What follows belongs to an exercise in optimizing a design on an open flow for small area; a production flow would make more cautious choices. The RTL was checked by simulation tests, not by an equivalence proof against the original design. Not every run is shown, and edits may drop behaviour that the tests do not exercise. Power figures rest on the tool's default switching activity, not on a simulated workload.

File: flow/flow/run.sh
#!/bin/bash
# Layout flow: the standard flow (standard.sh) with these changes:
#  - synthesis: ABC maps the logic with area-oriented scripts (flow/abc*.script)
#    instead of ORFS's abc_area.script, and Yosys's extract_fa is skipped.
#    The synthesis is run once per script and the one with the smallest cell
#    area is kept. Registers come out exactly as in the standard synthesis
#    (ABC only maps the logic between them).
#  - CTS: no dummy loads, clkbuf_8 clock buffers;
#  - port buffers: every input and output port still gets a buffer,
#    sky130_fd_sc_hd__buf_1.
# Each tool's output goes to a log file in this folder (and ORFS's own logs
# under orfs*/logs).
set -euo pipefail
W=$(pwd)
cp config.mk own_config.mk
cat >> own_config.mk <<'MK'
export CTS_ARGS = -sink_clustering_enable -repair_clock_nets -dont_use_dummy_load -buf_list sky130_fd_sc_hd__clkbuf_8
export BUFFER_PORTS_ARGS = -buffer_cell sky130_fd_sc_hd__buf_1
MK
# own_synth_<n>.tcl: synth_recipe.tcl with ABC script <n> and no extract_fa
mk_synth() {
  cat > "$W/own_synth_$1.tcl" <<TCL
proc abc {args} {
  set i [lsearch -exact \$args -script]
  if { \$i >= 0 } { lset args [expr {\$i + 1}] $W/flow/abc$1.script }
  yosys abc {*}\$args
}
proc extract_fa {args} { puts "extract_fa skipped" }
source $W/synth_recipe.tcl
TCL
}
# own_standard_<n>.sh: standard.sh with that synthesis, in work home $2
mk_std() {
  sed -e "s#SYNTH_SCRIPT=[^ ]*#SYNTH_SCRIPT=$W/own_synth_$1.tcl#" \
      -e "s#DESIGN_CONFIG=[^ ]*#DESIGN_CONFIG=$W/own_config.mk#" \
      -e "s#WORK_HOME=[^ ]*#WORK_HOME=$2#" standard.sh > "own_standard_$1.sh"
  grep -q "SYNTH_SCRIPT=$W/own_synth_$1.tcl" "own_standard_$1.sh"
  grep -q "WORK_HOME=$2 " "own_standard_$1.sh"
}
best=""; best_area=""
for f in flow/abc*.script; do
  n=$(basename "$f" .script); n=${n#abc}
  mk_synth "$n"
  mk_std "$n" "$W/orfs_try$n"
  bash "own_standard_$n.sh" synth > "synth_try$n.log" 2>&1 &
done
wait
for f in flow/abc*.script; do
  n=$(basename "$f" .script); n=${n#abc}
  st="$W/orfs_try$n/reports/sky130hd/hispi_rx/base/synth_stat.txt"
  a=$(grep -m1 "Chip area for module" "$st" | awk '{print $NF}') || continue
  echo "script $n: area $a" >> synth_choice.log
  if [[ -z "$best" ]] || awk -v a="$a" -v b="$best_area" 'BEGIN{exit !(a < b)}'; then
    best=$n; best_area=$a
  fi
done
echo "chosen: script $best ($best_area)" >> synth_choice.log
mk_std "$best" "$W/orfs"
cp "own_standard_$best.sh" own_standard.sh
bash own_standard.sh synth > synth.log 2>&1
bash own_standard.sh finish > finish.log 2>&1
test -f out/final.def
File: flow/flow/abc1.script
strash
ifraig
dc2
dch
amap
File: flow/flow/abc2.script
strash
dc2
dc2
dch
amap
File: flow/flow/abc3.script
strash
dc2
dch
amap
File: flow/flow/abc4.script
strash
dch
amap
File: flow/flow/abc5.script
strash
dc2
dch
amap
strash
dc2
dch
amap
File: flow/flow/abc6.script
strash
&get -n
&dch -f
&nf -R 1000 -p -a
&put
File: flow/flow/abc7.script
strash
ifraig
dc2
dch
amap
mfs3 -ae
File: flow/flow/abc8.script
strash
dch
amap
mfs3 -ae
File: flow/flow/abc9.script
strash
dc2
dc2
dch
amap
mfs3 -ae
File: flow/standard.sh
#!/bin/bash
# synth_recipe.tcl (not shown) runs the flow's synth.tcl, then flattens the netlist and writes it again
# the make line also repeats each setting of config.mk as NAME=value (left out here)
make -C /OpenROAD-flow-scripts/flow DESIGN_CONFIG=/design/flow/config.mk WORK_HOME=/design/flow/orfs CLKGATE_MAP_FILE= SYNTH_SCRIPT=/design/flow/synth_recipe.tcl "${@:-finish}"
File: flow/config.mk
export PLATFORM = sky130hd
export DESIGN_NAME = hispi_rx
export DESIGN_NICKNAME = hispi_rx
export VERILOG_FILES = /design/flow/design.v
export SDC_FILE = /design/flow/constraint.sdc
export NUM_CORES = 4
export LEC_CHECK = 0
export ABC_AREA = 1
export CAP_MARGIN = 20
export CORE_MARGIN = 2
export CORE_UTILIZATION = 40
export SLEW_MARGIN = 20
export SYNTH_MEMORY_MAX_BITS = 131072
File: flow/constraint.sdc
create_clock -name core_clock -period 10.0 [get_ports {clk}]
set_input_delay 2.0000 -clock core_clock [delete_from_list [all_inputs] [get_ports {clk}]]
set_output_delay 2.0000 -clock core_clock [all_outputs]
set_load 0.01 [all_outputs]
File: flow/design.v
module hispi_rx(
	input [47:0] data_in,
	output [63:0] data_out,
	output data_valid,
	output frame_start,
	input clk,
	input rst
);
wire [11:0] nw0, nw1, nw2, nw3;
genvar k;
generate for (k = 0; k < 12; k = k + 1) begin : g_split
	assign nw0[k] = data_in[4*k+0];
	assign nw1[k] = data_in[4*k+1];
	assign nw2[k] = data_in[4*k+2];
	assign nw3[k] = data_in[4*k+3];
end endgenerate
reg [47:12] ns0;
reg [47:0] ns1, ns2, ns3;
wire [59:12] d0 = ~{nw0, ns0};
wire [59:0] d1 = ~{nw1, ns1};
wire [59:0] d2 = ~{nw2, ns2};
wire [59:0] d3 = ~{nw3, ns3};
function [4:0] match_hi;
	input [59:24] d;
	reg [48:36] zs;    
	reg [35:24] suf;   
	reg [46:36] pre;   
	reg [11:0] m;
	integer k;
	begin
		zs[48] = ~|d[59:48];
		for (k = 47; k >= 36; k = k - 1) zs[k] = zs[k+1] & ~d[k];
		suf[35] = d[35];
		for (k = 34; k >= 24; k = k - 1) suf[k] = suf[k+1] & d[k];
		pre[36] = d[36];
		for (k = 37; k <= 46; k = k + 1) pre[k] = pre[k-1] & d[k];
		m[0] = suf[24] & zs[36];
		for (k = 1; k < 12; k = k + 1) m[k] = suf[24+k] & pre[35+k] & zs[36+k];
		match_hi = {|m, m[8] | m[9] | m[10] | m[11], m[4] | m[5] | m[6] | m[7],
			m[2] | m[3] | m[6] | m[7] | m[10] | m[11], m[1] | m[3] | m[5] | m[7] | m[9] | m[11]};
	end
endfunction
function zero_prefix;
	input [11:0] w;
	input [3:0] b;
	integer j;
	begin
		zero_prefix = 1'b1;
		for (j = 0; j < 12; j = j + 1)
			if (j < b && w[j]) zero_prefix = 1'b0;
	end
endfunction
reg [1:0] post_rst;
function [4:0] match_now;
	input [59:24] d;
	input [1:0] pr;
	begin
		if (pr[0]) match_now = {~|d[59:48], 4'd0};
		else if (pr[1]) match_now = 5'd0;
		else match_now = match_hi(d);
	end
endfunction
wire [4:0] g2_0 = match_now(d0[59:24], post_rst);
wire [4:0] g2_1 = match_now(d1[59:24], post_rst);
wire [4:0] g2_2 = match_now(d2[59:24], post_rst);
wire [4:0] g2_3 = match_now(d3[59:24], post_rst);
reg [4:0] r2_0, r2_1, r2_2, r2_3;    
reg [4:0] r1_0, r1_1, r1_2, r1_3;    
wire [4:0] g1_0 = {r2_0[4] & zero_prefix(d0[59:48], r2_0[3:0]), r2_0[3:0]};
wire [4:0] g1_1 = {r2_1[4] & zero_prefix(d1[59:48], r2_1[3:0]), r2_1[3:0]};
wire [4:0] g1_2 = {r2_2[4] & zero_prefix(d2[59:48], r2_2[3:0]), r2_2[3:0]};
wire [4:0] g1_3 = {r2_3[4] & zero_prefix(d3[59:48], r2_3[3:0]), r2_3[3:0]};
wire [4:0] g0_0 = r1_0, g0_1 = r1_1, g0_2 = r1_2, g0_3 = r1_3;
reg [3:0] bo0, bo1, bo2, bo3;
reg [1:0] wo1, wo2, wo3;
reg al1, al2, al3;
wire eq0 = ((({4{g1_0[4]}} & g1_0[3:0]) | ({4{g2_0[4]}} & g2_0[3:0])) == bo0);
wire a0 = g1_0[4] & eq0;
wire s0 = g2_0[4] & eq0;
wire [3:0] gb1 = ({4{g0_1[4]}} & g0_1[3:0]) | ({4{g1_1[4]}} & g1_1[3:0]) | ({4{g2_1[4]}} & g2_1[3:0]);
wire [3:0] gb2 = ({4{g0_2[4]}} & g0_2[3:0]) | ({4{g1_2[4]}} & g1_2[3:0]) | ({4{g2_2[4]}} & g2_2[3:0]);
wire [3:0] gb3 = ({4{g0_3[4]}} & g0_3[3:0]) | ({4{g1_3[4]}} & g1_3[3:0]) | ({4{g2_3[4]}} & g2_3[3:0]);
reg [3:0] state;
reg ffs;
reg [4:0] pc;
reg [31:0] h;
reg hfs;
wire in_pix = (state == 4'd8);
wire [14:0] sh0a = (bo0[3:2] == 2'd0) ? d0[26:12] : (bo0[3:2] == 2'd1) ? d0[30:16] : d0[34:20];
wire [11:0] px0 = sh0a[bo0[1:0] +: 12];
wire [11:0] code = px0;
function [11:0] pick;
	input [46:0] d;
	input [1:0] wo;
	input [3:0] bo;
	reg [22:0] w;
	reg [14:0] s;
	begin
		w = (wo == 2'd0) ? d[22:0] : (wo == 2'd1) ? d[34:12] : d[46:24];
		s = (bo[3:2] == 2'd0) ? w[14:0] : (bo[3:2] == 2'd1) ? w[18:4] : w[22:8];
		pick = s[bo[1:0] +: 12];
	end
endfunction
wire [11:0] px1 = pick(d1[46:0], wo1, bo1);
wire [11:0] px2 = pick(d2[46:0], wo2, bo2);
wire [11:0] px3 = pick(d3[46:0], wo3, bo3);
wire [7:0] y0, y1, y2, y3;
hispi_rx_log lg0 (.x(px0), .y(y0));
hispi_rx_log lg1 (.x(px1), .y(y1));
hispi_rx_log lg2 (.x(px2), .y(y2));
hispi_rx_log lg3 (.x(px3), .y(y3));
wire [31:0] grp = in_pix ? {y3, y2, y1, y0} : 32'd0;
wire gfs = in_pix & ffs;
wire dv = in_pix | (pc != 5'd0);
assign data_out = {grp, h};
assign frame_start = gfs | hfs;
assign data_valid = pc[0];
always @(posedge clk) begin
	ns0 <= {nw0, ns0[47:24]};
	ns1 <= {nw1, ns1[47:12]};
	ns2 <= {nw2, ns2[47:12]};
	ns3 <= {nw3, ns3[47:12]};
	r2_0 <= g2_0; r2_1 <= g2_1; r2_2 <= g2_2; r2_3 <= g2_3;
	r1_0 <= g1_0; r1_1 <= g1_1; r1_2 <= g1_2; r1_3 <= g1_3;
	if (g0_0[4]) bo0 <= g0_0[3:0];
	if (g0_1[4]) bo1 <= g0_1[3:0];
	if (g0_2[4]) bo2 <= g0_2[3:0];
	if (g0_3[4]) bo3 <= g0_3[3:0];
	if (a0 && (g0_1[4] | g1_1[4] | g2_1[4]) && gb1 == bo1) begin wo1 <= {g2_1[4], g1_1[4]}; al1 <= 1'b1; end
	if (a0 && (g0_2[4] | g1_2[4] | g2_2[4]) && gb2 == bo2) begin wo2 <= {g2_2[4], g1_2[4]}; al2 <= 1'b1; end
	if (a0 && (g0_3[4] | g1_3[4] | g2_3[4]) && gb3 == bo3) begin wo3 <= {g2_3[4], g1_3[4]}; al3 <= 1'b1; end
	case (state)
		4'd0: if (al1 & al2 & al3) state <= 4'd1;
		4'd1: if (s0) state <= 4'd2;
		4'd2: state <= 4'd3;
		4'd3: state <= 4'd4;
		4'd4: state <= 4'd5;
		4'd5: begin
			case (code)
				12'h001: state <= 4'd8;
				12'h003: begin ffs <= 1'b1; state <= 4'd8; end
				12'h005, 12'h007: state <= 4'd6;
				12'h013: begin ffs <= 1'b1; state <= 4'd1; end
				default: state <= 4'd1;
			endcase
		end
		4'd6: state <= 4'd7;
		4'd7: state <= 4'd1;
		4'd8: begin
			ffs <= 1'b0;
			if (s0) state <= 4'd2;
		end
		default: if (al1 & al2 & al3) state <= 4'd1;
	endcase
	if (dv) pc <= pc + 5'd1;
	h <= grp;
	hfs <= gfs;
	post_rst <= {post_rst[0], 1'b0};
	if (rst) begin
		post_rst <= 2'b01;
		r2_0[4] <= 1'b0; r2_1[4] <= 1'b0; r2_2[4] <= 1'b0; r2_3[4] <= 1'b0;
		r1_0[4] <= 1'b0; r1_1[4] <= 1'b0; r1_2[4] <= 1'b0; r1_3[4] <= 1'b0;
		bo0 <= 4'd0; bo1 <= 4'd0; bo2 <= 4'd0; bo3 <= 4'd0;
		wo1 <= 2'd0; wo2 <= 2'd0; wo3 <= 2'd0;
		al1 <= 1'b0; al2 <= 1'b0; al3 <= 1'b0;
		state <= 4'd0;
		ffs <= 1'b0;
		pc <= 5'd0;
	end
end
endmodule
module hispi_rx_log(input [11:0] x, output [7:0] y);
wire [7:0] g;
wire n_new_n100;
wire n_new_n101;
wire n_new_n102;
wire n_new_n103;
wire n_new_n104;
wire n_new_n105;
wire n_new_n106;
wire n_new_n107;
wire n_new_n108;
wire n_new_n109;
wire n_new_n110;
wire n_new_n111;
wire n_new_n112;
wire n_new_n113;
wire n_new_n114;
wire n_new_n115;
wire n_new_n116;
wire n_new_n117;
wire n_new_n118;
wire n_new_n119;
wire n_new_n120;
wire n_new_n121;
wire n_new_n122;
wire n_new_n123;
wire n_new_n124;
wire n_new_n125;
wire n_new_n126;
wire n_new_n127;
wire n_new_n128;
wire n_new_n129;
wire n_new_n130;
wire n_new_n131;
wire n_new_n132;
wire n_new_n133;
wire n_new_n134;
wire n_new_n135;
wire n_new_n136;
wire n_new_n137;
wire n_new_n138;
wire n_new_n139;
wire n_new_n140;
wire n_new_n141;
wire n_new_n142;
wire n_new_n143;
wire n_new_n144;
wire n_new_n145;
wire n_new_n146;
wire n_new_n148;
wire n_new_n149;
wire n_new_n150;
wire n_new_n151;
wire n_new_n152;
wire n_new_n153;
wire n_new_n154;
wire n_new_n155;
wire n_new_n156;
wire n_new_n157;
wire n_new_n158;
wire n_new_n159;
wire n_new_n160;
wire n_new_n161;
wire n_new_n162;
wire n_new_n163;
wire n_new_n164;
wire n_new_n165;
wire n_new_n166;
wire n_new_n167;
wire n_new_n168;
wire n_new_n169;
wire n_new_n170;
wire n_new_n171;
wire n_new_n172;
wire n_new_n173;
wire n_new_n174;
wire n_new_n175;
wire n_new_n176;
wire n_new_n177;
wire n_new_n178;
wire n_new_n179;
wire n_new_n180;
wire n_new_n181;
wire n_new_n182;
wire n_new_n183;
wire n_new_n184;
wire n_new_n185;
wire n_new_n186;
wire n_new_n187;
wire n_new_n188;
wire n_new_n189;
wire n_new_n190;
wire n_new_n191;
wire n_new_n192;
wire n_new_n193;
wire n_new_n194;
wire n_new_n195;
wire n_new_n196;
wire n_new_n197;
wire n_new_n198;
wire n_new_n199;
wire n_new_n200;
wire n_new_n201;
wire n_new_n202;
wire n_new_n204;
wire n_new_n205;
wire n_new_n206;
wire n_new_n207;
wire n_new_n208;
wire n_new_n209;
wire n_new_n21;
wire n_new_n210;
wire n_new_n211;
wire n_new_n212;
wire n_new_n213;
wire n_new_n214;
wire n_new_n215;
wire n_new_n216;
wire n_new_n217;
wire n_new_n218;
wire n_new_n219;
wire n_new_n22;
wire n_new_n220;
wire n_new_n221;
wire n_new_n222;
wire n_new_n223;
wire n_new_n224;
wire n_new_n225;
wire n_new_n226;
wire n_new_n227;
wire n_new_n228;
wire n_new_n229;
wire n_new_n23;
wire n_new_n230;
wire n_new_n231;
wire n_new_n232;
wire n_new_n233;
wire n_new_n234;
wire n_new_n235;
wire n_new_n236;
wire n_new_n237;
wire n_new_n238;
wire n_new_n239;
wire n_new_n24;
wire n_new_n240;
wire n_new_n241;
wire n_new_n242;
wire n_new_n243;
wire n_new_n244;
wire n_new_n245;
wire n_new_n246;
wire n_new_n247;
wire n_new_n248;
wire n_new_n249;
wire n_new_n25;
wire n_new_n250;
wire n_new_n251;
wire n_new_n252;
wire n_new_n253;
wire n_new_n254;
wire n_new_n255;
wire n_new_n256;
wire n_new_n257;
wire n_new_n258;
wire n_new_n259;
wire n_new_n26;
wire n_new_n260;
wire n_new_n261;
wire n_new_n262;
wire n_new_n263;
wire n_new_n264;
wire n_new_n265;
wire n_new_n266;
wire n_new_n267;
wire n_new_n268;
wire n_new_n269;
wire n_new_n27;
wire n_new_n270;
wire n_new_n271;
wire n_new_n272;
wire n_new_n273;
wire n_new_n274;
wire n_new_n275;
wire n_new_n276;
wire n_new_n277;
wire n_new_n278;
wire n_new_n279;
wire n_new_n28;
wire n_new_n280;
wire n_new_n281;
wire n_new_n282;
wire n_new_n283;
wire n_new_n284;
wire n_new_n285;
wire n_new_n286;
wire n_new_n287;
wire n_new_n288;
wire n_new_n289;
wire n_new_n29;
wire n_new_n290;
wire n_new_n291;
wire n_new_n293;
wire n_new_n294;
wire n_new_n295;
wire n_new_n296;
wire n_new_n297;
wire n_new_n298;
wire n_new_n299;
wire n_new_n30;
wire n_new_n300;
wire n_new_n301;
wire n_new_n302;
wire n_new_n303;
wire n_new_n304;
wire n_new_n305;
wire n_new_n306;
wire n_new_n307;
wire n_new_n308;
wire n_new_n309;
wire n_new_n310;
wire n_new_n311;
wire n_new_n312;
wire n_new_n313;
wire n_new_n314;
wire n_new_n315;
wire n_new_n316;
wire n_new_n317;
wire n_new_n318;
wire n_new_n319;
wire n_new_n32;
wire n_new_n320;
wire n_new_n321;
wire n_new_n322;
wire n_new_n323;
wire n_new_n324;
wire n_new_n325;
wire n_new_n326;
wire n_new_n327;
wire n_new_n328;
wire n_new_n329;
wire n_new_n33;
wire n_new_n330;
wire n_new_n331;
wire n_new_n332;
wire n_new_n333;
wire n_new_n334;
wire n_new_n335;
wire n_new_n336;
wire n_new_n337;
wire n_new_n338;
wire n_new_n339;
wire n_new_n34;
wire n_new_n340;
wire n_new_n341;
wire n_new_n342;
wire n_new_n343;
wire n_new_n344;
wire n_new_n345;
wire n_new_n346;
wire n_new_n347;
wire n_new_n348;
wire n_new_n349;
wire n_new_n35;
wire n_new_n350;
wire n_new_n351;
wire n_new_n352;
wire n_new_n353;
wire n_new_n354;
wire n_new_n355;
wire n_new_n356;
wire n_new_n357;
wire n_new_n358;
wire n_new_n359;
wire n_new_n36;
wire n_new_n360;
wire n_new_n361;
wire n_new_n362;
wire n_new_n363;
wire n_new_n364;
wire n_new_n365;
wire n_new_n366;
wire n_new_n367;
wire n_new_n368;
wire n_new_n369;
wire n_new_n37;
wire n_new_n370;
wire n_new_n371;
wire n_new_n372;
wire n_new_n373;
wire n_new_n374;
wire n_new_n375;
wire n_new_n376;
wire n_new_n377;
wire n_new_n378;
wire n_new_n379;
wire n_new_n38;
wire n_new_n380;
wire n_new_n381;
wire n_new_n382;
wire n_new_n383;
wire n_new_n384;
wire n_new_n385;
wire n_new_n386;
wire n_new_n387;
wire n_new_n388;
wire n_new_n389;
wire n_new_n39;
wire n_new_n390;
wire n_new_n391;
wire n_new_n392;
wire n_new_n393;
wire n_new_n394;
wire n_new_n395;
wire n_new_n396;
wire n_new_n397;
wire n_new_n398;
wire n_new_n399;
wire n_new_n40;
wire n_new_n400;
wire n_new_n401;
wire n_new_n402;
wire n_new_n403;
wire n_new_n404;
wire n_new_n405;
wire n_new_n406;
wire n_new_n407;
wire n_new_n408;
wire n_new_n409;
wire n_new_n41;
wire n_new_n410;
wire n_new_n412;
wire n_new_n413;
wire n_new_n414;
wire n_new_n415;
wire n_new_n416;
wire n_new_n417;
wire n_new_n418;
wire n_new_n419;
wire n_new_n42;
wire n_new_n420;
wire n_new_n421;
wire n_new_n422;
wire n_new_n423;
wire n_new_n424;
wire n_new_n425;
wire n_new_n426;
wire n_new_n427;
wire n_new_n428;
wire n_new_n429;
wire n_new_n43;
wire n_new_n430;
wire n_new_n431;
wire n_new_n432;
wire n_new_n433;
wire n_new_n434;
wire n_new_n435;
wire n_new_n436;
wire n_new_n437;
wire n_new_n438;
wire n_new_n439;
wire n_new_n44;
wire n_new_n440;
wire n_new_n441;
wire n_new_n442;
wire n_new_n443;
wire n_new_n444;
wire n_new_n445;
wire n_new_n446;
wire n_new_n447;
wire n_new_n448;
wire n_new_n449;
wire n_new_n45;
wire n_new_n450;
wire n_new_n451;
wire n_new_n452;
wire n_new_n453;
wire n_new_n454;
wire n_new_n455;
wire n_new_n456;
wire n_new_n457;
wire n_new_n458;
wire n_new_n459;
wire n_new_n46;
wire n_new_n460;
wire n_new_n461;
wire n_new_n462;
wire n_new_n463;
wire n_new_n464;
wire n_new_n465;
wire n_new_n466;
wire n_new_n467;
wire n_new_n468;
wire n_new_n469;
wire n_new_n47;
wire n_new_n470;
wire n_new_n471;
wire n_new_n472;
wire n_new_n473;
wire n_new_n474;
wire n_new_n475;
wire n_new_n476;
wire n_new_n477;
wire n_new_n478;
wire n_new_n479;
wire n_new_n48;
wire n_new_n480;
wire n_new_n481;
wire n_new_n482;
wire n_new_n483;
wire n_new_n484;
wire n_new_n485;
wire n_new_n486;
wire n_new_n487;
wire n_new_n488;
wire n_new_n489;
wire n_new_n49;
wire n_new_n490;
wire n_new_n491;
wire n_new_n492;
wire n_new_n493;
wire n_new_n494;
wire n_new_n495;
wire n_new_n496;
wire n_new_n497;
wire n_new_n498;
wire n_new_n499;
wire n_new_n50;
wire n_new_n500;
wire n_new_n501;
wire n_new_n502;
wire n_new_n503;
wire n_new_n504;
wire n_new_n505;
wire n_new_n506;
wire n_new_n507;
wire n_new_n508;
wire n_new_n509;
wire n_new_n51;
wire n_new_n510;
wire n_new_n511;
wire n_new_n512;
wire n_new_n513;
wire n_new_n514;
wire n_new_n515;
wire n_new_n516;
wire n_new_n517;
wire n_new_n518;
wire n_new_n519;
wire n_new_n52;
wire n_new_n520;
wire n_new_n521;
wire n_new_n522;
wire n_new_n523;
wire n_new_n524;
wire n_new_n525;
wire n_new_n526;
wire n_new_n527;
wire n_new_n528;
wire n_new_n529;
wire n_new_n53;
wire n_new_n530;
wire n_new_n531;
wire n_new_n532;
wire n_new_n533;
wire n_new_n534;
wire n_new_n535;
wire n_new_n536;
wire n_new_n537;
wire n_new_n538;
wire n_new_n539;
wire n_new_n54;
wire n_new_n540;
wire n_new_n541;
wire n_new_n542;
wire n_new_n543;
wire n_new_n544;
wire n_new_n545;
wire n_new_n546;
wire n_new_n547;
wire n_new_n548;
wire n_new_n549;
wire n_new_n55;
wire n_new_n550;
wire n_new_n551;
wire n_new_n552;
wire n_new_n553;
wire n_new_n554;
wire n_new_n555;
wire n_new_n556;
wire n_new_n557;
wire n_new_n558;
wire n_new_n559;
wire n_new_n56;
wire n_new_n560;
wire n_new_n561;
wire n_new_n562;
wire n_new_n563;
wire n_new_n564;
wire n_new_n565;
wire n_new_n566;
wire n_new_n567;
wire n_new_n568;
wire n_new_n569;
wire n_new_n570;
wire n_new_n571;
wire n_new_n572;
wire n_new_n573;
wire n_new_n574;
wire n_new_n575;
wire n_new_n576;
wire n_new_n577;
wire n_new_n58;
wire n_new_n59;
wire n_new_n60;
wire n_new_n61;
wire n_new_n62;
wire n_new_n63;
wire n_new_n64;
wire n_new_n65;
wire n_new_n66;
wire n_new_n67;
wire n_new_n68;
wire n_new_n69;
wire n_new_n70;
wire n_new_n71;
wire n_new_n72;
wire n_new_n73;
wire n_new_n74;
wire n_new_n75;
wire n_new_n76;
wire n_new_n77;
wire n_new_n78;
wire n_new_n79;
wire n_new_n80;
wire n_new_n81;
wire n_new_n82;
wire n_new_n83;
wire n_new_n84;
wire n_new_n86;
wire n_new_n87;
wire n_new_n88;
wire n_new_n89;
wire n_new_n90;
wire n_new_n91;
wire n_new_n92;
wire n_new_n93;
wire n_new_n94;
wire n_new_n95;
wire n_new_n96;
wire n_new_n97;
wire n_new_n98;
wire n_new_n99;
assign n_new_n21 = (~x[10] & ~x[9]);
assign n_new_n22 = (~x[11] & n_new_n21);
assign n_new_n23 = (x[8] & x[7]);
assign n_new_n24 = (x[2] & x[1]);
assign n_new_n25 = (x[3] & n_new_n24);
assign n_new_n26 = (~x[5] & ~x[4]);
assign n_new_n27 = (~n_new_n25 & n_new_n26);
assign n_new_n28 = (x[8] & ~x[6]);
assign n_new_n29 = (n_new_n27 & n_new_n28);
assign n_new_n30 = (n_new_n23 & ~n_new_n29);
assign g[7] = ~((n_new_n22 & ~n_new_n30));
assign n_new_n32 = (~x[4] & ~x[3]);
assign n_new_n33 = (x[5] & ~n_new_n32);
assign n_new_n34 = (~x[2] & ~x[1]);
assign n_new_n35 = (x[3] & ~n_new_n34);
assign n_new_n36 = (~x[3] & n_new_n34);
assign n_new_n37 = (x[5] & ~n_new_n36);
assign n_new_n38 = (~n_new_n35 & n_new_n37);
assign n_new_n39 = (~n_new_n33 & ~n_new_n38);
assign n_new_n40 = (x[6] & ~n_new_n39);
assign n_new_n41 = (~x[8] & ~x[7]);
assign n_new_n42 = (n_new_n21 & n_new_n41);
assign n_new_n43 = (~n_new_n40 & n_new_n42);
assign n_new_n44 = (x[1] & x[0]);
assign n_new_n45 = (~x[2] & ~n_new_n44);
assign n_new_n46 = (x[3] & ~n_new_n45);
assign n_new_n47 = (~x[4] & ~n_new_n46);
assign n_new_n48 = (x[8] & x[5]);
assign n_new_n49 = (~n_new_n47 & n_new_n48);
assign n_new_n50 = (~x[7] & ~x[6]);
assign n_new_n51 = (x[8] & ~n_new_n50);
assign n_new_n52 = (~n_new_n49 & ~n_new_n51);
assign n_new_n53 = (x[10] & ~n_new_n52);
assign n_new_n54 = (x[10] & x[9]);
assign n_new_n55 = (~x[11] & ~n_new_n54);
assign n_new_n56 = (~n_new_n53 & n_new_n55);
assign g[6] = (~n_new_n43 & n_new_n56);
assign n_new_n58 = (x[6] & ~n_new_n27);
assign n_new_n59 = (~x[0] & n_new_n26);
assign n_new_n60 = (n_new_n58 & ~n_new_n59);
assign n_new_n61 = (x[7] & n_new_n60);
assign n_new_n62 = (~x[3] & ~x[2]);
assign n_new_n63 = (~x[4] & n_new_n62);
assign n_new_n64 = (x[5] & ~n_new_n63);
assign n_new_n65 = (n_new_n50 & ~n_new_n64);
assign n_new_n66 = (~x[8] & ~n_new_n65);
assign n_new_n67 = (~n_new_n61 & n_new_n66);
assign n_new_n68 = (~x[11] & ~n_new_n67);
assign n_new_n69 = (~x[8] & ~x[5]);
assign n_new_n70 = (x[4] & x[3]);
assign n_new_n71 = (n_new_n24 & n_new_n70);
assign n_new_n72 = (n_new_n69 & ~n_new_n71);
assign n_new_n73 = (~n_new_n41 & ~n_new_n72);
assign n_new_n74 = (x[9] & n_new_n73);
assign n_new_n75 = (n_new_n68 & n_new_n74);
assign n_new_n76 = (x[8] & ~x[7]);
assign n_new_n77 = (x[5] & x[4]);
assign n_new_n78 = (~n_new_n62 & n_new_n77);
assign n_new_n79 = (n_new_n76 & n_new_n78);
assign n_new_n80 = (n_new_n21 & ~n_new_n51);
assign n_new_n81 = (~n_new_n79 & n_new_n80);
assign n_new_n82 = (~n_new_n68 & n_new_n81);
assign n_new_n83 = (~x[11] & x[10]);
assign n_new_n84 = (~n_new_n82 & ~n_new_n83);
assign g[5] = ~((~n_new_n75 & n_new_n84));
assign n_new_n86 = (x[2] & n_new_n44);
assign n_new_n87 = (~x[3] & ~n_new_n86);
assign n_new_n88 = (~x[8] & ~x[4]);
assign n_new_n89 = (n_new_n87 & n_new_n88);
assign n_new_n90 = (~n_new_n69 & ~n_new_n89);
assign n_new_n91 = (n_new_n68 & n_new_n90);
assign n_new_n92 = (~x[8] & n_new_n50);
assign n_new_n93 = (~x[9] & n_new_n92);
assign n_new_n94 = (x[10] & ~n_new_n93);
assign n_new_n95 = (~n_new_n91 & n_new_n94);
assign n_new_n96 = (~n_new_n25 & n_new_n88);
assign n_new_n97 = (~n_new_n69 & ~n_new_n96);
assign n_new_n98 = (~x[7] & x[6]);
assign n_new_n99 = (n_new_n97 & n_new_n98);
assign n_new_n100 = (~n_new_n44 & n_new_n63);
assign n_new_n101 = (n_new_n99 & n_new_n100);
assign n_new_n102 = (x[3] & n_new_n77);
assign n_new_n103 = (~n_new_n34 & n_new_n102);
assign n_new_n104 = (~n_new_n26 & n_new_n50);
assign n_new_n105 = (~n_new_n103 & n_new_n104);
assign n_new_n106 = (~n_new_n101 & ~n_new_n105);
assign n_new_n107 = (x[2] & n_new_n70);
assign n_new_n108 = (~x[7] & ~n_new_n88);
assign n_new_n109 = (~x[6] & ~x[5]);
assign n_new_n110 = (~n_new_n108 & n_new_n109);
assign n_new_n111 = (~n_new_n107 & n_new_n110);
assign n_new_n112 = (~n_new_n79 & ~n_new_n111);
assign n_new_n113 = (n_new_n44 & n_new_n107);
assign n_new_n114 = (~n_new_n98 & ~n_new_n113);
assign n_new_n115 = (n_new_n112 & n_new_n114);
assign n_new_n116 = (n_new_n106 & ~n_new_n115);
assign n_new_n117 = (~x[0] & n_new_n36);
assign n_new_n118 = (x[7] & x[4]);
assign n_new_n119 = (~n_new_n117 & n_new_n118);
assign n_new_n120 = (n_new_n116 & ~n_new_n119);
assign n_new_n121 = (~x[1] & ~x[0]);
assign n_new_n122 = (~x[2] & n_new_n121);
assign n_new_n123 = (n_new_n32 & n_new_n122);
assign n_new_n124 = (n_new_n48 & ~n_new_n123);
assign n_new_n125 = (n_new_n81 & ~n_new_n124);
assign n_new_n126 = (~n_new_n120 & n_new_n125);
assign n_new_n127 = (n_new_n55 & ~n_new_n126);
assign n_new_n128 = (~n_new_n95 & ~n_new_n127);
assign n_new_n129 = (~x[4] & n_new_n122);
assign n_new_n130 = (x[4] & ~n_new_n62);
assign n_new_n131 = (n_new_n87 & ~n_new_n130);
assign n_new_n132 = (x[2] & ~n_new_n121);
assign n_new_n133 = (~x[4] & ~n_new_n132);
assign n_new_n134 = (n_new_n46 & ~n_new_n133);
assign n_new_n135 = (~n_new_n131 & ~n_new_n134);
assign n_new_n136 = (~n_new_n129 & ~n_new_n135);
assign n_new_n137 = (~x[5] & ~n_new_n136);
assign n_new_n138 = (~x[5] & ~n_new_n130);
assign n_new_n139 = (x[6] & ~n_new_n138);
assign n_new_n140 = (n_new_n23 & n_new_n139);
assign n_new_n141 = (~n_new_n137 & n_new_n140);
assign n_new_n142 = (~x[10] & x[9]);
assign n_new_n143 = (n_new_n50 & n_new_n69);
assign n_new_n144 = (~n_new_n113 & n_new_n143);
assign n_new_n145 = (n_new_n142 & ~n_new_n144);
assign n_new_n146 = (~n_new_n141 & n_new_n145);
assign g[4] = ~((~n_new_n128 & ~n_new_n146));
assign n_new_n148 = (~x[8] & ~x[6]);
assign n_new_n149 = (x[4] & ~n_new_n36);
assign n_new_n150 = (n_new_n148 & ~n_new_n149);
assign n_new_n151 = (~n_new_n119 & ~n_new_n150);
assign n_new_n152 = (n_new_n33 & ~n_new_n151);
assign n_new_n153 = (x[3] & ~n_new_n122);
assign n_new_n154 = (x[8] & x[6]);
assign n_new_n155 = (n_new_n153 & n_new_n154);
assign n_new_n156 = (n_new_n152 & n_new_n155);
assign n_new_n157 = (~x[11] & ~n_new_n156);
assign n_new_n158 = (~n_new_n138 & n_new_n154);
assign n_new_n159 = (~n_new_n23 & ~n_new_n158);
assign n_new_n160 = (n_new_n157 & n_new_n159);
assign n_new_n161 = (x[9] & ~n_new_n160);
assign n_new_n162 = (x[10] & ~n_new_n143);
assign n_new_n163 = (x[7] & x[6]);
assign n_new_n164 = (~x[10] & ~n_new_n163);
assign n_new_n165 = (~n_new_n73 & n_new_n164);
assign n_new_n166 = (~n_new_n162 & ~n_new_n165);
assign n_new_n167 = (~n_new_n157 & ~n_new_n166);
assign n_new_n168 = (~n_new_n148 & ~n_new_n154);
assign n_new_n169 = (~n_new_n87 & ~n_new_n168);
assign n_new_n170 = (n_new_n26 & ~n_new_n35);
assign n_new_n171 = (n_new_n76 & ~n_new_n170);
assign n_new_n172 = (~n_new_n76 & ~n_new_n77);
assign n_new_n173 = (~n_new_n171 & ~n_new_n172);
assign n_new_n174 = (~n_new_n169 & n_new_n173);
assign n_new_n175 = (~n_new_n87 & n_new_n174);
assign n_new_n176 = (n_new_n41 & ~n_new_n175);
assign n_new_n177 = (~n_new_n54 & ~n_new_n176);
assign n_new_n178 = (~n_new_n167 & n_new_n177);
assign n_new_n179 = (~n_new_n161 & n_new_n178);
assign n_new_n180 = (x[9] & n_new_n167);
assign n_new_n181 = (~n_new_n21 & ~n_new_n180);
assign n_new_n182 = (~n_new_n179 & n_new_n181);
assign n_new_n183 = (x[4] & ~n_new_n153);
assign n_new_n184 = (x[3] & n_new_n26);
assign n_new_n185 = (n_new_n50 & ~n_new_n184);
assign n_new_n186 = (~n_new_n183 & n_new_n185);
assign n_new_n187 = (~n_new_n60 & ~n_new_n186);
assign n_new_n188 = (~x[3] & ~n_new_n132);
assign n_new_n189 = (n_new_n77 & ~n_new_n188);
assign n_new_n190 = (~x[8] & ~n_new_n189);
assign n_new_n191 = (~n_new_n187 & n_new_n190);
assign n_new_n192 = (x[7] & ~x[6]);
assign n_new_n193 = (n_new_n97 & n_new_n192);
assign n_new_n194 = (~x[5] & n_new_n163);
assign n_new_n195 = (~n_new_n119 & n_new_n194);
assign n_new_n196 = (~x[8] & x[3]);
assign n_new_n197 = (n_new_n98 & ~n_new_n196);
assign n_new_n198 = (~n_new_n138 & n_new_n197);
assign n_new_n199 = (n_new_n22 & ~n_new_n198);
assign n_new_n200 = (~n_new_n195 & n_new_n199);
assign n_new_n201 = (~n_new_n193 & n_new_n200);
assign n_new_n202 = (~n_new_n191 & n_new_n201);
assign g[3] = ~((~n_new_n182 & ~n_new_n202));
assign n_new_n204 = (~x[8] & x[5]);
assign n_new_n205 = (~n_new_n136 & n_new_n204);
assign n_new_n206 = (~n_new_n70 & n_new_n98);
assign n_new_n207 = (~n_new_n154 & ~n_new_n206);
assign n_new_n208 = (~n_new_n77 & ~n_new_n207);
assign n_new_n209 = (~n_new_n89 & n_new_n208);
assign n_new_n210 = (~n_new_n205 & n_new_n209);
assign n_new_n211 = (n_new_n163 & n_new_n204);
assign n_new_n212 = (~n_new_n117 & n_new_n211);
assign n_new_n213 = (n_new_n21 & ~n_new_n212);
assign n_new_n214 = (~n_new_n174 & n_new_n213);
assign n_new_n215 = (~n_new_n210 & n_new_n214);
assign n_new_n216 = (x[8] & x[4]);
assign n_new_n217 = (~n_new_n88 & ~n_new_n216);
assign n_new_n218 = (x[5] & ~n_new_n217);
assign n_new_n219 = (~n_new_n48 & ~n_new_n69);
assign n_new_n220 = (x[7] & ~n_new_n88);
assign n_new_n221 = (n_new_n86 & n_new_n220);
assign n_new_n222 = (~n_new_n219 & n_new_n221);
assign n_new_n223 = (~n_new_n218 & ~n_new_n222);
assign n_new_n224 = (~x[6] & n_new_n35);
assign n_new_n225 = (~n_new_n223 & n_new_n224);
assign n_new_n226 = (~x[8] & x[7]);
assign n_new_n227 = (~x[6] & n_new_n226);
assign n_new_n228 = (~x[5] & ~n_new_n63);
assign n_new_n229 = (n_new_n227 & ~n_new_n228);
assign n_new_n230 = (x[3] & x[2]);
assign n_new_n231 = (n_new_n88 & n_new_n230);
assign n_new_n232 = (~n_new_n62 & n_new_n143);
assign n_new_n233 = (~n_new_n231 & n_new_n232);
assign n_new_n234 = (~n_new_n229 & ~n_new_n233);
assign n_new_n235 = (~n_new_n25 & ~n_new_n234);
assign n_new_n236 = (~n_new_n225 & ~n_new_n235);
assign n_new_n237 = (n_new_n215 & n_new_n236);
assign n_new_n238 = (n_new_n88 & ~n_new_n153);
assign n_new_n239 = (~x[5] & n_new_n238);
assign n_new_n240 = (x[4] & ~n_new_n87);
assign n_new_n241 = (n_new_n109 & ~n_new_n240);
assign n_new_n242 = (~x[7] & ~n_new_n148);
assign n_new_n243 = (~n_new_n241 & n_new_n242);
assign n_new_n244 = (~n_new_n239 & n_new_n243);
assign n_new_n245 = (x[4] & ~n_new_n188);
assign n_new_n246 = (~x[5] & ~n_new_n245);
assign n_new_n247 = (~n_new_n69 & ~n_new_n238);
assign n_new_n248 = (~n_new_n246 & n_new_n247);
assign n_new_n249 = (n_new_n192 & ~n_new_n248);
assign n_new_n250 = (n_new_n142 & ~n_new_n249);
assign n_new_n251 = (~n_new_n244 & n_new_n250);
assign n_new_n252 = (x[10] & ~x[9]);
assign n_new_n253 = (~n_new_n23 & ~n_new_n41);
assign n_new_n254 = (n_new_n58 & n_new_n253);
assign n_new_n255 = (~n_new_n50 & ~n_new_n76);
assign n_new_n256 = (~x[3] & ~n_new_n24);
assign n_new_n257 = (n_new_n88 & n_new_n256);
assign n_new_n258 = (n_new_n204 & ~n_new_n257);
assign n_new_n259 = (~n_new_n255 & ~n_new_n258);
assign n_new_n260 = (~n_new_n29 & ~n_new_n259);
assign n_new_n261 = (~n_new_n254 & n_new_n260);
assign n_new_n262 = (n_new_n252 & ~n_new_n261);
assign n_new_n263 = (x[6] & n_new_n49);
assign n_new_n264 = (x[6] & x[5]);
assign n_new_n265 = (~x[4] & ~n_new_n230);
assign n_new_n266 = (n_new_n264 & ~n_new_n265);
assign n_new_n267 = (~n_new_n253 & ~n_new_n266);
assign n_new_n268 = (n_new_n54 & ~n_new_n267);
assign n_new_n269 = (~n_new_n263 & n_new_n268);
assign n_new_n270 = (~n_new_n262 & ~n_new_n269);
assign n_new_n271 = (~n_new_n251 & n_new_n270);
assign n_new_n272 = (~n_new_n237 & n_new_n271);
assign n_new_n273 = (~x[11] & ~n_new_n272);
assign n_new_n274 = (n_new_n23 & ~n_new_n39);
assign n_new_n275 = (~n_new_n150 & ~n_new_n274);
assign n_new_n276 = (~x[9] & ~n_new_n275);
assign n_new_n277 = (~n_new_n100 & n_new_n163);
assign n_new_n278 = (n_new_n276 & n_new_n277);
assign n_new_n279 = (x[9] & n_new_n52);
assign n_new_n280 = (~n_new_n119 & n_new_n165);
assign n_new_n281 = (~n_new_n33 & n_new_n50);
assign n_new_n282 = (x[8] & n_new_n252);
assign n_new_n283 = (~n_new_n281 & n_new_n282);
assign n_new_n284 = (~n_new_n32 & n_new_n264);
assign n_new_n285 = (~x[7] & n_new_n142);
assign n_new_n286 = (~n_new_n284 & n_new_n285);
assign n_new_n287 = (x[11] & ~n_new_n286);
assign n_new_n288 = (~n_new_n283 & n_new_n287);
assign n_new_n289 = (~n_new_n280 & n_new_n288);
assign n_new_n290 = (~n_new_n279 & n_new_n289);
assign n_new_n291 = (~n_new_n278 & n_new_n290);
assign g[2] = (~n_new_n273 & ~n_new_n291);
assign n_new_n293 = (n_new_n76 & n_new_n109);
assign n_new_n294 = (n_new_n123 & n_new_n293);
assign n_new_n295 = (~x[8] & ~n_new_n50);
assign n_new_n296 = (n_new_n142 & ~n_new_n295);
assign n_new_n297 = (~n_new_n294 & n_new_n296);
assign n_new_n298 = (~n_new_n23 & ~n_new_n47);
assign n_new_n299 = (n_new_n64 & ~n_new_n298);
assign n_new_n300 = (n_new_n240 & n_new_n299);
assign n_new_n301 = (x[5] & ~n_new_n100);
assign n_new_n302 = (n_new_n148 & ~n_new_n301);
assign n_new_n303 = (x[10] & ~n_new_n41);
assign n_new_n304 = (~n_new_n302 & n_new_n303);
assign n_new_n305 = (~n_new_n300 & n_new_n304);
assign n_new_n306 = (~n_new_n276 & n_new_n305);
assign n_new_n307 = (~n_new_n297 & ~n_new_n306);
assign n_new_n308 = (x[7] & n_new_n154);
assign n_new_n309 = (n_new_n41 & n_new_n116);
assign n_new_n310 = (~n_new_n308 & ~n_new_n309);
assign n_new_n311 = (~x[10] & ~x[5]);
assign n_new_n312 = (~n_new_n149 & n_new_n311);
assign n_new_n313 = (~n_new_n310 & ~n_new_n312);
assign n_new_n314 = (~n_new_n307 & ~n_new_n313);
assign n_new_n315 = (~x[8] & n_new_n163);
assign n_new_n316 = (n_new_n21 & ~n_new_n315);
assign n_new_n317 = (~n_new_n215 & ~n_new_n316);
assign n_new_n318 = (n_new_n255 & ~n_new_n317);
assign n_new_n319 = (x[11] & ~n_new_n318);
assign n_new_n320 = (~n_new_n314 & n_new_n319);
assign n_new_n321 = (x[11] & ~n_new_n170);
assign n_new_n322 = (~x[8] & ~n_new_n70);
assign n_new_n323 = (~x[5] & ~n_new_n71);
assign n_new_n324 = (x[8] & n_new_n323);
assign n_new_n325 = (~n_new_n322 & ~n_new_n324);
assign n_new_n326 = (~n_new_n35 & n_new_n88);
assign n_new_n327 = (~n_new_n258 & n_new_n326);
assign n_new_n328 = (n_new_n77 & ~n_new_n256);
assign n_new_n329 = (~x[6] & ~n_new_n328);
assign n_new_n330 = (~n_new_n327 & n_new_n329);
assign n_new_n331 = (~n_new_n325 & n_new_n330);
assign n_new_n332 = (n_new_n32 & ~n_new_n45);
assign n_new_n333 = (n_new_n62 & ~n_new_n332);
assign n_new_n334 = (x[4] & ~n_new_n132);
assign n_new_n335 = (n_new_n46 & ~n_new_n334);
assign n_new_n336 = (~x[5] & ~n_new_n335);
assign n_new_n337 = (~n_new_n333 & n_new_n336);
assign n_new_n338 = (x[5] & ~x[4]);
assign n_new_n339 = (~x[7] & ~n_new_n87);
assign n_new_n340 = (n_new_n338 & n_new_n339);
assign n_new_n341 = (~n_new_n25 & ~n_new_n36);
assign n_new_n342 = (n_new_n33 & ~n_new_n341);
assign n_new_n343 = (~x[7] & ~n_new_n342);
assign n_new_n344 = (~n_new_n340 & n_new_n343);
assign n_new_n345 = (~n_new_n337 & n_new_n344);
assign n_new_n346 = (~n_new_n331 & ~n_new_n345);
assign n_new_n347 = (~n_new_n321 & ~n_new_n346);
assign n_new_n348 = (n_new_n318 & n_new_n347);
assign n_new_n349 = (n_new_n163 & ~n_new_n257);
assign n_new_n350 = (n_new_n70 & ~n_new_n174);
assign n_new_n351 = (n_new_n349 & ~n_new_n350);
assign n_new_n352 = (~n_new_n39 & ~n_new_n113);
assign n_new_n353 = (n_new_n154 & ~n_new_n174);
assign n_new_n354 = (~n_new_n352 & n_new_n353);
assign n_new_n355 = (~n_new_n351 & ~n_new_n354);
assign n_new_n356 = (~n_new_n299 & ~n_new_n355);
assign n_new_n357 = (~x[8] & ~n_new_n136);
assign n_new_n358 = (n_new_n33 & ~n_new_n133);
assign n_new_n359 = (x[8] & n_new_n358);
assign n_new_n360 = (n_new_n216 & ~n_new_n256);
assign n_new_n361 = (~x[5] & ~n_new_n360);
assign n_new_n362 = (n_new_n50 & ~n_new_n361);
assign n_new_n363 = (~n_new_n359 & n_new_n362);
assign n_new_n364 = (~n_new_n357 & n_new_n363);
assign n_new_n365 = (x[1] & ~n_new_n70);
assign n_new_n366 = (x[2] & ~n_new_n365);
assign n_new_n367 = (x[4] & ~x[0]);
assign n_new_n368 = (x[2] & ~n_new_n367);
assign n_new_n369 = (n_new_n365 & ~n_new_n368);
assign n_new_n370 = (n_new_n143 & ~n_new_n369);
assign n_new_n371 = (~n_new_n366 & n_new_n370);
assign n_new_n372 = (n_new_n21 & ~n_new_n371);
assign n_new_n373 = (~n_new_n364 & n_new_n372);
assign n_new_n374 = (~n_new_n356 & n_new_n373);
assign n_new_n375 = (n_new_n48 & n_new_n245);
assign n_new_n376 = (n_new_n50 & n_new_n375);
assign n_new_n377 = (~n_new_n92 & ~n_new_n163);
assign n_new_n378 = (~n_new_n170 & ~n_new_n377);
assign n_new_n379 = (~n_new_n154 & ~n_new_n378);
assign n_new_n380 = (~n_new_n78 & ~n_new_n379);
assign n_new_n381 = (~x[3] & n_new_n45);
assign n_new_n382 = (~n_new_n35 & n_new_n163);
assign n_new_n383 = (~n_new_n381 & n_new_n382);
assign n_new_n384 = (n_new_n26 & n_new_n227);
assign n_new_n385 = (n_new_n41 & n_new_n264);
assign n_new_n386 = (n_new_n142 & ~n_new_n385);
assign n_new_n387 = (~n_new_n384 & n_new_n386);
assign n_new_n388 = (~n_new_n383 & n_new_n387);
assign n_new_n389 = (~n_new_n380 & n_new_n388);
assign n_new_n390 = (~n_new_n376 & n_new_n389);
assign n_new_n391 = (~n_new_n300 & n_new_n390);
assign n_new_n392 = (~n_new_n100 & ~n_new_n107);
assign n_new_n393 = (n_new_n154 & n_new_n392);
assign n_new_n394 = (~n_new_n227 & ~n_new_n393);
assign n_new_n395 = (n_new_n39 & ~n_new_n394);
assign n_new_n396 = (~n_new_n58 & ~n_new_n76);
assign n_new_n397 = (~n_new_n254 & ~n_new_n396);
assign n_new_n398 = (~n_new_n45 & n_new_n163);
assign n_new_n399 = (n_new_n102 & n_new_n398);
assign n_new_n400 = (n_new_n252 & ~n_new_n399);
assign n_new_n401 = (~n_new_n397 & n_new_n400);
assign n_new_n402 = (~n_new_n395 & n_new_n401);
assign n_new_n403 = (n_new_n54 & ~n_new_n163);
assign n_new_n404 = (~n_new_n281 & n_new_n403);
assign n_new_n405 = (~n_new_n152 & n_new_n404);
assign n_new_n406 = (~x[11] & ~n_new_n405);
assign n_new_n407 = (~n_new_n402 & n_new_n406);
assign n_new_n408 = (~n_new_n391 & n_new_n407);
assign n_new_n409 = (~n_new_n374 & n_new_n408);
assign n_new_n410 = (~n_new_n348 & ~n_new_n409);
assign g[1] = (~n_new_n320 & n_new_n410);
assign n_new_n412 = (x[6] & ~n_new_n64);
assign n_new_n413 = (~x[9] & x[5]);
assign n_new_n414 = (~x[3] & ~n_new_n413);
assign n_new_n415 = (n_new_n322 & ~n_new_n414);
assign n_new_n416 = (x[9] & ~x[4]);
assign n_new_n417 = (~n_new_n415 & ~n_new_n416);
assign n_new_n418 = (~n_new_n412 & n_new_n417);
assign n_new_n419 = (~x[7] & ~n_new_n418);
assign n_new_n420 = (x[5] & n_new_n349);
assign n_new_n421 = (~n_new_n50 & ~n_new_n420);
assign n_new_n422 = (~x[9] & n_new_n88);
assign n_new_n423 = (~n_new_n230 & n_new_n422);
assign n_new_n424 = (~n_new_n421 & ~n_new_n423);
assign n_new_n425 = (~n_new_n419 & ~n_new_n424);
assign n_new_n426 = (~n_new_n117 & n_new_n385);
assign n_new_n427 = (~n_new_n23 & ~n_new_n426);
assign n_new_n428 = (x[9] & ~n_new_n113);
assign n_new_n429 = (~n_new_n427 & n_new_n428);
assign n_new_n430 = (x[10] & ~n_new_n429);
assign n_new_n431 = (~n_new_n425 & n_new_n430);
assign n_new_n432 = (~n_new_n60 & n_new_n226);
assign n_new_n433 = (~n_new_n99 & n_new_n112);
assign n_new_n434 = (~n_new_n432 & n_new_n433);
assign n_new_n435 = (n_new_n142 & ~n_new_n434);
assign n_new_n436 = (x[8] & ~n_new_n171);
assign n_new_n437 = (n_new_n329 & n_new_n436);
assign n_new_n438 = (~n_new_n69 & ~n_new_n326);
assign n_new_n439 = (x[6] & ~n_new_n438);
assign n_new_n440 = (~x[7] & ~n_new_n168);
assign n_new_n441 = (~n_new_n323 & n_new_n440);
assign n_new_n442 = (n_new_n102 & n_new_n226);
assign n_new_n443 = (n_new_n316 & ~n_new_n442);
assign n_new_n444 = (~n_new_n441 & n_new_n443);
assign n_new_n445 = (~n_new_n439 & n_new_n444);
assign n_new_n446 = (~n_new_n437 & n_new_n445);
assign n_new_n447 = (x[11] & ~n_new_n446);
assign n_new_n448 = (~n_new_n435 & n_new_n447);
assign n_new_n449 = (~n_new_n431 & n_new_n448);
assign n_new_n450 = (~n_new_n267 & ~n_new_n332);
assign n_new_n451 = (~n_new_n50 & n_new_n246);
assign n_new_n452 = (~x[6] & n_new_n138);
assign n_new_n453 = (~n_new_n139 & ~n_new_n452);
assign n_new_n454 = (~n_new_n451 & ~n_new_n453);
assign n_new_n455 = (n_new_n33 & ~n_new_n71);
assign n_new_n456 = (~n_new_n129 & n_new_n455);
assign n_new_n457 = (~n_new_n454 & ~n_new_n456);
assign n_new_n458 = (~n_new_n450 & ~n_new_n457);
assign n_new_n459 = (~n_new_n204 & ~n_new_n458);
assign n_new_n460 = (n_new_n35 & ~n_new_n459);
assign n_new_n461 = (n_new_n32 & ~n_new_n69);
assign n_new_n462 = (~n_new_n36 & n_new_n69);
assign n_new_n463 = (~n_new_n461 & ~n_new_n462);
assign n_new_n464 = (n_new_n62 & n_new_n367);
assign n_new_n465 = (~n_new_n335 & ~n_new_n464);
assign n_new_n466 = (~n_new_n463 & n_new_n465);
assign n_new_n467 = (~n_new_n132 & n_new_n338);
assign n_new_n468 = (n_new_n163 & ~n_new_n467);
assign n_new_n469 = (~n_new_n466 & n_new_n468);
assign n_new_n470 = (~n_new_n460 & n_new_n469);
assign n_new_n471 = (~n_new_n24 & n_new_n184);
assign n_new_n472 = (n_new_n227 & ~n_new_n471);
assign n_new_n473 = (~n_new_n38 & n_new_n472);
assign n_new_n474 = (~n_new_n137 & n_new_n473);
assign n_new_n475 = (~n_new_n34 & n_new_n245);
assign n_new_n476 = (n_new_n337 & n_new_n475);
assign n_new_n477 = (~n_new_n121 & n_new_n149);
assign n_new_n478 = (n_new_n45 & ~n_new_n477);
assign n_new_n479 = (n_new_n33 & ~n_new_n132);
assign n_new_n480 = (~n_new_n478 & n_new_n479);
assign n_new_n481 = (n_new_n44 & ~n_new_n461);
assign n_new_n482 = (~x[4] & x[2]);
assign n_new_n483 = (~x[5] & ~x[3]);
assign n_new_n484 = (~n_new_n482 & ~n_new_n483);
assign n_new_n485 = (~n_new_n121 & ~n_new_n484);
assign n_new_n486 = (~n_new_n481 & n_new_n485);
assign n_new_n487 = (~x[4] & ~x[1]);
assign n_new_n488 = (~n_new_n59 & n_new_n487);
assign n_new_n489 = (~n_new_n64 & n_new_n488);
assign n_new_n490 = (n_new_n92 & ~n_new_n489);
assign n_new_n491 = (~n_new_n486 & n_new_n490);
assign n_new_n492 = (~n_new_n480 & n_new_n491);
assign n_new_n493 = (~n_new_n476 & n_new_n492);
assign n_new_n494 = (n_new_n21 & ~n_new_n493);
assign n_new_n495 = (~n_new_n474 & n_new_n494);
assign n_new_n496 = (~n_new_n86 & ~n_new_n122);
assign n_new_n497 = (n_new_n69 & ~n_new_n496);
assign n_new_n498 = (n_new_n133 & ~n_new_n456);
assign n_new_n499 = (~x[3] & x[0]);
assign n_new_n500 = (n_new_n69 & n_new_n499);
assign n_new_n501 = (~n_new_n46 & ~n_new_n500);
assign n_new_n502 = (x[4] & ~n_new_n501);
assign n_new_n503 = (~n_new_n34 & ~n_new_n86);
assign n_new_n504 = (n_new_n88 & ~n_new_n503);
assign n_new_n505 = (~n_new_n188 & ~n_new_n504);
assign n_new_n506 = (~n_new_n502 & n_new_n505);
assign n_new_n507 = (~n_new_n498 & n_new_n506);
assign n_new_n508 = (~n_new_n497 & ~n_new_n507);
assign n_new_n509 = (~n_new_n87 & ~n_new_n112);
assign n_new_n510 = (n_new_n98 & ~n_new_n461);
assign n_new_n511 = (~n_new_n509 & n_new_n510);
assign n_new_n512 = (~n_new_n508 & n_new_n511);
assign n_new_n513 = (~x[7] & n_new_n132);
assign n_new_n514 = (n_new_n256 & ~n_new_n513);
assign n_new_n515 = (n_new_n106 & n_new_n514);
assign n_new_n516 = (~n_new_n69 & ~n_new_n148);
assign n_new_n517 = (~n_new_n217 & n_new_n516);
assign n_new_n518 = (n_new_n515 & n_new_n517);
assign n_new_n519 = (~x[5] & ~n_new_n46);
assign n_new_n520 = (x[7] & ~n_new_n87);
assign n_new_n521 = (~n_new_n381 & ~n_new_n520);
assign n_new_n522 = (~n_new_n519 & n_new_n521);
assign n_new_n523 = (x[4] & ~n_new_n522);
assign n_new_n524 = (n_new_n28 & ~n_new_n340);
assign n_new_n525 = (~n_new_n523 & n_new_n524);
assign n_new_n526 = (~n_new_n515 & n_new_n525);
assign n_new_n527 = (~n_new_n518 & ~n_new_n526);
assign n_new_n528 = (~n_new_n512 & n_new_n527);
assign n_new_n529 = (n_new_n495 & n_new_n528);
assign n_new_n530 = (~n_new_n470 & n_new_n529);
assign n_new_n531 = (~n_new_n44 & ~n_new_n453);
assign n_new_n532 = (~n_new_n106 & ~n_new_n531);
assign n_new_n533 = (~n_new_n193 & n_new_n375);
assign n_new_n534 = (n_new_n33 & ~n_new_n240);
assign n_new_n535 = (n_new_n193 & ~n_new_n375);
assign n_new_n536 = (~n_new_n534 & n_new_n535);
assign n_new_n537 = (~n_new_n533 & ~n_new_n536);
assign n_new_n538 = (~n_new_n532 & n_new_n537);
assign n_new_n539 = (~x[9] & ~n_new_n538);
assign n_new_n540 = (n_new_n109 & n_new_n265);
assign n_new_n541 = (~n_new_n154 & ~n_new_n412);
assign n_new_n542 = (~n_new_n324 & ~n_new_n541);
assign n_new_n543 = (~n_new_n540 & ~n_new_n542);
assign n_new_n544 = (x[7] & ~n_new_n543);
assign n_new_n545 = (n_new_n40 & n_new_n41);
assign n_new_n546 = (x[10] & ~n_new_n545);
assign n_new_n547 = (~n_new_n544 & n_new_n546);
assign n_new_n548 = (~n_new_n539 & n_new_n547);
assign n_new_n549 = (n_new_n338 & n_new_n514);
assign n_new_n550 = (x[8] & ~n_new_n228);
assign n_new_n551 = (~n_new_n549 & n_new_n550);
assign n_new_n552 = (n_new_n69 & n_new_n392);
assign n_new_n553 = (n_new_n329 & ~n_new_n552);
assign n_new_n554 = (x[7] & ~n_new_n553);
assign n_new_n555 = (~n_new_n551 & ~n_new_n554);
assign n_new_n556 = (~n_new_n458 & n_new_n555);
assign n_new_n557 = (~n_new_n60 & ~n_new_n155);
assign n_new_n558 = (x[7] & ~n_new_n231);
assign n_new_n559 = (~n_new_n358 & n_new_n558);
assign n_new_n560 = (~n_new_n557 & n_new_n559);
assign n_new_n561 = (x[9] & ~n_new_n560);
assign n_new_n562 = (~n_new_n556 & n_new_n561);
assign n_new_n563 = (~n_new_n548 & ~n_new_n562);
assign n_new_n564 = (~n_new_n530 & n_new_n563);
assign n_new_n565 = (n_new_n27 & ~n_new_n339);
assign n_new_n566 = (~x[8] & n_new_n246);
assign n_new_n567 = (~n_new_n565 & ~n_new_n566);
assign n_new_n568 = (x[6] & ~n_new_n520);
assign n_new_n569 = (~n_new_n170 & n_new_n227);
assign n_new_n570 = (~n_new_n568 & ~n_new_n569);
assign n_new_n571 = (~n_new_n567 & n_new_n570);
assign n_new_n572 = (n_new_n557 & ~n_new_n571);
assign n_new_n573 = (n_new_n138 & n_new_n308);
assign n_new_n574 = (n_new_n54 & ~n_new_n573);
assign n_new_n575 = (~n_new_n572 & n_new_n574);
assign n_new_n576 = (~x[11] & ~n_new_n575);
assign n_new_n577 = (~n_new_n564 & n_new_n576);
assign g[0] = ~((~n_new_n449 & ~n_new_n577));
assign y[7] = g[7];
assign y[6] = y[7] ^ g[6];
assign y[5] = y[6] ^ g[5];
assign y[4] = y[5] ^ g[4];
assign y[3] = y[4] ^ g[3];
assign y[2] = y[3] ^ g[2];
assign y[1] = y[2] ^ g[1];
assign y[0] = y[1] ^ g[0];
endmodule
Run 1, sequential cells colored by netlist name:
Scale bar: 50 µm. Other sequential cells in the stronger gray, the rest of the logic in the fainter gray.
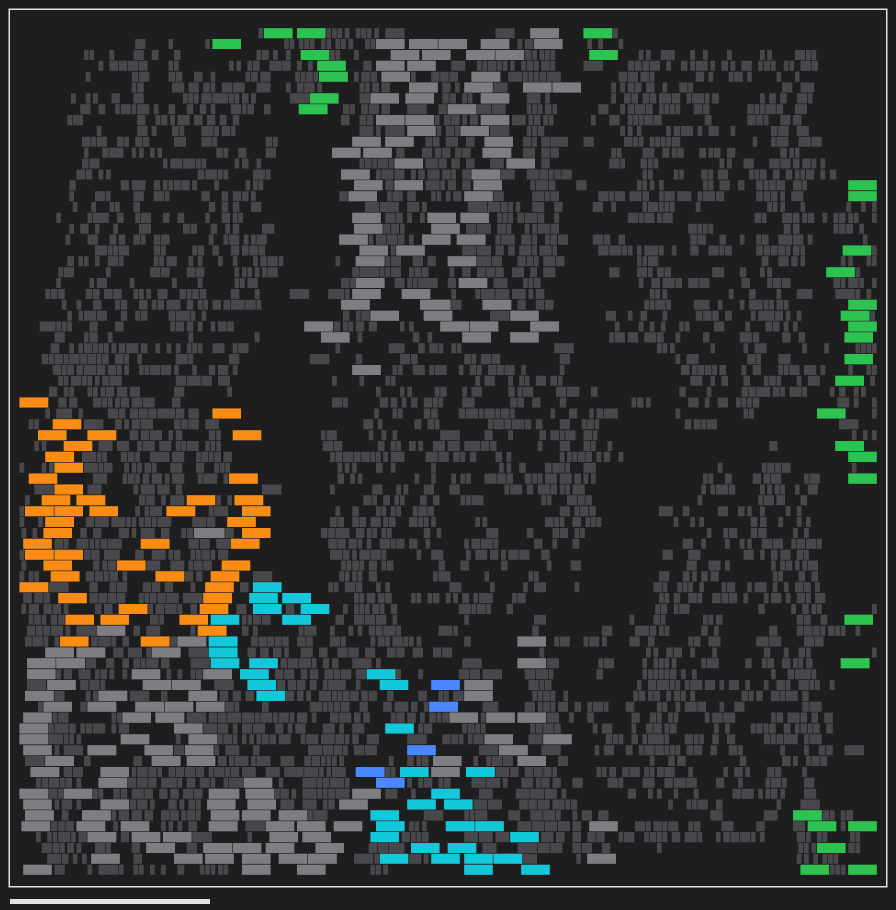
green -> h  # sequential cells 32, where spread over the die
orange -> ns1  # sequential cells 48, where west
blue -> r2_0  # sequential cells 5, where south
cyan -> ns0  # sequential cells 36, where south
not colored = 169
Seq area share: 0.271
final core occ: 0.471
sequential group power: 1.25 mW
register area: 5810 µm²

Run 1, layout detail:
Window x 97 to 122, y 97 to 122 µm. Cells in gray, sequential cells in the stronger gray; small squares are vias.
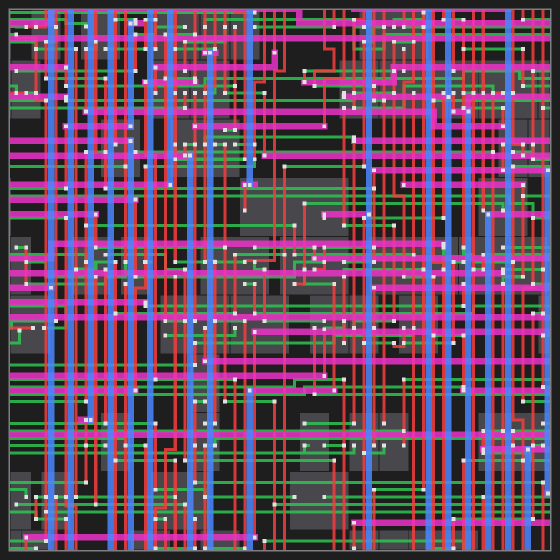
blue -> metal 4
red -> metal 2
magenta -> metal 3
green -> metal 1
cells with their middle in the window = 44
most frequent = nor2_1 (14), nor3_1 (5)
sequential cells in the window = 0

Run 1, gate families picked out:
Scale bar: 50 µm.
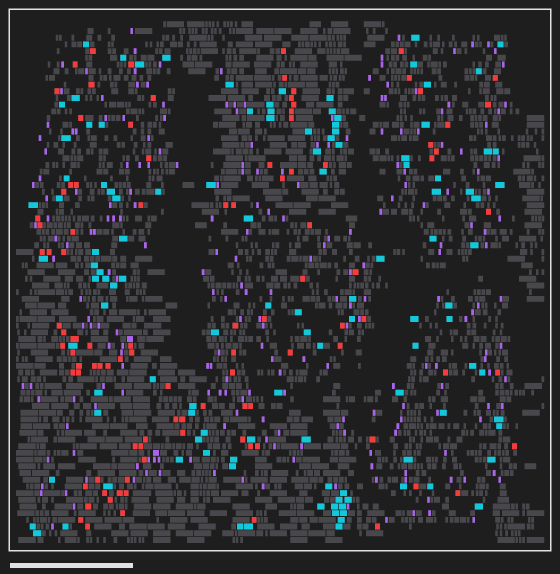
purple -> inverters  # cells 232, most used clkinv_1, where spread over the die
cyan -> AND-OR and OR-AND gates  # cells 117, most used o22a_1, where spread over the die
red -> AND and OR gates  # cells 101, most used or3_1, where spread over the die
fin cells: 3599
fraction of area in multi-input gates: 0.555

Run 1, routing congestion:
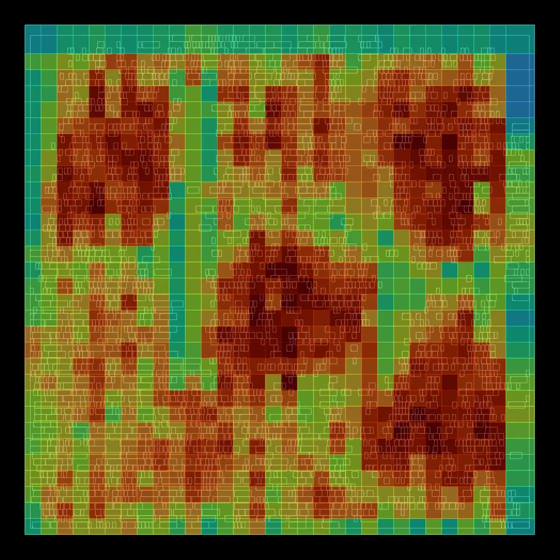
gr usage total: 0.361
met1 Usage GRT: 0.443
M3 GR Usage: 0.0773
busiest grt layer: met2
met2 GRT Util: 0.582

-- run 1: cells by family (layout without fill, tap and decap cells) --
group | after synthesis | count (layout) | share of synthesized area
mux | 1 | 1 | 0.000607
buf+inv | 232 | 530 | 0.0470
compound gates | 840 | 840 | 0.317
xor+xnor | 5 | 5 | 0.00236
flops | 290 | 290 | 0.313
simple gates | 1331 | 1331 | 0.320
other cells | 1 | 2 | 0.000202
-- run 1: worst min path at each step --
stage | endpoint | startpoint | slack, ns
after global placement | ns0[35] | ns0[47] | 0.34
after global routing | ns1[11] | ns1[23] | 0.33
after detailed placement | ns0[35] | ns0[47] | 0.33
after floorplan | ns0[35] | ns0[47] | 0.32
final | ns1[11] | ns1[23] | 0.32
after CTS | ns1[11] | ns1[23] | 0.32
-- run 1: flip-flops by register name (all words and copies together) (netlist names), 32 cells and up --
signal	count
ns0	36
ns2	48
ns3	48
h	32
ns1	48
-- run 1: cell type report --
class | count | area (µm²) | share of cell area
inverter | 232 | 878 | 0.0409
sequential | 290 | 5810 | 0.271
multi-input combinational | 2179 | 11900 | 0.555
timing repair buffer | 249 | 1440 | 0.0670
tap | 600 | 751 | 0.0350
clock buffer | 49 | 674 | 0.0314
-- run 1: power by group --
group          internal (mW)  switching [mW]
clock network          0.429           0.435
logic                  0.222           0.483
registers               1.20          0.0442
-- run 1: synthesized netlist by cell type, types with 20 or more instances --
cell type / count
nor2_1: 689
dfxtp_1: 290
clkinv_1: 232
nand2_1: 188
nor3_1: 161
o21ai_0: 153
a21oi_1: 150
a222oi_1: 77
o22ai_1: 74
a31oi_1: 66
nor2b_1: 48
nor4_1: 47
a211oi_1: 46
nand3_1: 40
o22a_1: 39
or3_1: 36
or2_0: 28
o21a_1: 25
nand2b_1: 24
o221ai_1: 22
a2111oi_0: 21
and2_0: 21
o32ai_1: 20
-- run 1: critical path: cells and delay by family (launching register included) --
family                 cells  cell delay, ns
AND/OR/NAND/NOR            9            1.48
buffers and inverters      4            0.98
flip-flops                 1            0.60
XOR/XNOR                   2            0.36
AO/OA/AOI/OAI             14            3.43
-- run 1: per-layer routing --
metal,track usage,vias to the layer above,part of all wire
met3,0.0773,521,0.11
li1,-,10700,-
met1,0.443,11000,0.37
met2,0.582,1881,0.44
met5,0,-,0
met4,0.214,0,0.071
==> flow_summary.ini, run 1 <==
[global_route]
grt_pass1_wl_um = 135000
grt_pass1_vias = 22900

[clock_network]
cts-root-buf = clkbuf_8
cts_resized = 0

[drt]
dr.pass1.iters = 10

[sta]
tightest_slew_ns = 0.995
slew_headroom = 0.336
timing.fmax_mhz = 105
skew_ns = 0.0775
fin_ws_ns = 0.499

[logic_synthesis]
netlist_instances = 2700
synth_top_area_share = 0.313

[worst_setup_path]
crit_required_ns = 8.00
r2r_start = wo2[1]
cp-end-kind = primary output
crit_start = wo2[1]
crit_path_max_fanout = 24
startpoint_type = flop
cp-endpoint = data_out[48]
cp_slowest_stage_delay_ns = 0.62

[pwr]
p_per_area_nw_per_um2 = 131
total_leakage_power_nw = 7.38

[floorplan]
pin_count = 116
num_rows = 78

[placement]
dp_slack_ns = 0.973

[worst_hold_path]
hold_depth = 0

[finish]
fin_area_um2 = 21500
final_net_count = 3051

[outcome]
status = complete, no violations
==> run 2: changes to the inputs <==
--- a/flow/flow/run.sh
+++ b/flow/flow/run.sh
@@ -7,3 +7,3 @@
 #    (ABC only maps the logic between them).
-#  - CTS: no dummy loads, clkbuf_8 clock buffers;
+#  - CTS: no dummy loads, clkbuf_16 clock buffers, clusters of up to 20 sinks;
 #  - port buffers: every input and output port still gets a buffer,
@@ -16,3 +16,3 @@
 cat >> own_config.mk <<'MK'
-export CTS_ARGS = -sink_clustering_enable -repair_clock_nets -dont_use_dummy_load -buf_list sky130_fd_sc_hd__clkbuf_8
+export CTS_ARGS = -sink_clustering_enable -repair_clock_nets -dont_use_dummy_load -buf_list sky130_fd_sc_hd__clkbuf_16 -sink_clustering_size 20 -sink_clustering_max_diameter 100
 export BUFFER_PORTS_ARGS = -buffer_cell sky130_fd_sc_hd__buf_1
--- a/flow/config.mk
+++ b/flow/config.mk
@@ -11,2 +11,3 @@
 export CORE_UTILIZATION = 40
+export GPL_TIMING_DRIVEN = 0
 export SLEW_MARGIN = 20
Run 2, M3 wires:
Scale bar: 50 µm.
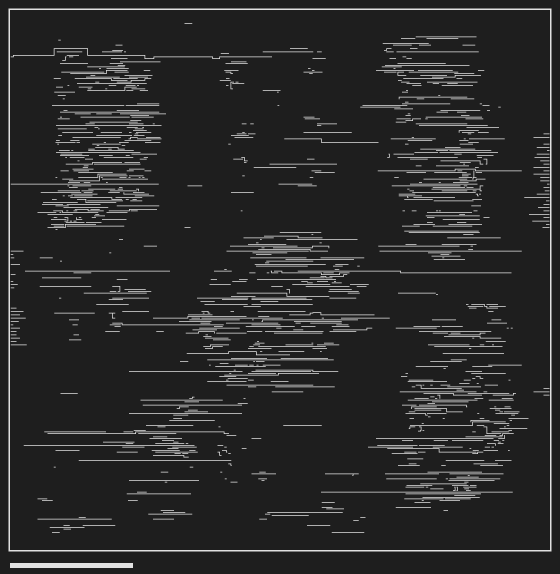
wire length on this layer = 8330 µm
nets with wire on the layer = 570
longest straight run = 77.5 µm
via count: 23100
final wirelength: 83700 µm
M3 GR Usage: 0.0613

Run 2, routing congestion:
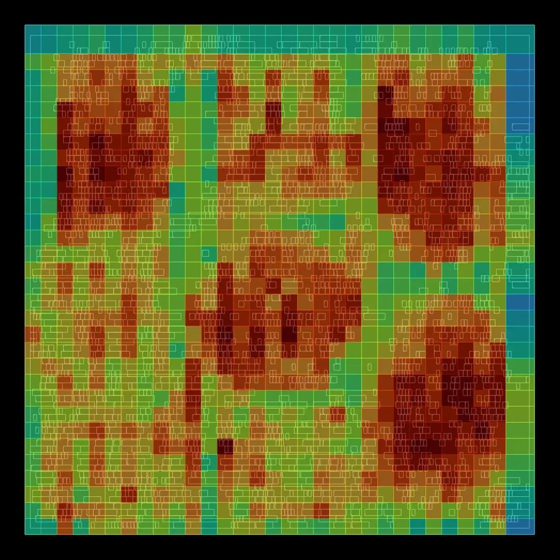
gr usage total: 0.336
WL per Instance: 24.2 µm
final core occ: 0.459
met1 Usage GRT: 0.426

Run 2, layout detail:
Window x 97 to 122, y 97 to 122 µm. Cells in gray, sequential cells in the stronger gray; small squares are vias.
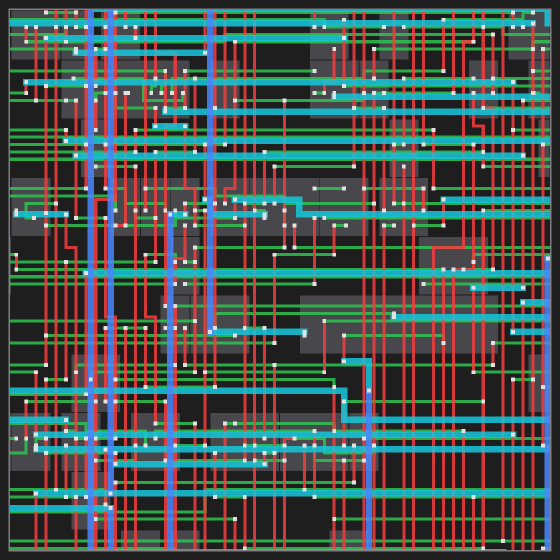

==> flow_summary.ini, run 2 <==
[outcome]
status = complete, no violations

[drt]
dr.pass1.iters = 9
wl_met2_um = 37500
antenna_left = 0
drt-met1-wl_um = 32800
wl_met3_um = 8330
highest_layer = met5

[worst_setup_path]
cp_slowest_stage_delay_ns = 0.70
crit_start = wo1[1]
crit_path_max_fanout = 23
cp-endpoint = data_out[40]
crit_required_ns = 8.00
startpoint_type = flop
worst-endpoint-arrival_ns = 7.52
cp-end-kind = primary output

[clock_network]
cts-root-buf = clkbuf_16
clock_latency_ns = 0.55

[sta]
timing.fmax_mhz = 105
drv_slew = 0
slew_headroom = 0.221
fin_crit_ns = 9.52
skew_ns = 0.0289
tightest_slew_ns = 1.17

[worst_hold_path]
hp-start = ns1[15]

[finish]
reg_top3 = ns1 (48), ns2 (48), ns3 (48)
fin_area_um2 = 20900

[pwr]
total_leakage_power_nw = 6.83
p_per_area_nw_per_um2 = 126

[logic_synthesis]
netlist_instances = 2700
synth.most_common_cell = nor2_1
synth_common_cells = nor2_1 (689), dfxtp_1 (290), clkinv_1 (232)

[floorplan]
pin_count = 116
num_rows = 78

[global_route]
grt_pass1_vias = 21600
## run 2: how the worst min path moves through the flow
stage | end | slack, ns | cells past startpoint
after floorplan | ns0[35] | 0.32 | 0
after global placement | ns3[11] | 0.34 | 0
after detailed placement | ns3[35] | 0.34 | 0
after CTS | ns1[3] | 0.34 | 0
after global routing | ns1[3] | 0.34 | 0
final | ns1[3] | 0.35 | 0
## run 2: power breakdown
part | switching, mW | leakage [nW] | internal, mW
combinational | 0.472 | 4.19 | 0.195
sequential | 0.0382 | 2.41 | 1.20
clock | 0.390 | 0.234 | 0.337
total | 0.900 | 6.83 | 1.73
## run 2: critical path: cells and delay by family, from the launching register on
kind,cells,cell delay [ns]
buf+inv,6,1.73
compound gates,12,3.23
simple gates,9,1.39
flops,1,0.44
xor+xnor,1,0.18
## run 2: cells by family after synthesis
group / synth area share
flops: 0.313
buf+inv: 0.0470
compound gates: 0.317
simple gates: 0.320
mux: 0.000607
xor+xnor: 0.00236
other cells: 0.000202
## run 2: what timing repair did
action,CTS,global route
endpoints found under the setup margin,10,11
cloned,0,1
pin swaps,2,8
buffers inserted,1,5
gates resized for setup,12,56
## run 2: through the flow
step                hold WS, ns  cells  setup TNS (ns)  utilization  setup WS [ns]
floorplan                 0.324   2701               0            -           1.91
global placement          0.336   3416          -12.82        0.433          -1.39
detailed placement        0.340   3432               0        0.441       0.000244
CTS                       0.341   3452               0        0.453         0.0439
global route              0.344   3458               0        0.459        0.00823
finish                    0.347   3458               0        0.459          0.475
## run 2: layout make-up
cell class | instances | area (µm²)
repair inverters | 1 | 5.00
clock buffers | 19 | 475
flip-flops and latches | 290 | 5820
repair buffers | 137 | 687
inverters | 232 | 918
fillers | 4703 | 24700
well taps | 600 | 751
multi-input cells | 2179 | 12300
## run 2: metal layers
layer	global-route usage	vias to the layer above
li1	-	10400
met1	0.426	10600
met2	0.544	1608
met3	0.0613	384
met4	0.170	2
met5	0	-
==> run 3: changes to the inputs <==
--- a/flow/design.v
+++ b/flow/design.v
@@ -74,4 +74,4 @@
 reg [3:0] bo0, bo1, bo2, bo3;
-reg [1:0] wo1, wo2, wo3;
-reg al1, al2, al3;
+reg [1:0] wo1, wo2, wo3;    
+wire al1 = (wo1 != 2'd3), al2 = (wo2 != 2'd3), al3 = (wo3 != 2'd3);
 wire eq0 = ((({4{g1_0[4]}} & g1_0[3:0]) | ({4{g2_0[4]}} & g2_0[3:0])) == bo0);
@@ -128,5 +128,5 @@
 	if (g0_3[4]) bo3 <= g0_3[3:0];
-	if (a0 && (g0_1[4] | g1_1[4] | g2_1[4]) && gb1 == bo1) begin wo1 <= {g2_1[4], g1_1[4]}; al1 <= 1'b1; end
-	if (a0 && (g0_2[4] | g1_2[4] | g2_2[4]) && gb2 == bo2) begin wo2 <= {g2_2[4], g1_2[4]}; al2 <= 1'b1; end
-	if (a0 && (g0_3[4] | g1_3[4] | g2_3[4]) && gb3 == bo3) begin wo3 <= {g2_3[4], g1_3[4]}; al3 <= 1'b1; end
+	if (a0 && (g0_1[4] | g1_1[4] | g2_1[4]) && gb1 == bo1) wo1 <= {g2_1[4], g1_1[4]};
+	if (a0 && (g0_2[4] | g1_2[4] | g2_2[4]) && gb2 == bo2) wo2 <= {g2_2[4], g1_2[4]};
+	if (a0 && (g0_3[4] | g1_3[4] | g2_3[4]) && gb3 == bo3) wo3 <= {g2_3[4], g1_3[4]};
 	case (state)
@@ -163,4 +163,3 @@
 		bo0 <= 4'd0; bo1 <= 4'd0; bo2 <= 4'd0; bo3 <= 4'd0;
-		wo1 <= 2'd0; wo2 <= 2'd0; wo3 <= 2'd0;
-		al1 <= 1'b0; al2 <= 1'b0; al3 <= 1'b0;
+		wo1 <= 2'd3; wo2 <= 2'd3; wo3 <= 2'd3;
 		state <= 4'd0;
Run 3, layout detail:
Window x 97 to 122, y 97 to 122 µm. Cells in gray, sequential cells in the stronger gray; small squares are vias.
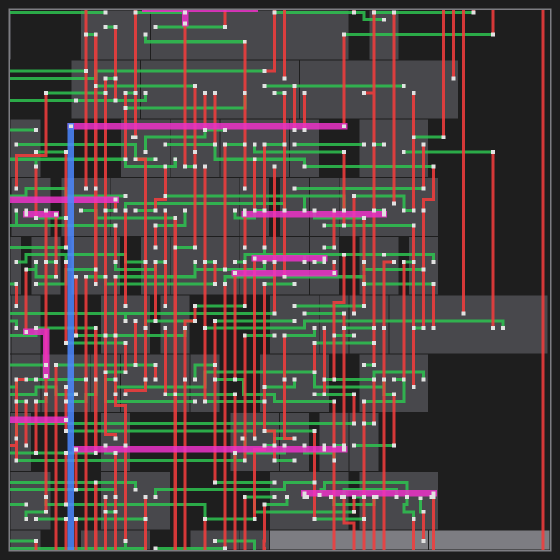

Run 3, routing congestion:
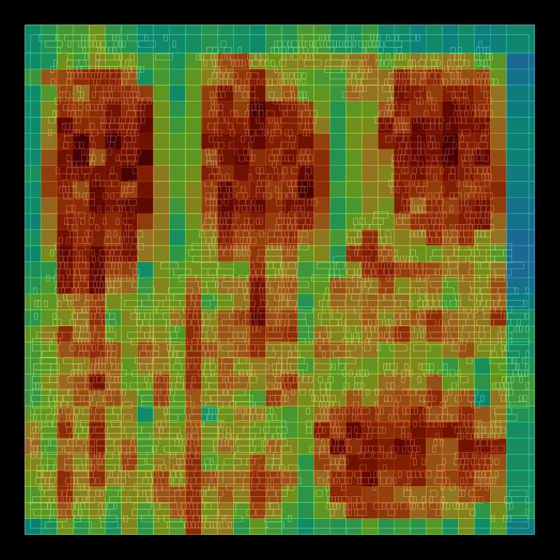
met2 GRT Util: 0.540
M3 GR Usage: 0.0536
final core occ: 0.456

Run 3, finished layout with every layer on:
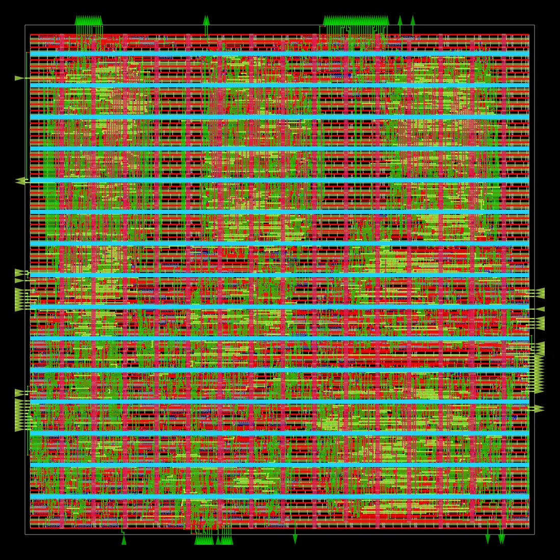
design area: 20800 µm²
die footprint: 48000 µm²
final wirelength: 82100 µm
Row Count: 78
DIE WIDTH: 219 µm

==> flow_summary.ini, run 3 <==
[outcome]
status = complete, no violations

[clock_network]
cts_tree = built
htreeDepth = 1
cts-root-buf = clkbuf_16
cts_buffers = 19
clock_latency_ns = 0.56

[drt]
antenna_left = 0
drc = 0
vias = 23000
dr.pass1.iters = 7
drt-wirelength-per-cell_um = 24.0

[worst_setup_path]
crit_path_max_fanout = 19
criticalPathCategory = flop to primary output
startpoint_type = flop
cp_slowest_stage_delay_ns = 0.65
r2r_start = wo2[0]
cp-end-kind = primary output
cp_common_cell = nor2_1
crit_start = wo2[0]
worst-endpoint-arrival_ns = 7.65
crit_required_ns = 8.00

[sta]
slew_headroom = 0.197
rsz0062_at_grt = no
fin_crit_ns = 9.65
skew_ns = 0.0460
drv_slew = 0
tightest_slew_ns = 1.20
timing.fmax_mhz = 104
fin_ws_ns = 0.352

[finish]
reg_top3 = ns1 (48), ns2 (48), ns3 (48)
final_net_count = 2872
final_common_cell = nor2_1

[logic_synthesis]
synth_top_family_by_area = compound AO/OA/AOI/OAI gates
synth_enable_flop_cells = 0
synth.most_common_cell = nor2_1
synthArstFlopShare = 0
synth_xor_area_frac = 0.00331
netlist_instances = 2661
synthMuxAreaShare = 0
synth_fa_ha_area_frac = 0
synth_common_cells = nor2_1 (639), dfxtp_1 (287), clkinv_1 (236)
synth_compound_area_frac = 0.326
yosysTopAreaCell = dfxtp_1
synthSimpleGateAreaFrac = 0.312
ys.flop_type = dfxtp_1
synth_top_area_share = 0.311

[global_route]
overflow = 0
track_usage = 0.331
antenna_found_initial = 0
grt_pass1_wl_um = 125000
grt_pass1_vias = 21500

[pwr]
p_per_area_nw_per_um2 = 132
total_leakage_power_nw = 6.77

[floorplan]
pin_count = 116
start_util = 0.407

[placement]
dp_slack_ns = 0.299
portBuffers = 115

[worst_hold_path]
hp-start = r2_1[3]
==> run 3: cells by family (layout without fill, tap and decap cells) <==
kind of cell / count (synthesis) / in the layout
AOI/OAI and AO/OA: 855 / 855
and+or+nand+nor: 1276 / 1278
xor gates and xnor gates: 7 / 7
DFF: 287 / 287
buffers and inverters: 236 / 393
==> run 3: final cells by class <==
cell class              count  area (µm²)
clock buffers              19         475
multi-input cells        2140       12200
repair buffers            138         683
flip-flops and latches    287        5750
fillers                  4661       24700
inverters                 236         921
well taps                 600         751
==> run 3: power breakdown <==
group          leakage [nW]  internal (mW)  switching [mW]
sequential             2.38           1.21          0.0478
clock                 0.234          0.337           0.389
combinational          4.15          0.228           0.526
==> run 3: path summary, 6_finish.rpt <==
path                            cells after the start           end  slack (ns)
worst min-delay path                                0       r1_1[3]        0.35
worst max register to register                     29         h[16]        2.97
worst max-delay path                               30  data_out[48]        0.35
worst min register to register                      0       r1_1[3]        0.35
==> run 3: per-layer routing <==
layer  share of wire  routed length [µm]  vias up  track usage
met5               0                   0        -            0
met3           0.095                7810      356       0.0536
met1            0.40               33000    10700        0.426
met2            0.45               36600     1573        0.540
met4           0.057                4660        0        0.160
li1                -                   -    10400            -
==> run 3: per-stage QoR <==
| step | cells | power (mW) | TNS (ns) | hold slack [ns] |
|---|---|---|---|---|
| 6_report | 3420 | 2.74 | 0 | 0.351 |
| 5_1_grt | 3420 | 2.86 | 0 | 0.359 |
| 4_1_cts | 3411 | 2.72 | 0 | 0.350 |
| 3_5_place_dp | 3392 | 2.00 | 0 | 0.343 |
| 3_3_place_gp | 3376 | 2.00 | -27.09 | 0.337 |
| 2_1_floorplan | 2661 | 1.73 | 0 | 0.330 |
==> run 3: what timing repair did <==
action | in CTS | in global routing
resized for setup | 8 | 33
endpoints found under the setup margin | 4 | 13
pin swaps | 0 | 3
cloned | 0 | 2
setup buffers | 0 | 7
==> run 3: worst max-delay path, delay by kind of cell (launching register included) <==
kind | cells | cell delay, ns
AOI/OAI and AO/OA | 12 | 3.05
and+or+nand+nor | 13 | 2.03
buffers and inverters | 4 | 1.33
DFF | 1 | 0.55
xor gates and xnor gates | 1 | 0.10

## separate check: timing with driven ports
No port has a modelled driver above. Below, the same layouts with a new extraction and two added sets of constraints.
Step 1 sets driving cells, clkbuf_16 on the clock port and buf_2 on the other inputs (assumed; they add their load-dependent delay and slew).
Step 2, shift: input delay + t, output delay - t, t = (earliest + latest rising clock arrival at the registers) / 2. This alone moves slack from input paths to output paths.
Three values: ideal ports, drivers, drivers and shift; two values: the first two.
| run | shift t [ns] | setup WS [ns] | worst setup path at the end | slew at the worst register clock pin (ns) | cell pins on the clock port's net |
|---|---|---|---|---|---|
| run 1 | 0.649 | 0.499 / 0.445 / 1.094 | register to output | 0.06 / 0.06 | 1 |
| run 2 | 0.596 | 0.475 / 0.416 / 1.012 | register to output | 0.09 / 0.09 | 1 |
| run 3 | 0.598 | 0.352 / 0.293 / 0.891 | register to output | 0.08 / 0.08 | 1 |
After both steps setup and hold are still met in every run listed.
